What follows belongs to an exercise in optimizing a design on an open flow for small area; a production flow would make more cautious choices. Only simulation tests tie the RTL to the original design; equivalence was not proved. Some runs may be left out. An edit can pass the tests and still lose a function that they never use. The clock port is modelled as an ideal driver; clocking choices that lean on that would not hold on a real chip. Power figures rest on the tool's default switching activity, not on a simulated workload.

Figure 1. Met2 routing (run 1).
Drawn at 3 px/µm.
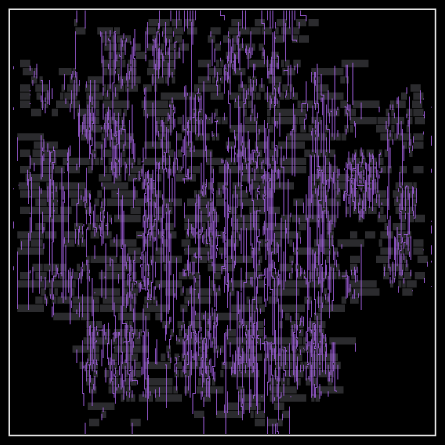
Figure 2. Cell outlines without signal wires (run 1).
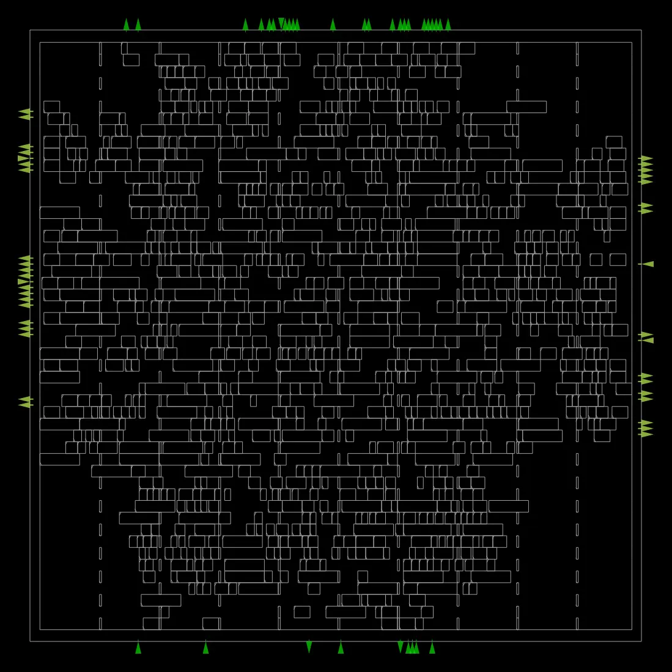
Figure 3. The metal 1 layer (run 1).
Drawn at 4 px/µm. Supply wires on this layer in gray.
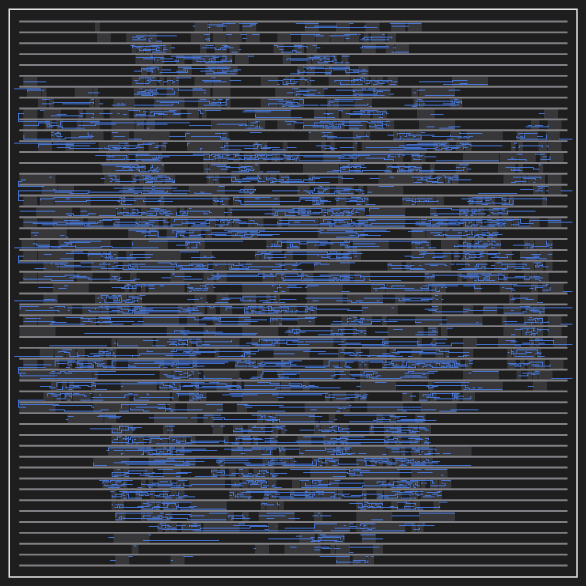
Figure 4. Signal wires on met4 (run 1).
Drawn at 3 px/µm. Supply wires on this layer in gray.
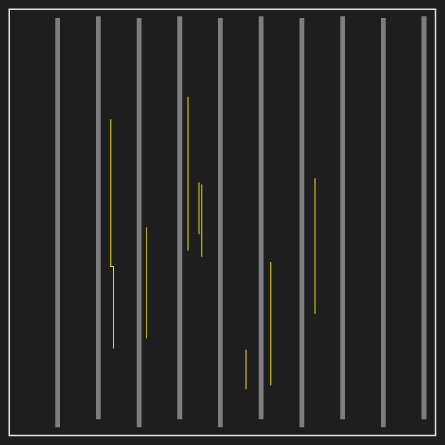
**flow/config.mk**
```make
export PLATFORM = sky130hd
export DESIGN_NAME = top
export DESIGN_NICKNAME = top
export VERILOG_FILES = /design/flow/design.v
export SDC_FILE = /design/flow/constraint.sdc
export NUM_CORES = 4
export LEC_CHECK = 0
export CAP_MARGIN = 20
export CORE_MARGIN = 2
export CORE_UTILIZATION = 40
export SLEW_MARGIN = 20
```
**flow/design.v**
```verilog
module clock(
    input clk,                           
    input reset,                         
    input tick,                          
    input set_time_mode,
    input inc_minutes,
    input inc_hours,
    input inc_seconds,
    input stopwatch_mode,
    input start_stopwatch,
    input stop_stopwatch,
    input reset_stopwatch,             
    input timer_mode,
    input set_timer_mode,
    input inc_timer_hours,
    input inc_timer_minutes,
    input inc_timer_seconds,
    input start_timer,
    input stop_timer,
    input reset_timer,                 
    input set_alarm_mode,
    input inc_alarm_hours,
    input inc_alarm_minutes,
    input alarm_reset,
    output reg [5:0] seconds,
    output reg [5:0] minutes,
    output reg [4:0] hours,
    output reg [5:0] stopwatch_seconds,
    output reg [5:0] stopwatch_minutes,
    output reg [4:0] stopwatch_hours,
    output reg [5:0] timer_seconds,
    output reg [5:0] timer_minutes,
    output reg [4:0] timer_hours,
    output reg is_stopwatch_running,
    output reg is_timer_running,
    output reg timer_done,
    output reg alarm_trigger,
    output reg [4:0] debug_alarm_hours,
    output reg [5:0] debug_alarm_minutes,
    output reg [4:0] alarm_hours,
    output reg [5:0] alarm_minutes
);
    reg stopwatch_running;
    reg timer_running;
    reg prev_start_stopwatch;
    reg prev_stop_stopwatch;
    reg prev_reset_stopwatch;
    reg prev_start_timer;
    reg prev_stop_timer;
    reg prev_reset_timer;
    reg prev_alarm_reset;
    always @(posedge clk or posedge reset) begin
        if (reset) begin
            seconds <= 0;
            minutes <= 0;
            hours <= 0;
            stopwatch_seconds <= 0;
            stopwatch_minutes <= 0;
            stopwatch_hours <= 0;
            stopwatch_running <= 0;
            is_stopwatch_running <= 0;
            timer_seconds <= 0;
            timer_minutes <= 0;
            timer_hours <= 0;
            timer_running <= 0;
            is_timer_running <= 0;
            timer_done <= 0;
            alarm_hours <= 0;
            alarm_minutes <= 0;
            alarm_trigger <= 0;
            prev_start_stopwatch <= 0;
            prev_stop_stopwatch <= 0;
            prev_reset_stopwatch <= 0;
            prev_start_timer <= 0;
            prev_stop_timer <= 0;
            prev_reset_timer <= 0;
            prev_alarm_reset <= 0;
            debug_alarm_hours <= 0;
            debug_alarm_minutes <= 0;
        end else if (tick) begin
            if (stopwatch_mode && !set_alarm_mode) begin
                if (start_stopwatch && !prev_start_stopwatch)
                    stopwatch_running <= 1;
                if (stop_stopwatch && !prev_stop_stopwatch)
                    stopwatch_running <= 0;
					 if (reset_stopwatch && !prev_reset_stopwatch) begin
                    stopwatch_seconds <= 0;
                    stopwatch_minutes <= 0;
                    stopwatch_hours <= 0;
                    stopwatch_running <= 0;
                end
            end
            prev_start_stopwatch <= start_stopwatch;
            prev_stop_stopwatch <= stop_stopwatch;
            prev_reset_stopwatch <= reset_stopwatch;
            if (set_timer_mode && !set_alarm_mode) begin
                if (inc_timer_seconds)
                    timer_seconds <= (timer_seconds == 6'd59) ? 0 : timer_seconds + 1;
                if (inc_timer_minutes)
                    timer_minutes <= (timer_minutes == 6'd59) ? 0 : timer_minutes + 1;
                if (inc_timer_hours)
                    timer_hours <= (timer_hours == 5'd23) ? 0 : timer_hours + 1;
                timer_done <= 0;
            end
            if (timer_mode && !set_alarm_mode) begin
                if (start_timer && !prev_start_timer) begin
                    timer_running <= 1;
                    timer_done <= 0;
                end
                if (stop_timer && !prev_stop_timer)
                    timer_running <= 0;
                if (reset_timer && !prev_reset_timer) begin
                    timer_hours <= 0;
                    timer_minutes <= 0;
                    timer_seconds <= 0;
                    timer_running <= 0;
                    timer_done <= 0;
                end
            end
            prev_start_timer <= start_timer;
            prev_stop_timer <= stop_timer;
            prev_reset_timer <= reset_timer;
            if (set_time_mode && !set_alarm_mode) begin
                if (inc_minutes)
                    minutes <= (minutes == 6'd59) ? 0 : minutes + 1;
                if (inc_hours)
                    hours <= (hours == 5'd23) ? 0 : hours + 1;
                if (inc_seconds)
                    seconds <= (seconds == 6'd59) ? 0 : seconds + 1;
            end
            if (!set_time_mode && !set_alarm_mode) begin
                if (seconds == 6'd59) begin
                    seconds <= 0;
                    if (minutes == 6'd59) begin
                        minutes <= 0;
                        if (hours == 5'd23)
                            hours <= 0;
                        else
                            hours <= hours + 1;
                    end else begin
                        minutes <= minutes + 1;
                    end
                end else begin
                    seconds <= seconds + 1;
                end
            end
            if (stopwatch_mode && stopwatch_running && !set_alarm_mode) begin
                if (stopwatch_seconds == 6'd59) begin
                    stopwatch_seconds <= 0;
                    if (stopwatch_minutes == 6'd59) begin
                        stopwatch_minutes <= 0;
                        if (stopwatch_hours == 5'd23)
                            stopwatch_hours <= 0;
                        else
                            stopwatch_hours <= stopwatch_hours + 1;
                    end else begin
                        stopwatch_minutes <= stopwatch_minutes + 1;
                    end
                end else begin
                    stopwatch_seconds <= stopwatch_seconds + 1;
                end
            end
            if (timer_mode && timer_running && !timer_done && !set_alarm_mode) begin
                if (timer_hours == 0 && timer_minutes == 0 && timer_seconds == 0) begin
                    timer_done <= 1;
                    timer_running <= 0;
                end else begin
                    if (timer_seconds == 0) begin
                        timer_seconds <= 6'd59;
                        if (timer_minutes == 0) begin
                            timer_minutes <= 6'd59;
                            if (timer_hours != 0)
                                timer_hours <= timer_hours - 1;
                        end else begin
                            timer_minutes <= timer_minutes - 1;
                        end
                    end else begin
                        timer_seconds <= timer_seconds - 1;
                    end
                end
            end
            if (set_alarm_mode) begin
                if (inc_alarm_hours)
                    alarm_hours <= (alarm_hours == 5'd23) ? 0 : alarm_hours + 1;
                if (inc_alarm_minutes)
                    alarm_minutes <= (alarm_minutes == 6'd59) ? 0 : alarm_minutes + 1;
                alarm_trigger <= 0;
            end
            if (!alarm_trigger && !set_alarm_mode) begin
                if (hours == alarm_hours && minutes == alarm_minutes && seconds == 0)
                    alarm_trigger <= 1;
            end
            if (alarm_reset && !prev_alarm_reset)
                alarm_trigger <= 0;
            prev_alarm_reset <= alarm_reset;
            is_stopwatch_running <= stopwatch_running;
            is_timer_running <= timer_running;
            debug_alarm_hours <= alarm_hours;
            debug_alarm_minutes <= alarm_minutes;
        end
    end
endmodule
module top(
    input clk,                           
    input reset,                         
    input tick,                          
    input [5:0] SW,                      
    input [3:1] KEY,                     
    output [6:0] HEX0, HEX1, HEX2,
                   HEX3, HEX4, HEX5,
    output [16:0] LEDR
);
	wire [5:0] seconds, minutes, stopwatch_seconds, stopwatch_minutes, timer_seconds, timer_minutes;
	wire [4:0] hours, stopwatch_hours, timer_hours;
	wire [5:0] alarm_minutes;
	wire [4:0] alarm_hours;
	wire alarm_trigger;
	wire [4:0] debug_alarm_hours;
	wire [5:0] debug_alarm_minutes;
	wire stopwatch_mode = SW[1];
	wire timer_mode = SW[2] && !SW[3];
	wire set_timer_mode = SW[3];
	wire set_time_mode = SW[0];
	wire alarm_display_mode = SW[4];
	wire set_alarm_mode = SW[5];
	wire timer_display_mode = timer_mode || set_timer_mode;
	wire key1_pressed = ~KEY[1];
	wire key2_pressed = ~KEY[2];
	wire key3_pressed = ~KEY[3];
	clock clock_inst(
		 .clk(clk),
		 .reset(reset),
		 .tick(tick),
		 .set_time_mode(set_time_mode),
		 .inc_minutes(key1_pressed && set_time_mode),
		 .inc_hours(key2_pressed && set_time_mode),
		 .inc_seconds(key3_pressed && set_time_mode),
		 .stopwatch_mode(stopwatch_mode),
		 .start_stopwatch(stopwatch_mode && key3_pressed),
		 .stop_stopwatch(stopwatch_mode && key2_pressed),
		 .reset_stopwatch(stopwatch_mode && key1_pressed),
		 .timer_mode(timer_mode),
		 .set_timer_mode(set_timer_mode),
		 .inc_timer_hours(set_timer_mode && key2_pressed),
		 .inc_timer_minutes(set_timer_mode && key1_pressed),
		 .inc_timer_seconds(set_timer_mode && key3_pressed),
		 .start_timer(timer_mode && key3_pressed),
		 .stop_timer(timer_mode && key2_pressed),
		 .reset_timer(timer_mode && key1_pressed),
		 .set_alarm_mode(set_alarm_mode),
		 .inc_alarm_hours(set_alarm_mode && key2_pressed),
		 .inc_alarm_minutes(set_alarm_mode && key1_pressed),
		 .alarm_reset(key3_pressed),
		 .seconds(seconds), .minutes(minutes), .hours(hours),
		 .stopwatch_seconds(stopwatch_seconds), .stopwatch_minutes(stopwatch_minutes), .stopwatch_hours(stopwatch_hours),
		 .timer_seconds(timer_seconds), .timer_minutes(timer_minutes), .timer_hours(timer_hours),
		 .is_stopwatch_running(), .is_timer_running(), .timer_done(),
		 .alarm_trigger(alarm_trigger),
		 .debug_alarm_hours(debug_alarm_hours),
		 .debug_alarm_minutes(debug_alarm_minutes),
		 .alarm_hours(alarm_hours),
		 .alarm_minutes(alarm_minutes)
	);
	wire [5:0] display_sec = (alarm_display_mode || set_alarm_mode) ? 6'd0 :
									 stopwatch_mode ? stopwatch_seconds :
									 timer_display_mode ? timer_seconds : seconds;
	wire [5:0] display_min = (alarm_display_mode || set_alarm_mode) ? alarm_minutes :
									 stopwatch_mode ? stopwatch_minutes :
									 timer_display_mode ? timer_minutes : minutes;
	wire [4:0] display_hr  = (alarm_display_mode || set_alarm_mode) ? alarm_hours :
									 stopwatch_mode ? stopwatch_hours :
									 timer_display_mode ? timer_hours : hours;
	wire [3:0] sec_ones = display_sec % 10;
	wire [3:0] sec_tens = display_sec / 10;
	wire [3:0] min_ones = display_min % 10;
	wire [3:0] min_tens = display_min / 10;
	wire [3:0] hr_ones  = display_hr % 10;
	wire [3:0] hr_tens  = display_hr / 10;
    reg [6:0] hex0_out, hex1_out, hex2_out, hex3_out, hex4_out, hex5_out;
    always @(*) begin
        case (sec_ones)
            4'd0: hex0_out = 7'b1000000;
            4'd1: hex0_out = 7'b1111001;
            4'd2: hex0_out = 7'b0100100;
            4'd3: hex0_out = 7'b0110000;
            4'd4: hex0_out = 7'b0011001;
            4'd5: hex0_out = 7'b0010010;
            4'd6: hex0_out = 7'b0000010;
            4'd7: hex0_out = 7'b1111000;
            4'd8: hex0_out = 7'b0000000;
            4'd9: hex0_out = 7'b0010000;
            default: hex0_out = 7'b1111111;
        endcase
        case (sec_tens)
            4'd0: hex1_out = 7'b1000000;
            4'd1: hex1_out = 7'b1111001;
            4'd2: hex1_out = 7'b0100100;
            4'd3: hex1_out = 7'b0110000;
            4'd4: hex1_out = 7'b0011001;
            4'd5: hex1_out = 7'b0010010;
            4'd6: hex1_out = 7'b0000010;
            4'd7: hex1_out = 7'b1111000;
            4'd8: hex1_out = 7'b0000000;
            4'd9: hex1_out = 7'b0010000;
            default: hex1_out = 7'b1111111;
        endcase
        case (min_ones)
            4'd0: hex2_out = 7'b1000000;
            4'd1: hex2_out = 7'b1111001;
            4'd2: hex2_out = 7'b0100100;
            4'd3: hex2_out = 7'b0110000;
            4'd4: hex2_out = 7'b0011001;
            4'd5: hex2_out = 7'b0010010;
            4'd6: hex2_out = 7'b0000010;
            4'd7: hex2_out = 7'b1111000;
            4'd8: hex2_out = 7'b0000000;
            4'd9: hex2_out = 7'b0010000;
            default: hex2_out = 7'b1111111;
        endcase
        case (min_tens)
            4'd0: hex3_out = 7'b1000000;
            4'd1: hex3_out = 7'b1111001;
            4'd2: hex3_out = 7'b0100100;
            4'd3: hex3_out = 7'b0110000;
            4'd4: hex3_out = 7'b0011001;
            4'd5: hex3_out = 7'b0010010;
            4'd6: hex3_out = 7'b0000010;
            4'd7: hex3_out = 7'b1111000;
            4'd8: hex3_out = 7'b0000000;
            4'd9: hex3_out = 7'b0010000;
            default: hex3_out = 7'b1111111;
        endcase
        case (hr_ones)
            4'd0: hex4_out = 7'b1000000;
            4'd1: hex4_out = 7'b1111001;
            4'd2: hex4_out = 7'b0100100;
            4'd3: hex4_out = 7'b0110000;
            4'd4: hex4_out = 7'b0011001;
            4'd5: hex4_out = 7'b0010010;
            4'd6: hex4_out = 7'b0000010;
            4'd7: hex4_out = 7'b1111000;
            4'd8: hex4_out = 7'b0000000;
            4'd9: hex4_out = 7'b0010000;
            default: hex4_out = 7'b1111111;
        endcase
        case (hr_tens)
            4'd0: hex5_out = 7'b1000000;
            4'd1: hex5_out = 7'b1111001;
            4'd2: hex5_out = 7'b0100100;
            4'd3: hex5_out = 7'b0110000;
            4'd4: hex5_out = 7'b0011001;
            4'd5: hex5_out = 7'b0010010;
            4'd6: hex5_out = 7'b0000010;
            4'd7: hex5_out = 7'b1111000;
            4'd8: hex5_out = 7'b0000000;
            4'd9: hex5_out = 7'b0010000;
            default: hex5_out = 7'b1111111;
        endcase
    end
	assign HEX0 = hex0_out;
	assign HEX1 = hex1_out;
	assign HEX2 = hex2_out;
	assign HEX3 = hex3_out;
	assign HEX4 = hex4_out;
	assign HEX5 = hex5_out;
	assign LEDR[4] = SW[4];
	assign LEDR[5] = SW[5];
	assign LEDR[1] = ~KEY[1];
	assign LEDR[2] = ~KEY[2];
	assign LEDR[3] = ~KEY[3];
	assign LEDR[0] = alarm_trigger;
	assign LEDR[10:6] = debug_alarm_hours;
	assign LEDR[16:11] = debug_alarm_minutes;
endmodule
```
**flow/constraint.sdc**
```tcl
create_clock -name core_clock -period 20.0 [get_ports {clk}]
set_input_delay 4.0000 -clock core_clock [delete_from_list [all_inputs] [get_ports {clk}]]
set_output_delay 4.0000 -clock core_clock [all_outputs]
set_load 0.01 [all_outputs]
```
**flow/run.sh**
```bash
#!/bin/bash
# synth_recipe.tcl (not shown) runs the flow's synth.tcl, then flattens the netlist and writes it again
# the make line also repeats each setting of config.mk as NAME=value (left out here)
make -C /OpenROAD-flow-scripts/flow DESIGN_CONFIG=/design/flow/config.mk WORK_HOME=/design/flow/orfs CLKGATE_MAP_FILE= SYNTH_SCRIPT=/design/flow/synth_recipe.tcl finish
```
==> results.txt, run 1 <==
Status = timing/DRC/antenna clean
Initial antenna violation count = 0
Share of the synthesized area in the top cell type = 27.8%
Met3 usage = 2.19%
Worst EP required = 16.00 ns
Fin Setup TNS = 0 ns
Clock latency (worst-skew pair) = 0.35 ns
Worst r2r dst = clock_inst.timer_minutes[2]
Global-route wire length before repair = 31300 µm
Clk pin slew, worst setup/hold paths = 0.07 ns
Final instance area = 0.00865 mm²
Cell variety after synth = 97
Synth Flop Type = dfrtp_1
Final setup vio count = 0
Worst-path fanout max = 23
Cells after synthesis = 936
Critical path's top delay family = buffers and inverters
Unrepaired setup endpoints after global routing = false
CTS max path bufs = 2
Syn avg cell area = 8.09 µm²
Max stage delay cell, worst path = clkdlybuf4s50_1
Die Ht = 142 µm
Core area = 0.0186 mm²
DR WL met2 = 8850 µm
Flip-flop and latch count = 84
CTS Sinks = 84
Fraction of area in multi-input gates = 57.3%
Starting density of the core = 40.6%
Worst setup EP type = primary output
Signal buf overhead = 8.44%
Inverters = 61
Clock Power Share = 18.2%
DRT iter0 DRCs = 402
About Figure 1:
wire length on this layer = 8850 µm
longest straight run = 52.4 µm
main direction = vertical
nets with wire on the layer = 811

About Figure 2:
number of cell rows: 50
# fillers: 1828
Tapcells: 234
fin cells: 1207
fin util: 46.4%

About Figure 3:
wire length on this layer = 9030 µm
main direction = horizontal

About Figure 4:
main direction = vertical
share of all routed wire = 1.6%

Figure 5. Metal 3 (run 1).
Drawn at 3 px/µm.
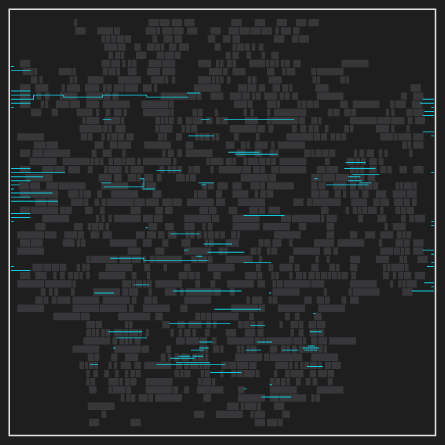

## Run 2: files that changed since run 1, shown whole
==> flow/design.v <==
module clock(
    input clk,
    input reset,
    input tick,
    input [5:0] SW,
    input k1, k2, k3,                    
    output reg [6:0] seconds,            
    output reg [6:0] minutes,
    output reg [5:0] hours,              
    output reg [6:0] stopwatch_seconds,
    output reg [6:0] stopwatch_minutes,
    output reg [5:0] stopwatch_hours,
    output reg [6:0] timer_seconds,
    output reg [6:0] timer_minutes,
    output reg [5:0] timer_hours,
    output reg alarm_trigger,
    output reg [5:0] debug_alarm_hours,
    output reg [6:0] debug_alarm_minutes,
    output [5:0] alarm_hours,
    output [6:0] alarm_minutes
);
    function [6:0] inc60(input [6:0] v);
        if (v[3:0] == 4'd9)
            inc60 = (v[6:4] == 3'd5) ? 7'd0 : {v[6:4] + 3'd1, 4'd0};
        else
            inc60 = {v[6:4], v[3:0] + 4'd1};
    endfunction
    function [6:0] dec60(input [6:0] v);
        if (v[3:0] == 4'd0)
            dec60 = (v[6:4] == 3'd0) ? {3'd5, 4'd9} : {v[6:4] - 3'd1, 4'd9};
        else
            dec60 = {v[6:4], v[3:0] - 4'd1};
    endfunction
    function [5:0] inc24(input [5:0] v);
        if (v == {2'd2, 4'd3})
            inc24 = 6'd0;
        else if (v[3:0] == 4'd9)
            inc24 = {v[5:4] + 2'd1, 4'd0};
        else
            inc24 = {v[5:4], v[3:0] + 4'd1};
    endfunction
    function [5:0] dec24(input [5:0] v);    
        if (v[3:0] == 4'd0)
            dec24 = {v[5:4] - 2'd1, 4'd9};
        else
            dec24 = {v[5:4], v[3:0] - 4'd1};
    endfunction
    reg stopwatch_running, timer_running;
    reg pk1, pk2, pk3;                   
    reg psw1, ptm, psw5;                 
    wire set_time  = SW[0];
    wire sw_mode   = SW[1];
    wire set_timer = SW[3];
    wire tmr_mode  = SW[2] & ~SW[3];
    wire set_alarm = SW[5];
    wire run       = ~set_alarm;
    wire alarm_h_inc = pk2 & psw5;
    wire alarm_m_inc = pk1 & psw5;
    assign alarm_hours   = alarm_h_inc ? inc24(debug_alarm_hours) : debug_alarm_hours;
    assign alarm_minutes = alarm_m_inc ? inc60(debug_alarm_minutes) : debug_alarm_minutes;
    wire sw_start  = sw_mode & k3 & ~(pk3 & psw1);
    wire sw_stop   = sw_mode & k2 & ~(pk2 & psw1);
    wire sw_clear  = sw_mode & k1 & ~(pk1 & psw1);
    wire t_start   = tmr_mode & k3 & ~(pk3 & ptm);
    wire t_stop    = tmr_mode & k2 & ~(pk2 & ptm);
    wire t_clear   = tmr_mode & k1 & ~(pk1 & ptm);
    wire al_clear  = k3 & ~pk3;
    wire s59 = seconds == {3'd5, 4'd9};
    wire m59 = minutes == {3'd5, 4'd9};
    wire t_s_en = set_time ? k3 : 1'b1;
    wire t_m_en = set_time ? k1 : s59;
    wire t_h_en = set_time ? k2 : s59 & m59;
    wire sw_cnt = sw_mode & stopwatch_running;
    wire sws59 = stopwatch_seconds == {3'd5, 4'd9};
    wire swm59 = stopwatch_minutes == {3'd5, 4'd9};
    wire ts0 = timer_seconds == 7'd0;
    wire tm0 = timer_minutes == 7'd0;
    wire th0 = timer_hours == 6'd0;
    wire t_zero = ts0 & tm0 & th0;
    wire t_cnt = tmr_mode & timer_running;
    wire t_dec = t_cnt & ~t_zero;
    always @(posedge clk or posedge reset) begin
        if (reset) begin
            seconds <= 0;
            minutes <= 0;
            hours <= 0;
            stopwatch_seconds <= 0;
            stopwatch_minutes <= 0;
            stopwatch_hours <= 0;
            stopwatch_running <= 0;
            timer_seconds <= 0;
            timer_minutes <= 0;
            timer_hours <= 0;
            timer_running <= 0;
            alarm_trigger <= 0;
            debug_alarm_hours <= 0;
            debug_alarm_minutes <= 0;
            pk1 <= 0;
            pk2 <= 0;
            pk3 <= 0;
            psw1 <= 0;
            ptm <= 0;
            psw5 <= 0;
        end else if (tick) begin
            pk1 <= k1;
            pk2 <= k2;
            pk3 <= k3;
            psw1 <= sw_mode;
            ptm <= tmr_mode;
            psw5 <= set_alarm;
            debug_alarm_hours <= alarm_hours;
            debug_alarm_minutes <= alarm_minutes;
            alarm_trigger <= ~al_clear & run &
                             (alarm_trigger | (hours == alarm_hours && minutes == alarm_minutes && seconds == 7'd0));
            if (run) begin
                if (t_s_en) seconds <= inc60(seconds);
                if (t_m_en) minutes <= inc60(minutes);
                if (t_h_en) hours <= inc24(hours);
                if (sw_cnt)
                    stopwatch_seconds <= inc60(stopwatch_seconds);
                else if (sw_clear)
                    stopwatch_seconds <= 7'd0;
                if (sw_cnt & sws59)
                    stopwatch_minutes <= inc60(stopwatch_minutes);
                else if (sw_clear)
                    stopwatch_minutes <= 7'd0;
                if (sw_cnt & sws59 & swm59)
                    stopwatch_hours <= inc24(stopwatch_hours);
                else if (sw_clear)
                    stopwatch_hours <= 6'd0;
                if (sw_stop | sw_clear)
                    stopwatch_running <= 1'b0;
                else if (sw_start)
                    stopwatch_running <= 1'b1;
                if (set_timer & k3)
                    timer_seconds <= inc60(timer_seconds);
                else if (t_dec)
                    timer_seconds <= dec60(timer_seconds);
                else if (t_clear)
                    timer_seconds <= 7'd0;
                if (set_timer & k1)
                    timer_minutes <= inc60(timer_minutes);
                else if (t_dec & ts0)
                    timer_minutes <= dec60(timer_minutes);
                else if (t_clear)
                    timer_minutes <= 7'd0;
                if (set_timer & k2)
                    timer_hours <= inc24(timer_hours);
                else if (t_dec & ts0 & tm0)
                    timer_hours <= dec24(timer_hours);
                else if (t_clear)
                    timer_hours <= 6'd0;
                if (t_stop | t_clear | (t_cnt & t_zero))
                    timer_running <= 1'b0;
                else if (t_start)
                    timer_running <= 1'b1;
            end
        end
    end
endmodule
module top(
    input clk,                           
    input reset,                         
    input tick,                          
    input [5:0] SW,                      
    input [3:1] KEY,                     
    output [6:0] HEX0, HEX1, HEX2,
                   HEX3, HEX4, HEX5,
    output [16:0] LEDR
);
	wire [6:0] seconds, minutes, stopwatch_seconds, stopwatch_minutes, timer_seconds, timer_minutes;
	wire [5:0] hours, stopwatch_hours, timer_hours;
	wire [6:0] alarm_minutes, debug_alarm_minutes;
	wire [5:0] alarm_hours, debug_alarm_hours;
	wire alarm_trigger;
	clock clock_inst(
		.clk(clk), .reset(reset), .tick(tick), .SW(SW),
		.k1(~KEY[1]), .k2(~KEY[2]), .k3(~KEY[3]),
		.seconds(seconds), .minutes(minutes), .hours(hours),
		.stopwatch_seconds(stopwatch_seconds), .stopwatch_minutes(stopwatch_minutes), .stopwatch_hours(stopwatch_hours),
		.timer_seconds(timer_seconds), .timer_minutes(timer_minutes), .timer_hours(timer_hours),
		.alarm_trigger(alarm_trigger),
		.debug_alarm_hours(debug_alarm_hours), .debug_alarm_minutes(debug_alarm_minutes),
		.alarm_hours(alarm_hours), .alarm_minutes(alarm_minutes)
	);
	wire show_alarm = SW[4] | SW[5];
	wire show_sw    = SW[1];
	wire show_timer = SW[2] | SW[3];
	wire [6:0] display_sec = show_alarm ? 7'd0 : show_sw ? stopwatch_seconds : show_timer ? timer_seconds : seconds;
	wire [6:0] display_min = show_alarm ? alarm_minutes : show_sw ? stopwatch_minutes : show_timer ? timer_minutes : minutes;
	wire [5:0] display_hr  = show_alarm ? alarm_hours : show_sw ? stopwatch_hours : show_timer ? timer_hours : hours;
	function [6:0] seg7(input [3:0] d);
		reg a, b, c, e, f, g, dd;
		begin
			a  = d[3] | d[1] | (d[2] & d[0]) | (~d[2] & ~d[0]);
			b  = ~d[2] | (d[1] & d[0]) | (~d[1] & ~d[0]);
			c  = d[2] | ~d[1] | d[0];
			dd = d[3] | (~d[2] & ~d[0]) | (d[1] & ~d[0]) | (~d[2] & d[1]) | (d[2] & ~d[1] & d[0]);
			e  = (~d[2] & ~d[0]) | (d[1] & ~d[0]);
			f  = d[3] | (~d[1] & ~d[0]) | (d[2] & ~d[1]) | (d[2] & ~d[0]);
			g  = d[3] | (d[2] & ~d[1]) | (~d[2] & d[1]) | (d[1] & ~d[0]);
			seg7 = ~{g, f, e, dd, c, b, a};
		end
	endfunction
	assign HEX0 = seg7(display_sec[3:0]);
	assign HEX1 = seg7({1'b0, display_sec[6:4]});
	assign HEX2 = seg7(display_min[3:0]);
	assign HEX3 = seg7({1'b0, display_min[6:4]});
	assign HEX4 = seg7(display_hr[3:0]);
	assign HEX5 = seg7({2'b0, display_hr[5:4]});
	assign LEDR[0] = alarm_trigger;
	assign LEDR[1] = ~KEY[1];
	assign LEDR[2] = ~KEY[2];
	assign LEDR[3] = ~KEY[3];
	assign LEDR[4] = SW[4];
	assign LEDR[5] = SW[5];
	assign LEDR[10:6] = {debug_alarm_hours[5:4], 3'b0} + {debug_alarm_hours[5:4], 1'b0} + debug_alarm_hours[3:0];
	assign LEDR[16:11] = {debug_alarm_minutes[6:4], 3'b0} + {debug_alarm_minutes[6:4], 1'b0} + debug_alarm_minutes[3:0];
endmodule
==> flow/config.mk <==
export PLATFORM = sky130hd
export DESIGN_NAME = top
export DESIGN_NICKNAME = top
export VERILOG_FILES = /design/flow/design.v
export SDC_FILE = /design/flow/constraint.sdc
export NUM_CORES = 4
export LEC_CHECK = 0
export ABC_AREA = 1
export CAP_MARGIN = 20
export CORE_MARGIN = 2
export CORE_UTILIZATION = 60
export SLEW_MARGIN = 20
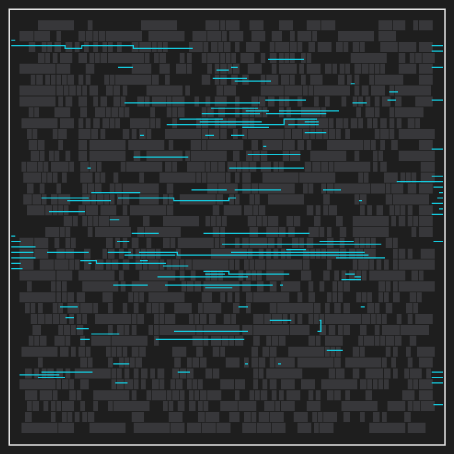
Figure 6: run 2, metal 3.
Drawn at 4 px/µm.
nets with wire on the layer = 90
wire length on this layer = 959 µm

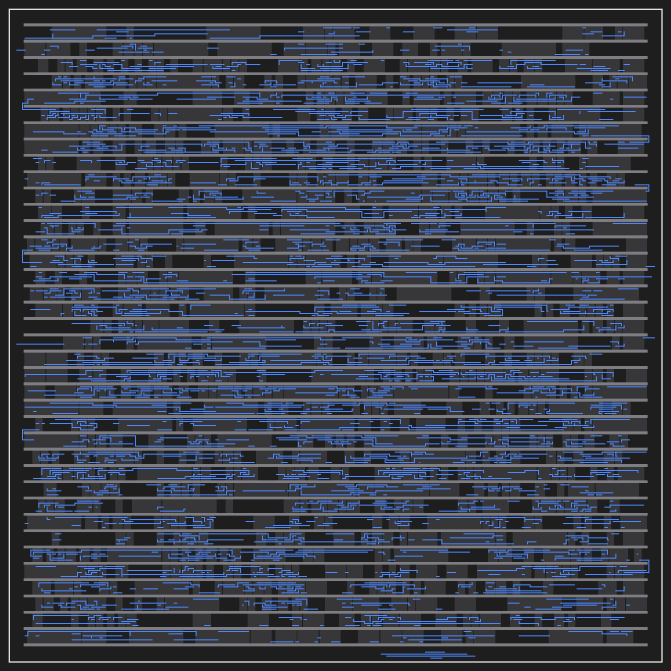
Figure 7: run 2, the metal 1 layer.
Drawn at 6 px/µm. Supply wires on this layer in gray.
met1 Use GR: 41.4%
vias post-DR: 6598

==> results.txt, run 2 <==
Status = timing/DRC/antenna clean
Fraction of area in multi-input gates = 50.5%
Fin util = 69.5%
DRT iter0 DRCs = 519
Clock Power Share = 15.2%
Syn avg cell area = 6.59 µm²
Post-CTS Setup Bufs = 0
Share of the synthesized area in the top cell type = 31.3%
Inverters = 155
Synth Flop Type = dfrtp_1
Worst-path fanout max = 21
Fin Setup TNS = 0 ns
Core area = 0.0107 mm²
Worst EP required = 16.00 ns
Clk pin slew, worst setup/hold paths = 0.08 ns
CTS Sinks = 82
Cells after synthesis = 995
Max stage delay cell, worst path = nor2_2
Signal buf overhead = 9.60%
# fillers = 966
Unrepaired setup endpoints after global routing = false
Critical path's top delay family = buffers and inverters
CTS max path bufs = 2
Worst r2r dst = clock_inst.stopwatch_hours[4]
Compound-Gate Fraction of Synth Area = 16.6%
Final setup vio count = 0
Worst setup EP type = primary output
Global-route wire length before repair = 28100 µm
Final instance area = 0.00747 mm²
Cell variety after synth = 46
Flip-flop and latch count = 82
Initial antenna violation count = 0
Die Ht = 109 µm
Clock latency (worst-skew pair) = 0.37 ns
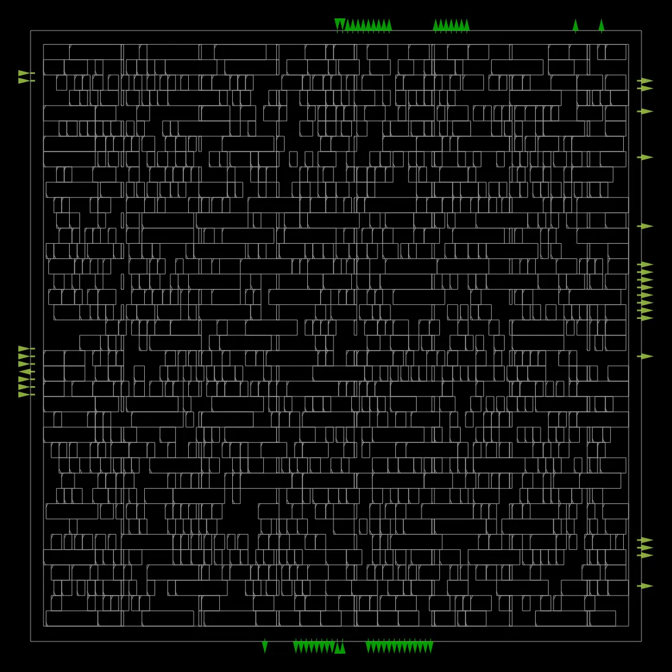
Figure 8: run 2, cell outlines without signal wires.
Tapcells: 140
fin cells: 1196
number of cell rows: 38

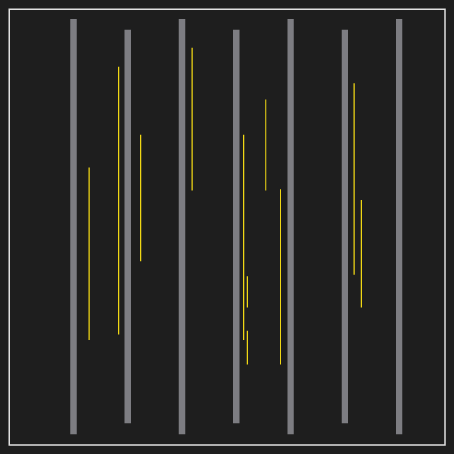
Figure 9: run 2, signal wires on met4.
Drawn at 4 px/µm. Supply wires on this layer in gray.
final WL: 16900 µm

Figure 10. Met2 routing (run 2).
Drawn at 3 px/µm.
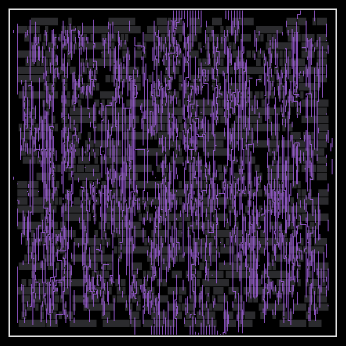

==> run 3: a larger rewrite; changed files in full <==
removed: flow/run.sh
==> flow/design.v <==
module clock(
    input clk,
    input reset,
    input tick,
    input [5:0] SW,
    input k1, k2, k3,                    
    output reg [5:0] seconds,
    output reg [5:0] minutes,
    output reg [4:0] hours,
    output reg [5:0] stopwatch_seconds,
    output reg [5:0] stopwatch_minutes,
    output reg [4:0] stopwatch_hours,
    output reg [5:0] timer_seconds,
    output reg [5:0] timer_minutes,
    output reg [4:0] timer_hours,
    output reg alarm_trigger,
    output reg [4:0] debug_alarm_hours,
    output reg [5:0] debug_alarm_minutes,
    output [4:0] alarm_hours,
    output [5:0] alarm_minutes
);
    reg stopwatch_running, timer_running;
    reg pk1, pk2, pk3;                   
    reg psw1, ptm, psw5;                 
    wire set_time  = SW[0];
    wire sw_mode   = SW[1];
    wire set_timer = SW[3];
    wire tmr_mode  = SW[2] & ~SW[3];
    wire set_alarm = SW[5];
    wire run       = ~set_alarm;
    wire alarm_h_inc = pk2 & psw5;
    wire alarm_m_inc = pk1 & psw5;
    assign alarm_hours   = alarm_h_inc ? ((debug_alarm_hours == 5'd23) ? 5'd0 : debug_alarm_hours + 5'd1) : debug_alarm_hours;
    assign alarm_minutes = alarm_m_inc ? ((debug_alarm_minutes == 6'd59) ? 6'd0 : debug_alarm_minutes + 6'd1) : debug_alarm_minutes;
    wire sw_start  = sw_mode & k3 & ~(pk3 & psw1);
    wire sw_stop   = sw_mode & k2 & ~(pk2 & psw1);
    wire sw_clear  = sw_mode & k1 & ~(pk1 & psw1);
    wire t_start   = tmr_mode & k3 & ~(pk3 & ptm);
    wire t_stop    = tmr_mode & k2 & ~(pk2 & ptm);
    wire t_clear   = tmr_mode & k1 & ~(pk1 & ptm);
    wire al_clear  = k3 & ~pk3;
    wire s59 = seconds == 6'd59;
    wire m59 = minutes == 6'd59;
    wire h23 = hours == 5'd23;
    wire t_s_en = set_time ? k3 : 1'b1;
    wire t_m_en = set_time ? k1 : s59;
    wire t_h_en = set_time ? k2 : s59 & m59;
    wire sw_cnt = sw_mode & stopwatch_running;
    wire sw_clr = sw_clear;
    wire sws59 = stopwatch_seconds == 6'd59;
    wire swm59 = stopwatch_minutes == 6'd59;
    wire ts0 = timer_seconds == 6'd0;
    wire tm0 = timer_minutes == 6'd0;
    wire th0 = timer_hours == 5'd0;
    wire t_zero = ts0 & tm0 & th0;
    wire t_cnt = tmr_mode & timer_running;
    wire t_dec = t_cnt & ~t_zero;
    wire ts_inc = set_timer & k3;
    wire tm_inc = set_timer & k1;
    wire th_inc = set_timer & k2;
    wire ts_dec = t_dec;
    wire tm_dec = t_dec & ts0;
    wire th_dec = t_dec & ts0 & tm0;
    always @(posedge clk or posedge reset) begin
        if (reset) begin
            seconds <= 0;
            minutes <= 0;
            hours <= 0;
            stopwatch_seconds <= 0;
            stopwatch_minutes <= 0;
            stopwatch_hours <= 0;
            stopwatch_running <= 0;
            timer_seconds <= 0;
            timer_minutes <= 0;
            timer_hours <= 0;
            timer_running <= 0;
            alarm_trigger <= 0;
            debug_alarm_hours <= 0;
            debug_alarm_minutes <= 0;
            pk1 <= 0;
            pk2 <= 0;
            pk3 <= 0;
            psw1 <= 0;
            ptm <= 0;
            psw5 <= 0;
        end else if (tick) begin
            pk1 <= k1;
            pk2 <= k2;
            pk3 <= k3;
            psw1 <= sw_mode;
            ptm <= tmr_mode;
            psw5 <= set_alarm;
            debug_alarm_hours <= alarm_hours;
            debug_alarm_minutes <= alarm_minutes;
            alarm_trigger <= ~al_clear & run &
                             (alarm_trigger | (hours == alarm_hours && minutes == alarm_minutes && seconds == 6'd0));
            if (run) begin
                if (t_s_en) seconds <= s59 ? 6'd0 : seconds + 6'd1;
                if (t_m_en) minutes <= m59 ? 6'd0 : minutes + 6'd1;
                if (t_h_en) hours <= h23 ? 5'd0 : hours + 5'd1;
                if (sw_cnt)
                    stopwatch_seconds <= sws59 ? 6'd0 : stopwatch_seconds + 6'd1;
                else if (sw_clr)
                    stopwatch_seconds <= 6'd0;
                if (sw_cnt & sws59)
                    stopwatch_minutes <= swm59 ? 6'd0 : stopwatch_minutes + 6'd1;
                else if (sw_clr)
                    stopwatch_minutes <= 6'd0;
                if (sw_cnt & sws59 & swm59)
                    stopwatch_hours <= (stopwatch_hours == 5'd23) ? 5'd0 : stopwatch_hours + 5'd1;
                else if (sw_clr)
                    stopwatch_hours <= 5'd0;
                if (sw_stop | sw_clear)
                    stopwatch_running <= 1'b0;
                else if (sw_start)
                    stopwatch_running <= 1'b1;
                if (ts_inc)
                    timer_seconds <= (timer_seconds == 6'd59) ? 6'd0 : timer_seconds + 6'd1;
                else if (ts_dec)
                    timer_seconds <= ts0 ? 6'd59 : timer_seconds - 6'd1;
                else if (t_clear)
                    timer_seconds <= 6'd0;
                if (tm_inc)
                    timer_minutes <= (timer_minutes == 6'd59) ? 6'd0 : timer_minutes + 6'd1;
                else if (tm_dec)
                    timer_minutes <= tm0 ? 6'd59 : timer_minutes - 6'd1;
                else if (t_clear)
                    timer_minutes <= 6'd0;
                if (th_inc)
                    timer_hours <= (timer_hours == 5'd23) ? 5'd0 : timer_hours + 5'd1;
                else if (th_dec)
                    timer_hours <= timer_hours - 5'd1;
                else if (t_clear)
                    timer_hours <= 5'd0;
                if (t_stop | t_clear | (t_cnt & t_zero))
                    timer_running <= 1'b0;
                else if (t_start)
                    timer_running <= 1'b1;
            end
        end
    end
endmodule
module top(
    input clk,                           
    input reset,                         
    input tick,                          
    input [5:0] SW,                      
    input [3:1] KEY,                     
    output [6:0] HEX0, HEX1, HEX2,
                   HEX3, HEX4, HEX5,
    output [16:0] LEDR
);
	wire [5:0] seconds, minutes, stopwatch_seconds, stopwatch_minutes, timer_seconds, timer_minutes;
	wire [4:0] hours, stopwatch_hours, timer_hours;
	wire [5:0] alarm_minutes, debug_alarm_minutes;
	wire [4:0] alarm_hours, debug_alarm_hours;
	wire alarm_trigger;
	clock clock_inst(
		.clk(clk), .reset(reset), .tick(tick), .SW(SW),
		.k1(~KEY[1]), .k2(~KEY[2]), .k3(~KEY[3]),
		.seconds(seconds), .minutes(minutes), .hours(hours),
		.stopwatch_seconds(stopwatch_seconds), .stopwatch_minutes(stopwatch_minutes), .stopwatch_hours(stopwatch_hours),
		.timer_seconds(timer_seconds), .timer_minutes(timer_minutes), .timer_hours(timer_hours),
		.alarm_trigger(alarm_trigger),
		.debug_alarm_hours(debug_alarm_hours), .debug_alarm_minutes(debug_alarm_minutes),
		.alarm_hours(alarm_hours), .alarm_minutes(alarm_minutes)
	);
	wire show_alarm = SW[4] | SW[5];
	wire show_sw    = SW[1];
	wire show_timer = SW[2] | SW[3];
	wire [5:0] display_sec = show_alarm ? 6'd0 : show_sw ? stopwatch_seconds : show_timer ? timer_seconds : seconds;
	wire [5:0] display_min = show_alarm ? alarm_minutes : show_sw ? stopwatch_minutes : show_timer ? timer_minutes : minutes;
	wire [4:0] display_hr  = show_alarm ? alarm_hours : show_sw ? stopwatch_hours : show_timer ? timer_hours : hours;
	seg2 d_sec(.v(display_sec), .tens(HEX1), .ones(HEX0));
	seg2 d_min(.v(display_min), .tens(HEX3), .ones(HEX2));
	seg2 d_hr (.v({1'b0, display_hr}), .tens(HEX5), .ones(HEX4));
	assign LEDR[0] = alarm_trigger;
	assign LEDR[1] = ~KEY[1];
	assign LEDR[2] = ~KEY[2];
	assign LEDR[3] = ~KEY[3];
	assign LEDR[4] = SW[4];
	assign LEDR[5] = SW[5];
	assign LEDR[10:6] = debug_alarm_hours;
	assign LEDR[16:11] = debug_alarm_minutes;
endmodule
module seg2(input [5:0] v, output [6:0] tens, output [6:0] ones);
	wire [3:0] t = v / 10;
	wire [3:0] o = v % 10;
	seg7 st(.d(t), .seg(tens));
	seg7 so(.d(o), .seg(ones));
endmodule
module seg7(input [3:0] d, output reg [6:0] seg);
	always @(*) begin
		case (d)
			4'd0: seg = 7'b1000000;
			4'd1: seg = 7'b1111001;
			4'd2: seg = 7'b0100100;
			4'd3: seg = 7'b0110000;
			4'd4: seg = 7'b0011001;
			4'd5: seg = 7'b0010010;
			4'd6: seg = 7'b0000010;
			4'd7: seg = 7'b1111000;
			4'd8: seg = 7'b0000000;
			4'd9: seg = 7'b0010000;
			default: seg = 7'b1111111;
		endcase
	end
endmodule
==> flow/flow/run.sh <==
#!/bin/bash
# Layout flow: the standard ORFS flow (standard.sh) with these changes:
#  * synthesis is the standard flow's own script (synth_recipe.tcl) except that ABC maps the
#    logic with an area-oriented script (flow/area.abc) and adder cells are not
#    extracted first; registers are left exactly as the standard synthesis makes them;
#  * ports are buffered with the smallest buffer cell.
# Every tool's output goes to a log file in this folder (ORFS's own per-step logs
# are under orfs/logs).
set -euo pipefail
W=$(pwd)
{
  echo 'proc abc {args} {'
  echo '  set i [lsearch -exact $args -script]'
  echo "  if {\$i >= 0} { lset args [expr {\$i + 1}] {$W/flow/area.abc} }"
  echo '  yosys abc {*}$args'
  echo '}'
  cat synth_recipe.tcl
} > area_synth.tcl
sed "s#SYNTH_SCRIPT=[^ ]*#SYNTH_SCRIPT=$W/area_synth.tcl#" standard.sh > area_standard.sh
grep -q "SYNTH_SCRIPT=$W/area_synth.tcl" area_standard.sh
export ADDER_MAP_FILE=
export BUFFER_PORTS_ARGS="-buffer_cell sky130_fd_sc_hd__buf_1"
bash area_standard.sh > flow.log 2>&1
==> flow/flow/area.abc <==
strash
&get -n
&deepsyn -T 60
&put
&get -n
&dch -f
&nf -R 1000
&put
==> flow/standard.sh <==
#!/bin/bash
# synth_recipe.tcl (not shown) runs the flow's synth.tcl, then flattens the netlist and writes it again
# the make line also repeats each setting of config.mk as NAME=value (left out here)
make -C /OpenROAD-flow-scripts/flow DESIGN_CONFIG=/design/flow/config.mk WORK_HOME=/design/flow/orfs CLKGATE_MAP_FILE= SYNTH_SCRIPT=/design/flow/synth_recipe.tcl "${@:-finish}"
==> flow/config.mk <==
export PLATFORM = sky130hd
export DESIGN_NAME = top
export DESIGN_NICKNAME = top
export VERILOG_FILES = /design/flow/design.v
export SDC_FILE = /design/flow/constraint.sdc
export NUM_CORES = 4
export LEC_CHECK = 0
export CAP_MARGIN = 20
export CORE_MARGIN = 2
export CORE_UTILIZATION = 60
export SLEW_MARGIN = 20
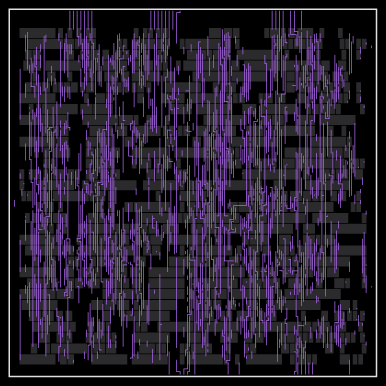
Figure 11: run 3, met2 routing.
Drawn at 4 px/µm.
longest straight run = 34.3 µm
wire length on this layer = 5730 µm
nets with wire on the layer = 556
share of all routed wire = 47%
main direction = vertical

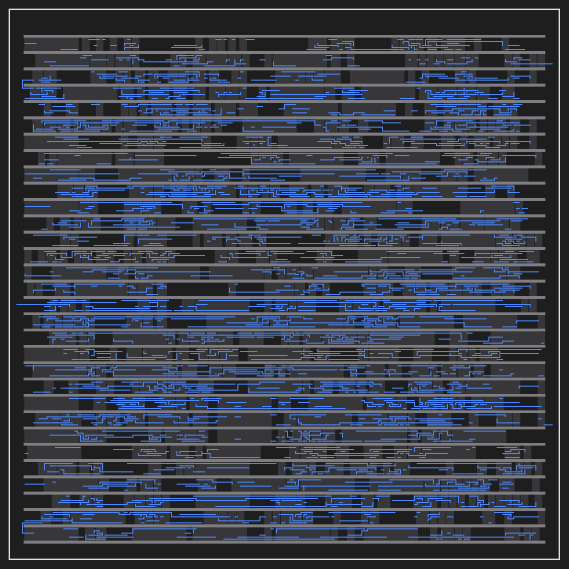
Figure 12: run 3, the metal 1 layer.
Drawn at 6 px/µm. Supply wires on this layer in gray.
longest straight run = 28.5 µm
nets with wire on the layer = 578

==> results.txt, run 3 <==
Clk pin slew, worst setup/hold paths = 0.08 ns
Core area = 0.00733 mm²
DR WL met2 = 5730 µm
Signal buf overhead = 5.58%
Final setup vio count = 0
Clock latency (worst-skew pair) = 0.35 ns
Unrepaired setup endpoints after global routing = false
Number of cell rows = 31
CTS Sinks = 71
Vias post-DR = 4644
# fillers = 619
Final WL = 12300 µm
CTS max path bufs = 2
Final instance area = 0.00518 mm²
Worst r2r dst = clock_inst.timer_seconds[4]
Compound-Gate Fraction of Synth Area = 24.7%
Cell variety after synth = 50
Max stage delay cell, worst path = nor3_1
Status = timing/DRC/antenna clean
Initial antenna violation count = 0
Fin Setup TNS = 0 ns
Cells after synthesis = 565
Critical path's top delay family = simple AND/OR/NAND/NOR gates
Syn avg cell area = 8.12 µm²
Worst-path fanout max = 10
Met1 Use GR = 43.0%
Flip-flop and latch count = 71
Post-CTS Setup Bufs = 0
Global-route wire length before repair = 20600 µm
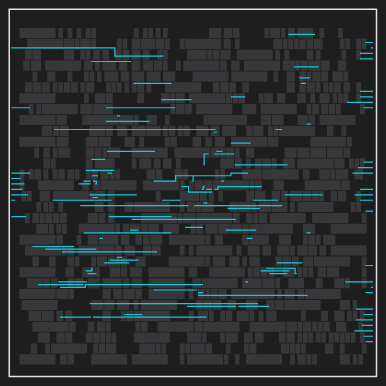
Figure 13: run 3, metal 3.
Drawn at 4 px/µm.
wire length on this layer = 825 µm
longest straight run = 41.9 µm
nets with wire on the layer = 87
main direction = horizontal
share of all routed wire = 6.7%

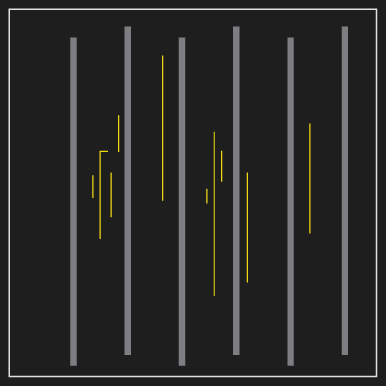
Figure 14: run 3, signal wires on met4.
Drawn at 4 px/µm. Supply wires on this layer in gray.
share of all routed wire = 1.6%
wire length on this layer = 191 µm
longest straight run = 40.8 µm

Figure 15. Cell outlines without signal wires (run 3).
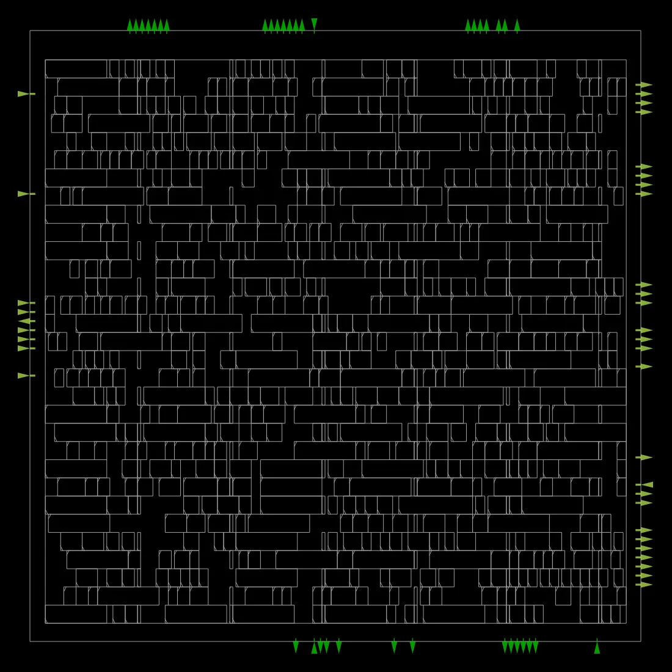

==> inputs of run 4 (changes only) <==
--- a/flow/flow/run.sh
+++ b/flow/flow/run.sh
@@ -21,3 +21,4 @@
 export ADDER_MAP_FILE=
 export BUFFER_PORTS_ARGS="-buffer_cell sky130_fd_sc_hd__buf_1"
+export CTS_ARGS="-sink_clustering_enable -repair_clock_nets -dont_use_dummy_load"
 bash area_standard.sh > flow.log 2>&1
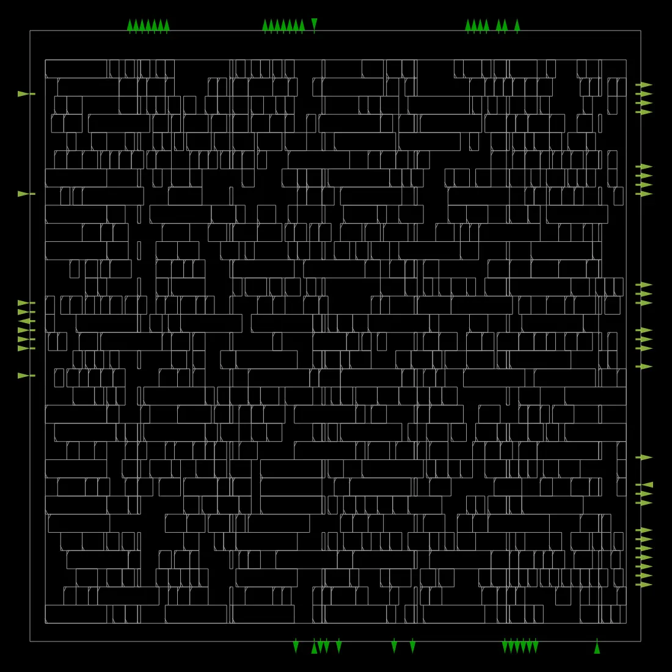
Figure 16: run 4, cell outlines without signal wires.
number of cell rows: 31
Seq/total area: 35.1%
# fillers: 628

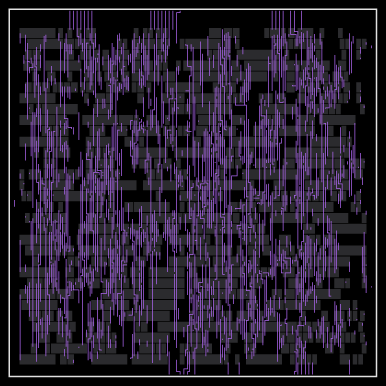
Figure 17: run 4, met2 routing.
Drawn at 4 px/µm.
wire length on this layer = 5660 µm
share of all routed wire = 47%
main direction = vertical

==> results.txt, run 4 <==
Status = timing/DRC/antenna clean
Cell-internal power = 341 µW
Fin cells = 738
Worst EP required = 16.00 ns
Signal buf overhead = 5.71%
Worst r2r dst = clock_inst.timer_seconds[4]
Starting density of the core = 62.6%
Clock Power Share = 13.7%
Unrepaired setup endpoints after global routing = false
DRT iter0 DRCs = 399
CTS max path bufs = 2
Compound-Gate Fraction of Synth Area = 24.7%
DR WL met2 = 5660 µm
# nets final = 653
Met1 Use GR = 42.8%
Tapcells = 99
Max power group = combinational logic
Core area = 0.00733 mm²
Worst Setup EP = HEX3[2]
Area Growth Syn to Fin = 10.4%
# clk buffers = 9
Clk power = 86.3 µW
Crit path time final = 11.92 ns
Initial antenna violation count = 0
Flip-flop and latch count = 71
Simple-gate area share of the yosys netlist = 25.8%
Clk pin slew, worst setup/hold paths = 0.06 ns
Slew @ Worst Pin = 1.01 ns
Global-route wire length before repair = 20500 µm
Met3 usage = 4.15%
Mux cell area share after synthesis = 3.08%
Die area = 0.00836 mm²
Final setup vio count = 0
Final WL = 12100 µm
Critical path's top delay family = simple AND/OR/NAND/NOR gates
Vias per std cell = 6.22
Max-area cell class = multi-input gates
Commonest non-fill, non-tap cell in the layout = nor2_1
Die Ht = 91.4 µm
Clock latency (worst-skew pair) = 0.35 ns
Combinational logic power = 299 µW
Max stage delay cell, worst path = nor3_1
Cell variety after synth = 50
Share of the synthesized area in the top cell type = 38.7%
Cells after synthesis = 565
Vias post-DR = 4589
Syn avg cell area = 8.12 µm²
Post-CTS Setup Bufs = 0
Inverters = 17
Highest routed metal layer = met4
Clk cell area share = 2.45%
Fin Setup TNS = 0 ns
Synth Flop Type = dfrtp_1
Final instance area = 0.00506 mm²
IO Pins = 71
Fraction of area in multi-input gates = 53.0%
Worst-path fanout max = 10
Worst setup EP type = primary output
CTS Sinks = 71
Fin util = 69.1%
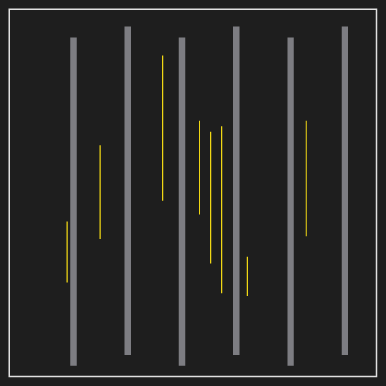
Figure 18: run 4, signal wires on met4.
Drawn at 4 px/µm. Supply wires on this layer in gray.
longest straight run = 41.5 µm
wire length on this layer = 209 µm

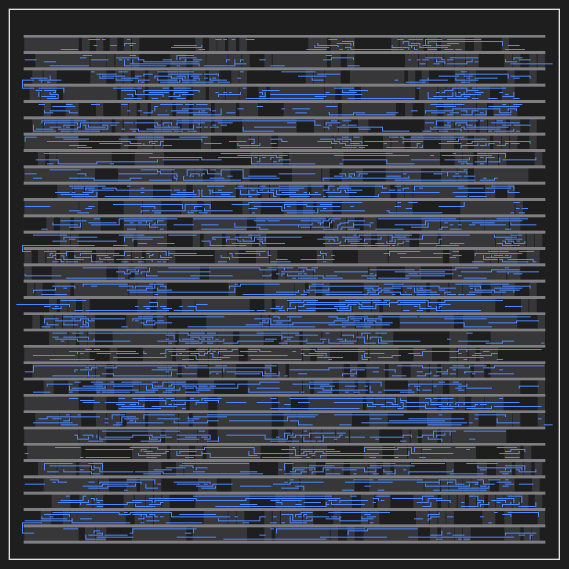
Figure 19: run 4, the metal 1 layer.
Drawn at 6 px/µm. Supply wires on this layer in gray.
main direction = horizontal
longest straight run = 28.5 µm
wire length on this layer = 5280 µm
share of all routed wire = 44%

==> inputs of run 5 (changes only) <==
--- a/flow/flow/run.sh
+++ b/flow/flow/run.sh
@@ -4,5 +4,6 @@
 #    logic with an area-oriented script (flow/area.abc) and adder cells are not
 #    extracted first; registers are left exactly as the standard synthesis makes them;
-#  * ports are buffered with the smallest buffer cell.
+#  * ports are buffered with the smallest buffer cell;
+#  * the clock tree inserts no dummy loads.
 # Every tool's output goes to a log file in this folder (ORFS's own per-step logs
 # are under orfs/logs).
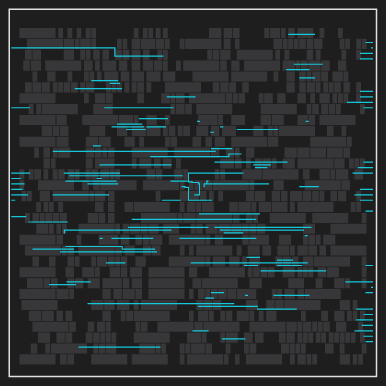
Figure 20: run 5, metal 3.
Drawn at 4 px/µm.
nets with wire on the layer = 91
longest straight run = 40.5 µm

==> results.txt, run 5 <==
Status = timing/DRC/antenna clean
Slew @ Worst Pin = 1.01 ns
Cell-internal power = 341 µW
Worst-path fanout max = 10
Highest routed metal layer = met4
HP Class = reg -> reg
DRT iter0 DRCs = 399
Initial antenna violation count = 0
Crit path from = SW[5]
Largest family of logic cells by synthesized area = simple AND/OR/NAND/NOR gates
Mux cell area share after synthesis = 3.08%
Crit path time final = 11.92 ns
Post-CTS Setup Bufs = 0
Clk pin slew, worst setup/hold paths = 0.06 ns
Core area = 0.00733 mm²
# clk buffers = 9
Worst Setup EP = HEX3[2]
Cell variety after synth = 50
Unrepaired setup endpoints after global routing = false
Cells after synthesis = 565
Reg-to-Reg Start = clock_inst.timer_minutes[0]
Die Ht = 91.4 µm
Final WL = 12100 µm
Flip-flop and latch count = 71
Clk power = 86.3 µW
Clock Power Share = 13.7%
Synth Flop Type = dfrtp_1
Global-route wire length before repair = 20500 µm
Number of cell rows = 31
Fin util = 69.1%
Critical path's top delay family = simple AND/OR/NAND/NOR gates
Fin cells = 738
Combinational logic power = 299 µW
Share of the synthesized area in the top cell type = 38.7%
CTS max path bufs = 2
IO Pins = 71
Starting density of the core = 62.6%
Max stage delay cell, worst path = nor3_1
Area Growth Syn to Fin = 10.4%
Simple-gate area share of the yosys netlist = 25.8%
Die area = 0.00836 mm²
Synth top area cells = dfrtp_1 39%, nor2_1 7.1%, a21oi_1 5.7%, o21ai_0 4.5%, nand2_1 4.4%
# nets final = 653
Met3 usage = 4.15%
Vias post-DR = 4589
Worst EP required = 16.00 ns
Tapcells = 99
Commonest non-fill, non-tap cell in the layout = nor2_1
Clock latency (worst-skew pair) = 0.35 ns
Final setup vio count = 0
Worst setup EP type = primary output
Compound-Gate Fraction of Synth Area = 24.7%
Seq/total area = 35.1%
Final instance area = 0.00506 mm²
Signal buf overhead = 5.71%
Max-area cell class = multi-input gates
Met1 Use GR = 42.8%
# fillers = 628
==> inputs of run 6 (changes only) <==
==> flow/flow/run.sh (replaced) <==
#!/bin/bash
# Layout flow: the standard ORFS flow (standard.sh) with these changes:
#  * synthesis is the standard flow's own script (synth_recipe.tcl) except for the logic
#    mapping: ABC runs an area-oriented script (deepsyn, then mapping with
#    &nf) with several random seeds and the smallest result is kept, and
#    adder cells are not extracted first. Registers are not touched by ABC,
#    so they are exactly the standard synthesis's;
#  * ports are buffered with the smallest buffer cell;
#  * clock tree: clkbuf_8 cells only and no dummy loads.
# Every tool's output goes to a log file in this folder (ORFS's own per-step
# logs are under orfs/logs; flow.log has make's output).
set -euo pipefail
W=$(pwd)
SEEDS="1 2 3 4"
for s in $SEEDS; do
  printf 'strash\n&get -n\n&deepsyn -T 45 -S %s\n&put\n&get -n\n&dch -f\n&nf -R 1000\n&put\n' "$s" > "$W/area_$s.abc"
done
{
  echo "set area_seeds {$SEEDS}"
  echo "set area_dir {$W}"
  cat <<'EOT'
proc abc {args} {
  global area_seeds area_dir
  set i [lsearch -exact $args -script]
  set lib [lindex $args [expr {[lsearch -exact $args -liberty] + 1}]]
  yosys design -save area_pre_abc
  set best ""
  foreach s $area_seeds {
    yosys design -load area_pre_abc
    lset args [expr {$i + 1}] "$area_dir/area_$s.abc"
    yosys abc {*}$args
    set st [tee -q -s result.string stat -liberty $lib]
    regexp {Chip area for module[^:]*:\s*([0-9.]+)} $st -> a
    puts "AREA_SEED $s: $a"
    if {$best eq "" || $a < $best} {
      set best $a
      yosys design -save area_best
    }
  }
  yosys design -load area_best
  puts "AREA_BEST $best"
}
EOT
  cat synth_recipe.tcl
} > area_synth.tcl
sed "s#SYNTH_SCRIPT=[^ ]*#SYNTH_SCRIPT=$W/area_synth.tcl REMOVE_ABC_BUFFERS=1#" standard.sh > area_standard.sh
grep -q "SYNTH_SCRIPT=$W/area_synth.tcl" area_standard.sh
export ADDER_MAP_FILE=
export BUFFER_PORTS_ARGS="-buffer_cell sky130_fd_sc_hd__buf_1"
export CTS_ARGS="-sink_clustering_enable -repair_clock_nets -dont_use_dummy_load -buf_list sky130_fd_sc_hd__clkbuf_8"
bash area_standard.sh > flow.log 2>&1
--- a/flow/config.mk
+++ b/flow/config.mk
@@ -9,3 +9,4 @@
 export CORE_MARGIN = 2
 export CORE_UTILIZATION = 60
+export GPL_TIMING_DRIVEN = 0
 export SLEW_MARGIN = 20
removed: flow/flow/area.abc
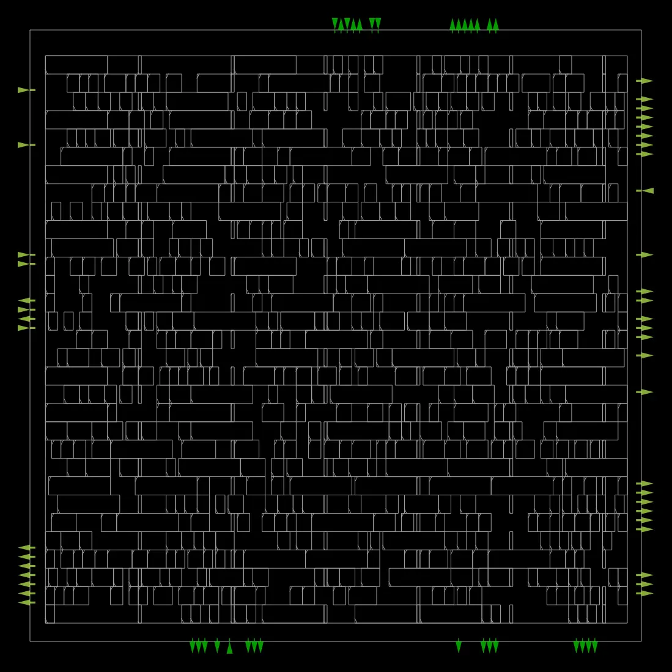
Figure 21: run 6, cell outlines without signal wires.
# fillers: 647
Tapcells: 99
fin util: 68.6%
Seq/total area: 35.5%
flip-flop and latch count: 71

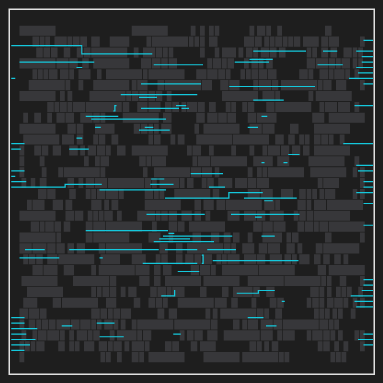
Figure 22: run 6, metal 3.
Drawn at 4 px/µm.
met3 usage: 3.59%
vias post-DR: 4526

==> results.txt, run 6 <==
Clk pin slew, worst setup/hold paths = 0.05 ns
CTS max path bufs = 2
Number of cell rows = 31
# nets final = 655
Status = timing/DRC/antenna clean
Core area = 0.00729 mm²
Cell-internal power = 345 µW
# clk buffers = 9
Fin cells = 740
Clock Power Share = 13.5%
Initial antenna violation count = 0
Fraction of area in multi-input gates = 52.9%
Critical path's top delay family = simple AND/OR/NAND/NOR gates
Largest family of logic cells by synthesized area = simple AND/OR/NAND/NOR gates
Synth Flop Type = dfrtp_1
Worst-path fanout max = 11
Combinational logic power = 313 µW
Mux cell area share after synthesis = 1.16%
Commonest non-fill, non-tap cell in the layout = nor2_1
Post-CTS Setup Bufs = 0
Worst r2r dst = clock_inst.timer_hours[4]
Unrepaired setup endpoints after global routing = false
Synth top area cells = dfrtp_1 39%, a21oi_1 7.5%, nor2_1 6.4%, nand2_1 6.1%, o21ai_0 3.9%
Die area = 0.00826 mm²
Max stage delay cell, worst path = and2_0
DRT iter0 DRCs = 389
Global-route wire length before repair = 19200 µm
Clock latency (worst-skew pair) = 0.36 ns
Highest routed metal layer = met4
Die Ht = 90.9 µm
Simple-gate area share of the yosys netlist = 28.5%
CTS Sinks = 71
DR WL met2 = 5160 µm
Starting density of the core = 62.1%
Syn avg cell area = 7.94 µm²
Worst EP required = 16.00 ns
Area Growth Syn to Fin = 10.4%
Final setup vio count = 0
Crit path from = SW[5]
HP Class = reg -> reg
IO Pins = 71
Signal buf overhead = 5.36%
Max-area cell class = multi-input gates
Compound-Gate Fraction of Synth Area = 24.0%
Vias per std cell = 6.12
Cell variety after synth = 51
Clk cell area share = 2.48%
Worst setup EP type = primary output
Inverters = 15
Clk power = 88.1 µW
Cells after synthesis = 570
Fin Setup TNS = 0 ns
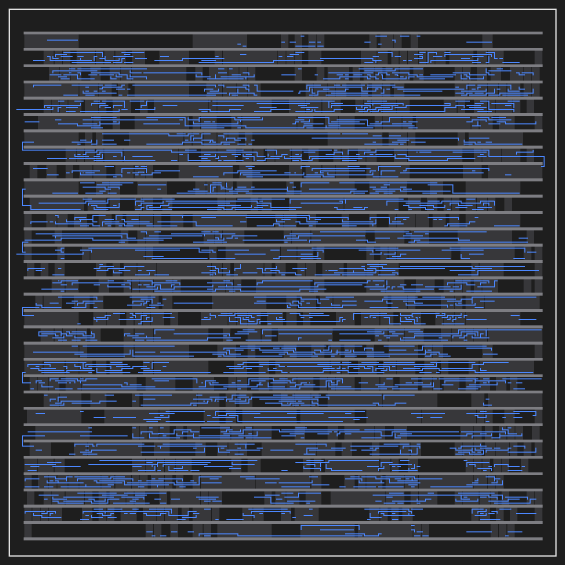
Figure 23: run 6, the metal 1 layer.
Drawn at 6 px/µm. Supply wires on this layer in gray.
met1 Use GR: 41.4%
final WL: 11500 µm

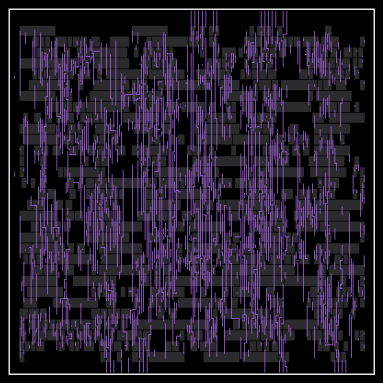
Figure 24: run 6, met2 routing.
Drawn at 4 px/µm.
met2 Use GR: 44.3%

==> inputs of run 7 (changes only) <==
--- a/flow/flow/run.sh
+++ b/flow/flow/run.sh
@@ -6,4 +6,6 @@
 #    adder cells are not extracted first. Registers are not touched by ABC,
 #    so they are exactly the standard synthesis's;
+#  * the buffers synthesis puts on pass-through outputs are removed at
+#    floorplan (REMOVE_ABC_BUFFERS), as port buffering adds its own;
 #  * ports are buffered with the smallest buffer cell;
 #  * clock tree: clkbuf_8 cells only and no dummy loads.
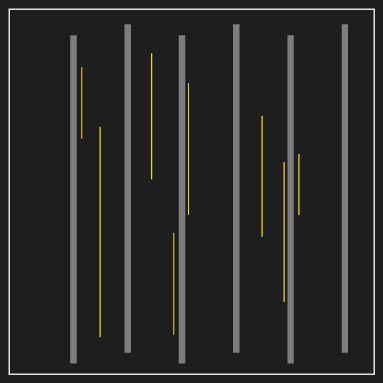
Figure 25: run 7, signal wires on met4.
Drawn at 4 px/µm. Supply wires on this layer in gray.
nets with wire on the layer = 7
share of all routed wire = 2.1%
longest straight run = 52.4 µm

==> results.txt, run 7 <==
Final instance area = 0.00500 mm²
Critical path's top delay family = simple AND/OR/NAND/NOR gates
Clock latency (worst-skew pair) = 0.36 ns
Max power group = combinational logic
Starting density of the core = 62.1%
Slew @ Worst Pin = 0.940 ns
# nets final = 655
Simple-gate area share of the yosys netlist = 28.5%
Met1 Use GR = 41.4%
Mux cell area share after synthesis = 1.16%
Reg-to-Reg Start = clock_inst.timer_seconds[2]
Tapcells = 99
Initial antenna violation count = 0
Inverters = 15
Crit path time final = 12.02 ns
Seq/total area = 35.5%
Crit path from = SW[5]
Clk power = 88.1 µW
CTS max path bufs = 2
Worst r2r dst = clock_inst.timer_hours[4]
Flip-flop and latch count = 71
Clk pin slew, worst setup/hold paths = 0.05 ns
Combinational logic power = 313 µW
Number of cell rows = 31
Cell-internal power = 345 µW
Vias per std cell = 6.12
DR WL met2 = 5160 µm
Area Growth Syn to Fin = 10.4%
CTS Sinks = 71
DRT iter0 DRCs = 389
Cells after synthesis = 570
Max stage delay cell, worst path = and2_0
Status = timing/DRC/antenna clean
Worst-path fanout max = 11
Final WL = 11500 µm
# clk buffers = 9
Met3 usage = 3.59%
Worst EP required = 16.00 ns
Unrepaired setup endpoints after global routing = false
Worst setup EP type = primary output
Fraction of area in multi-input gates = 52.9%
Clk cell area share = 2.48%
Die area = 0.00826 mm²
Worst Setup EP = HEX2[2]
Max-area cell class = multi-input gates
Syn avg cell area = 7.94 µm²
Share of the synthesized area in the top cell type = 39.2%
IO Pins = 71
Clock Power Share = 13.5%
Commonest non-fill, non-tap cell in the layout = nor2_1
Compound-Gate Fraction of Synth Area = 24.0%
# fillers = 647
Signal buf overhead = 5.36%
Post-CTS Setup Bufs = 0
Synth top area cells = dfrtp_1 39%, a21oi_1 7.5%, nor2_1 6.4%, nand2_1 6.1%, o21ai_0 3.9%
Highest routed metal layer = met4
==> inputs of run 8 (changes only) <==
--- a/flow/flow/run.sh
+++ b/flow/flow/run.sh
@@ -50,4 +50,4 @@
 export ADDER_MAP_FILE=
 export BUFFER_PORTS_ARGS="-buffer_cell sky130_fd_sc_hd__buf_1"
-export CTS_ARGS="-sink_clustering_enable -repair_clock_nets -dont_use_dummy_load -buf_list sky130_fd_sc_hd__clkbuf_8"
+export CTS_ARGS="-sink_clustering_enable -repair_clock_nets -dont_use_dummy_load -buf_list sky130_fd_sc_hd__clkbuf_8 -sink_buffer_max_cap_derate 1.0"
 bash area_standard.sh > flow.log 2>&1
==> results.txt, run 8 <==
Max power group = combinational logic
Largest family of logic cells by synthesized area = simple AND/OR/NAND/NOR gates
# nets final = 655
Commonest non-fill, non-tap cell in the layout = nor2_1
Die area = 0.00826 mm²
Fin Setup TNS = 0 ns
Worst setup EP type = primary output
DRT iter0 DRCs = 389
Clk pin slew, worst setup/hold paths = 0.05 ns
Status = timing/DRC/antenna clean
Cell variety after synth = 51
Worst Setup EP = HEX2[2]
Worst r2r dst = clock_inst.timer_hours[4]
Mux cell area share after synthesis = 1.16%
CTS Sinks = 71
# clk buffers = 9
DR WL met2 = 5160 µm
IO Pins = 71
Met3 usage = 3.59%
Cells after synthesis = 570
Synth top area cells = dfrtp_1 39%, a21oi_1 7.5%, nor2_1 6.4%, nand2_1 6.1%, o21ai_0 3.9%
Share of the synthesized area in the top cell type = 39.2%
Crit path from = SW[5]
Fin cells = 740
Worst EP required = 16.00 ns
Fin util = 68.6%
Final WL = 11500 µm
Combinational logic power = 313 µW
==> inputs of run 9 (changes only) <==
--- a/flow/flow/run.sh
+++ b/flow/flow/run.sh
@@ -9,5 +9,7 @@
 #    floorplan (REMOVE_ABC_BUFFERS), as port buffering adds its own;
 #  * ports are buffered with the smallest buffer cell;
-#  * clock tree: clkbuf_8 cells only and no dummy loads.
+#  * clock tree: clkbuf_8 cells and no dummy loads, then each clock buffer
+#    is downsized to the smallest clkbuf cell that keeps the flip-flop clock
+#    pins' slew under 115 ps (flow/post_cts.tcl, run by ORFS after CTS).
 # Every tool's output goes to a log file in this folder (ORFS's own per-step
 # logs are under orfs/logs; flow.log has make's output).
@@ -50,4 +52,5 @@
 export ADDER_MAP_FILE=
 export BUFFER_PORTS_ARGS="-buffer_cell sky130_fd_sc_hd__buf_1"
-export CTS_ARGS="-sink_clustering_enable -repair_clock_nets -dont_use_dummy_load -buf_list sky130_fd_sc_hd__clkbuf_8 -sink_buffer_max_cap_derate 1.0"
+export CTS_ARGS="-sink_clustering_enable -repair_clock_nets -dont_use_dummy_load -buf_list sky130_fd_sc_hd__clkbuf_8"
+export POST_CTS_TCL="$W/flow/post_cts.tcl"
 bash area_standard.sh > flow.log 2>&1
==> flow/flow/post_cts.tcl (new file) <==
set clk_sizes {sky130_fd_sc_hd__clkbuf_2 sky130_fd_sc_hd__clkbuf_4 sky130_fd_sc_hd__clkbuf_8 sky130_fd_sc_hd__clkbuf_16}
set clk_slew_limit 0.115

proc worst_clk_pin_slew {} {
  estimate_parasitics -placement
  set worst 0
  foreach pin [get_pins -hierarchical */CLK] {
    set s [get_property $pin slew_max]
    if {$s > $worst} { set worst $s }
  }
  return $worst
}

set clk_bufs {}
foreach inst [get_cells -hierarchical clkbuf_*] {
  lappend clk_bufs [get_name $inst]
}
# leaf buffers (names clkbuf_<level>_<index>__f_...) before the root
set clk_bufs [lsort -decreasing $clk_bufs]
puts "clock buffer sizing: worst flip-flop clock slew before [worst_clk_pin_slew]"
foreach name $clk_bufs {
  set orig [get_property [get_cells $name] ref_name]
  set done 0
  foreach cell $clk_sizes {
    if {$cell eq $orig} { break }
    replace_cell $name $cell
    if {[worst_clk_pin_slew] <= $clk_slew_limit} {
      puts "clock buffer sizing: $name $orig -> $cell"
      set done 1
      break
    }
  }
  if {!$done} { replace_cell $name $orig }
}
puts "clock buffer sizing: worst flip-flop clock slew after [worst_clk_pin_slew]"
detailed_placement
check_placement -verbose
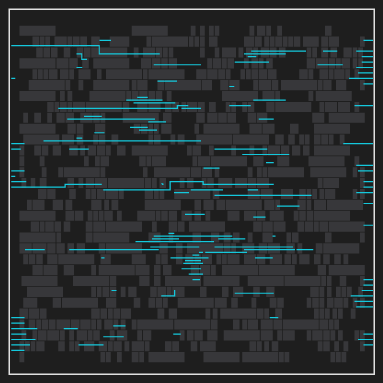
Figure 26: run 9, metal 3.
Drawn at 4 px/µm.
share of all routed wire = 6.5%
longest straight run = 39.1 µm
wire length on this layer = 746 µm
nets with wire on the layer = 94

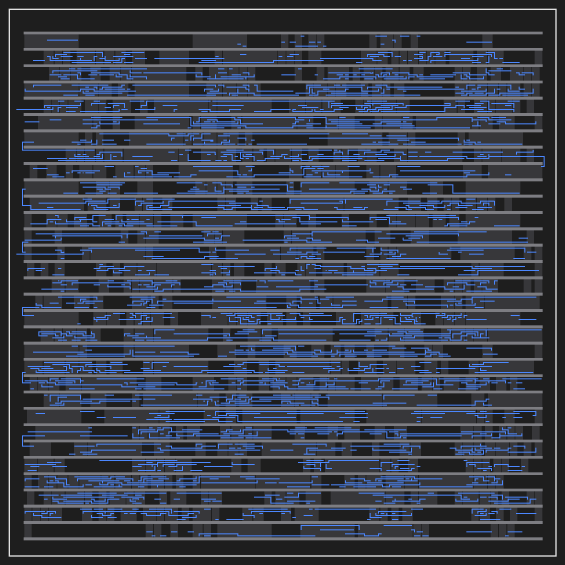
Figure 27: run 9, the metal 1 layer.
Drawn at 6 px/µm. Supply wires on this layer in gray.
met1 Use GR: 41.5%
final WL: 11500 µm
vias post-DR: 4543

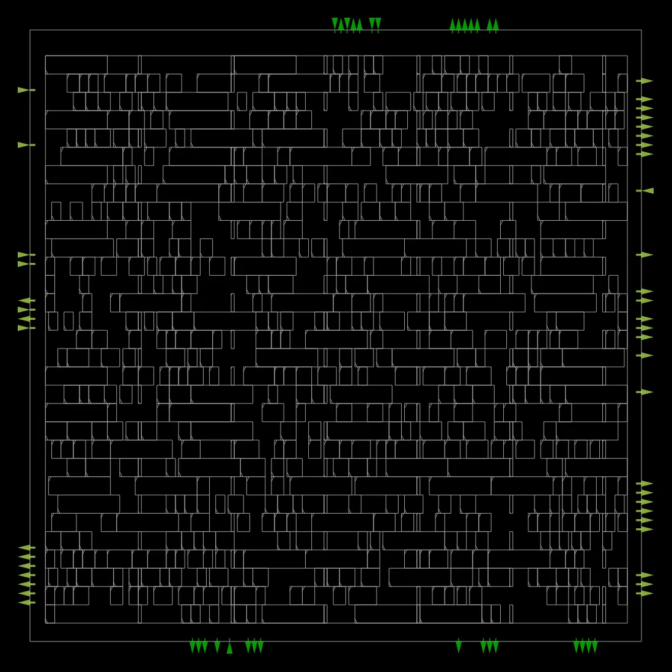
Figure 28: run 9, cell outlines without signal wires.
fin cells: 740
Seq/total area: 35.9%

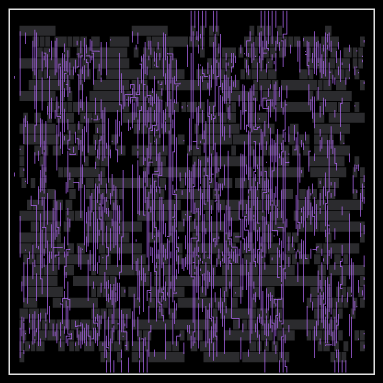
Figure 29: run 9, met2 routing.
Drawn at 4 px/µm.
share of all routed wire = 45%
nets with wire on the layer = 559
longest straight run = 36.7 µm
wire length on this layer = 5160 µm
main direction = vertical

==> results.txt, run 9 <==
Synth top area cells = dfrtp_1 39%, a21oi_1 7.5%, nor2_1 6.4%, nand2_1 6.1%, o21ai_0 3.9%
Simple-gate area share of the yosys netlist = 28.5%
Vias per std cell = 6.14
Compound-Gate Fraction of Synth Area = 24.0%
Worst Setup EP = HEX2[2]
Status = timing/DRC/antenna clean
Die area = 0.00826 mm²
Reg-to-Reg Start = clock_inst.timer_seconds[2]
Core area = 0.00729 mm²
IO Pins = 71
Mux cell area share after synthesis = 1.16%
Max stage delay cell, worst path = and2_0
DR WL met2 = 5160 µm
Met3 usage = 3.92%
Syn avg cell area = 7.94 µm²
# clk buffers = 9
Clk cell area share = 1.44%
Flip-flop and latch count = 71
Max power group = combinational logic
Die Ht = 90.9 µm
Combinational logic power = 313 µW
Cell variety after synth = 51
Clk pin slew, worst setup/hold paths = 0.08 ns
Fin Setup TNS = 0 ns
Clock latency (worst-skew pair) = 0.52 ns
DRT iter0 DRCs = 433
Share of the synthesized area in the top cell type = 39.2%
Crit path from = SW[5]
Starting density of the core = 62.1%
Highest routed metal layer = met4
Initial antenna violation count = 0
Largest family of logic cells by synthesized area = simple AND/OR/NAND/NOR gates
Fraction of area in multi-input gates = 53.5%
HP Class = reg -> reg
Fin util = 67.8%
Worst r2r dst = clock_inst.timer_hours[4]
Clk power = 67.1 µW
Worst setup EP type = primary output
Unrepaired setup endpoints after global routing = false
# fillers = 662
Cell-internal power = 327 µW
Final setup vio count = 0
CTS Sinks = 71
Clock Power Share = 10.6%
Slew @ Worst Pin = 0.932 ns
Global-route wire length before repair = 19200 µm
Synth Flop Type = dfrtp_1

[port drivers added, routing unchanged]
The results above use ideal ports. As a check the final layouts listed here were re-extracted and re-timed, cells and wires unchanged.
Step 1, drivers: a clkbuf_16 drives clk and a buf_2 each remaining input, both assumed.
Step 2 moves the port delays by t, midway between the first and last clock arrival at a register: inputs arrive t later, outputs are due t later. That takes back most of the time a late clock gives input paths.
Three values: ideal, step 1, step 2; two values: the first two.
run | t, ns | setup WS [ns] | slew at the worst register clock pin (ns) | cell pins on the clock port's net
run 1 | 0.391 | 6.477 / 6.440 / 6.440 | 0.07 / 0.07 | 1
run 2 | 0.395 | 8.928 / 8.900 / 8.900 | 0.09 / 0.09 | 1
run 3 | 0.378 | 8.005 / 7.985 / 7.985 | 0.08 / 0.08 | 1
run 4 | 0.371 | 8.084 / 8.064 / 8.064 | 0.08 / 0.08 | 1
run 5 | 0.371 | 8.084 / 8.064 / 8.064 | 0.08 / 0.08 | 1
run 6 | 0.378 | 7.975 / 7.954 / 7.954 | 0.07 / 0.07 | 1
run 7 | 0.378 | 7.975 / 7.954 / 7.954 | 0.07 / 0.07 | 1
run 8 | 0.378 | 7.975 / 7.954 / 7.954 | 0.07 / 0.07 | 1
run 9 | 0.534 | 7.949 / 7.927 / 7.927 | 0.11 / 0.11 | 1
After both steps every run listed still meets setup and hold. The setup slack of run 1, which loses most, moves by -0.037 ns with the drivers and by -0.037 ns with both steps.
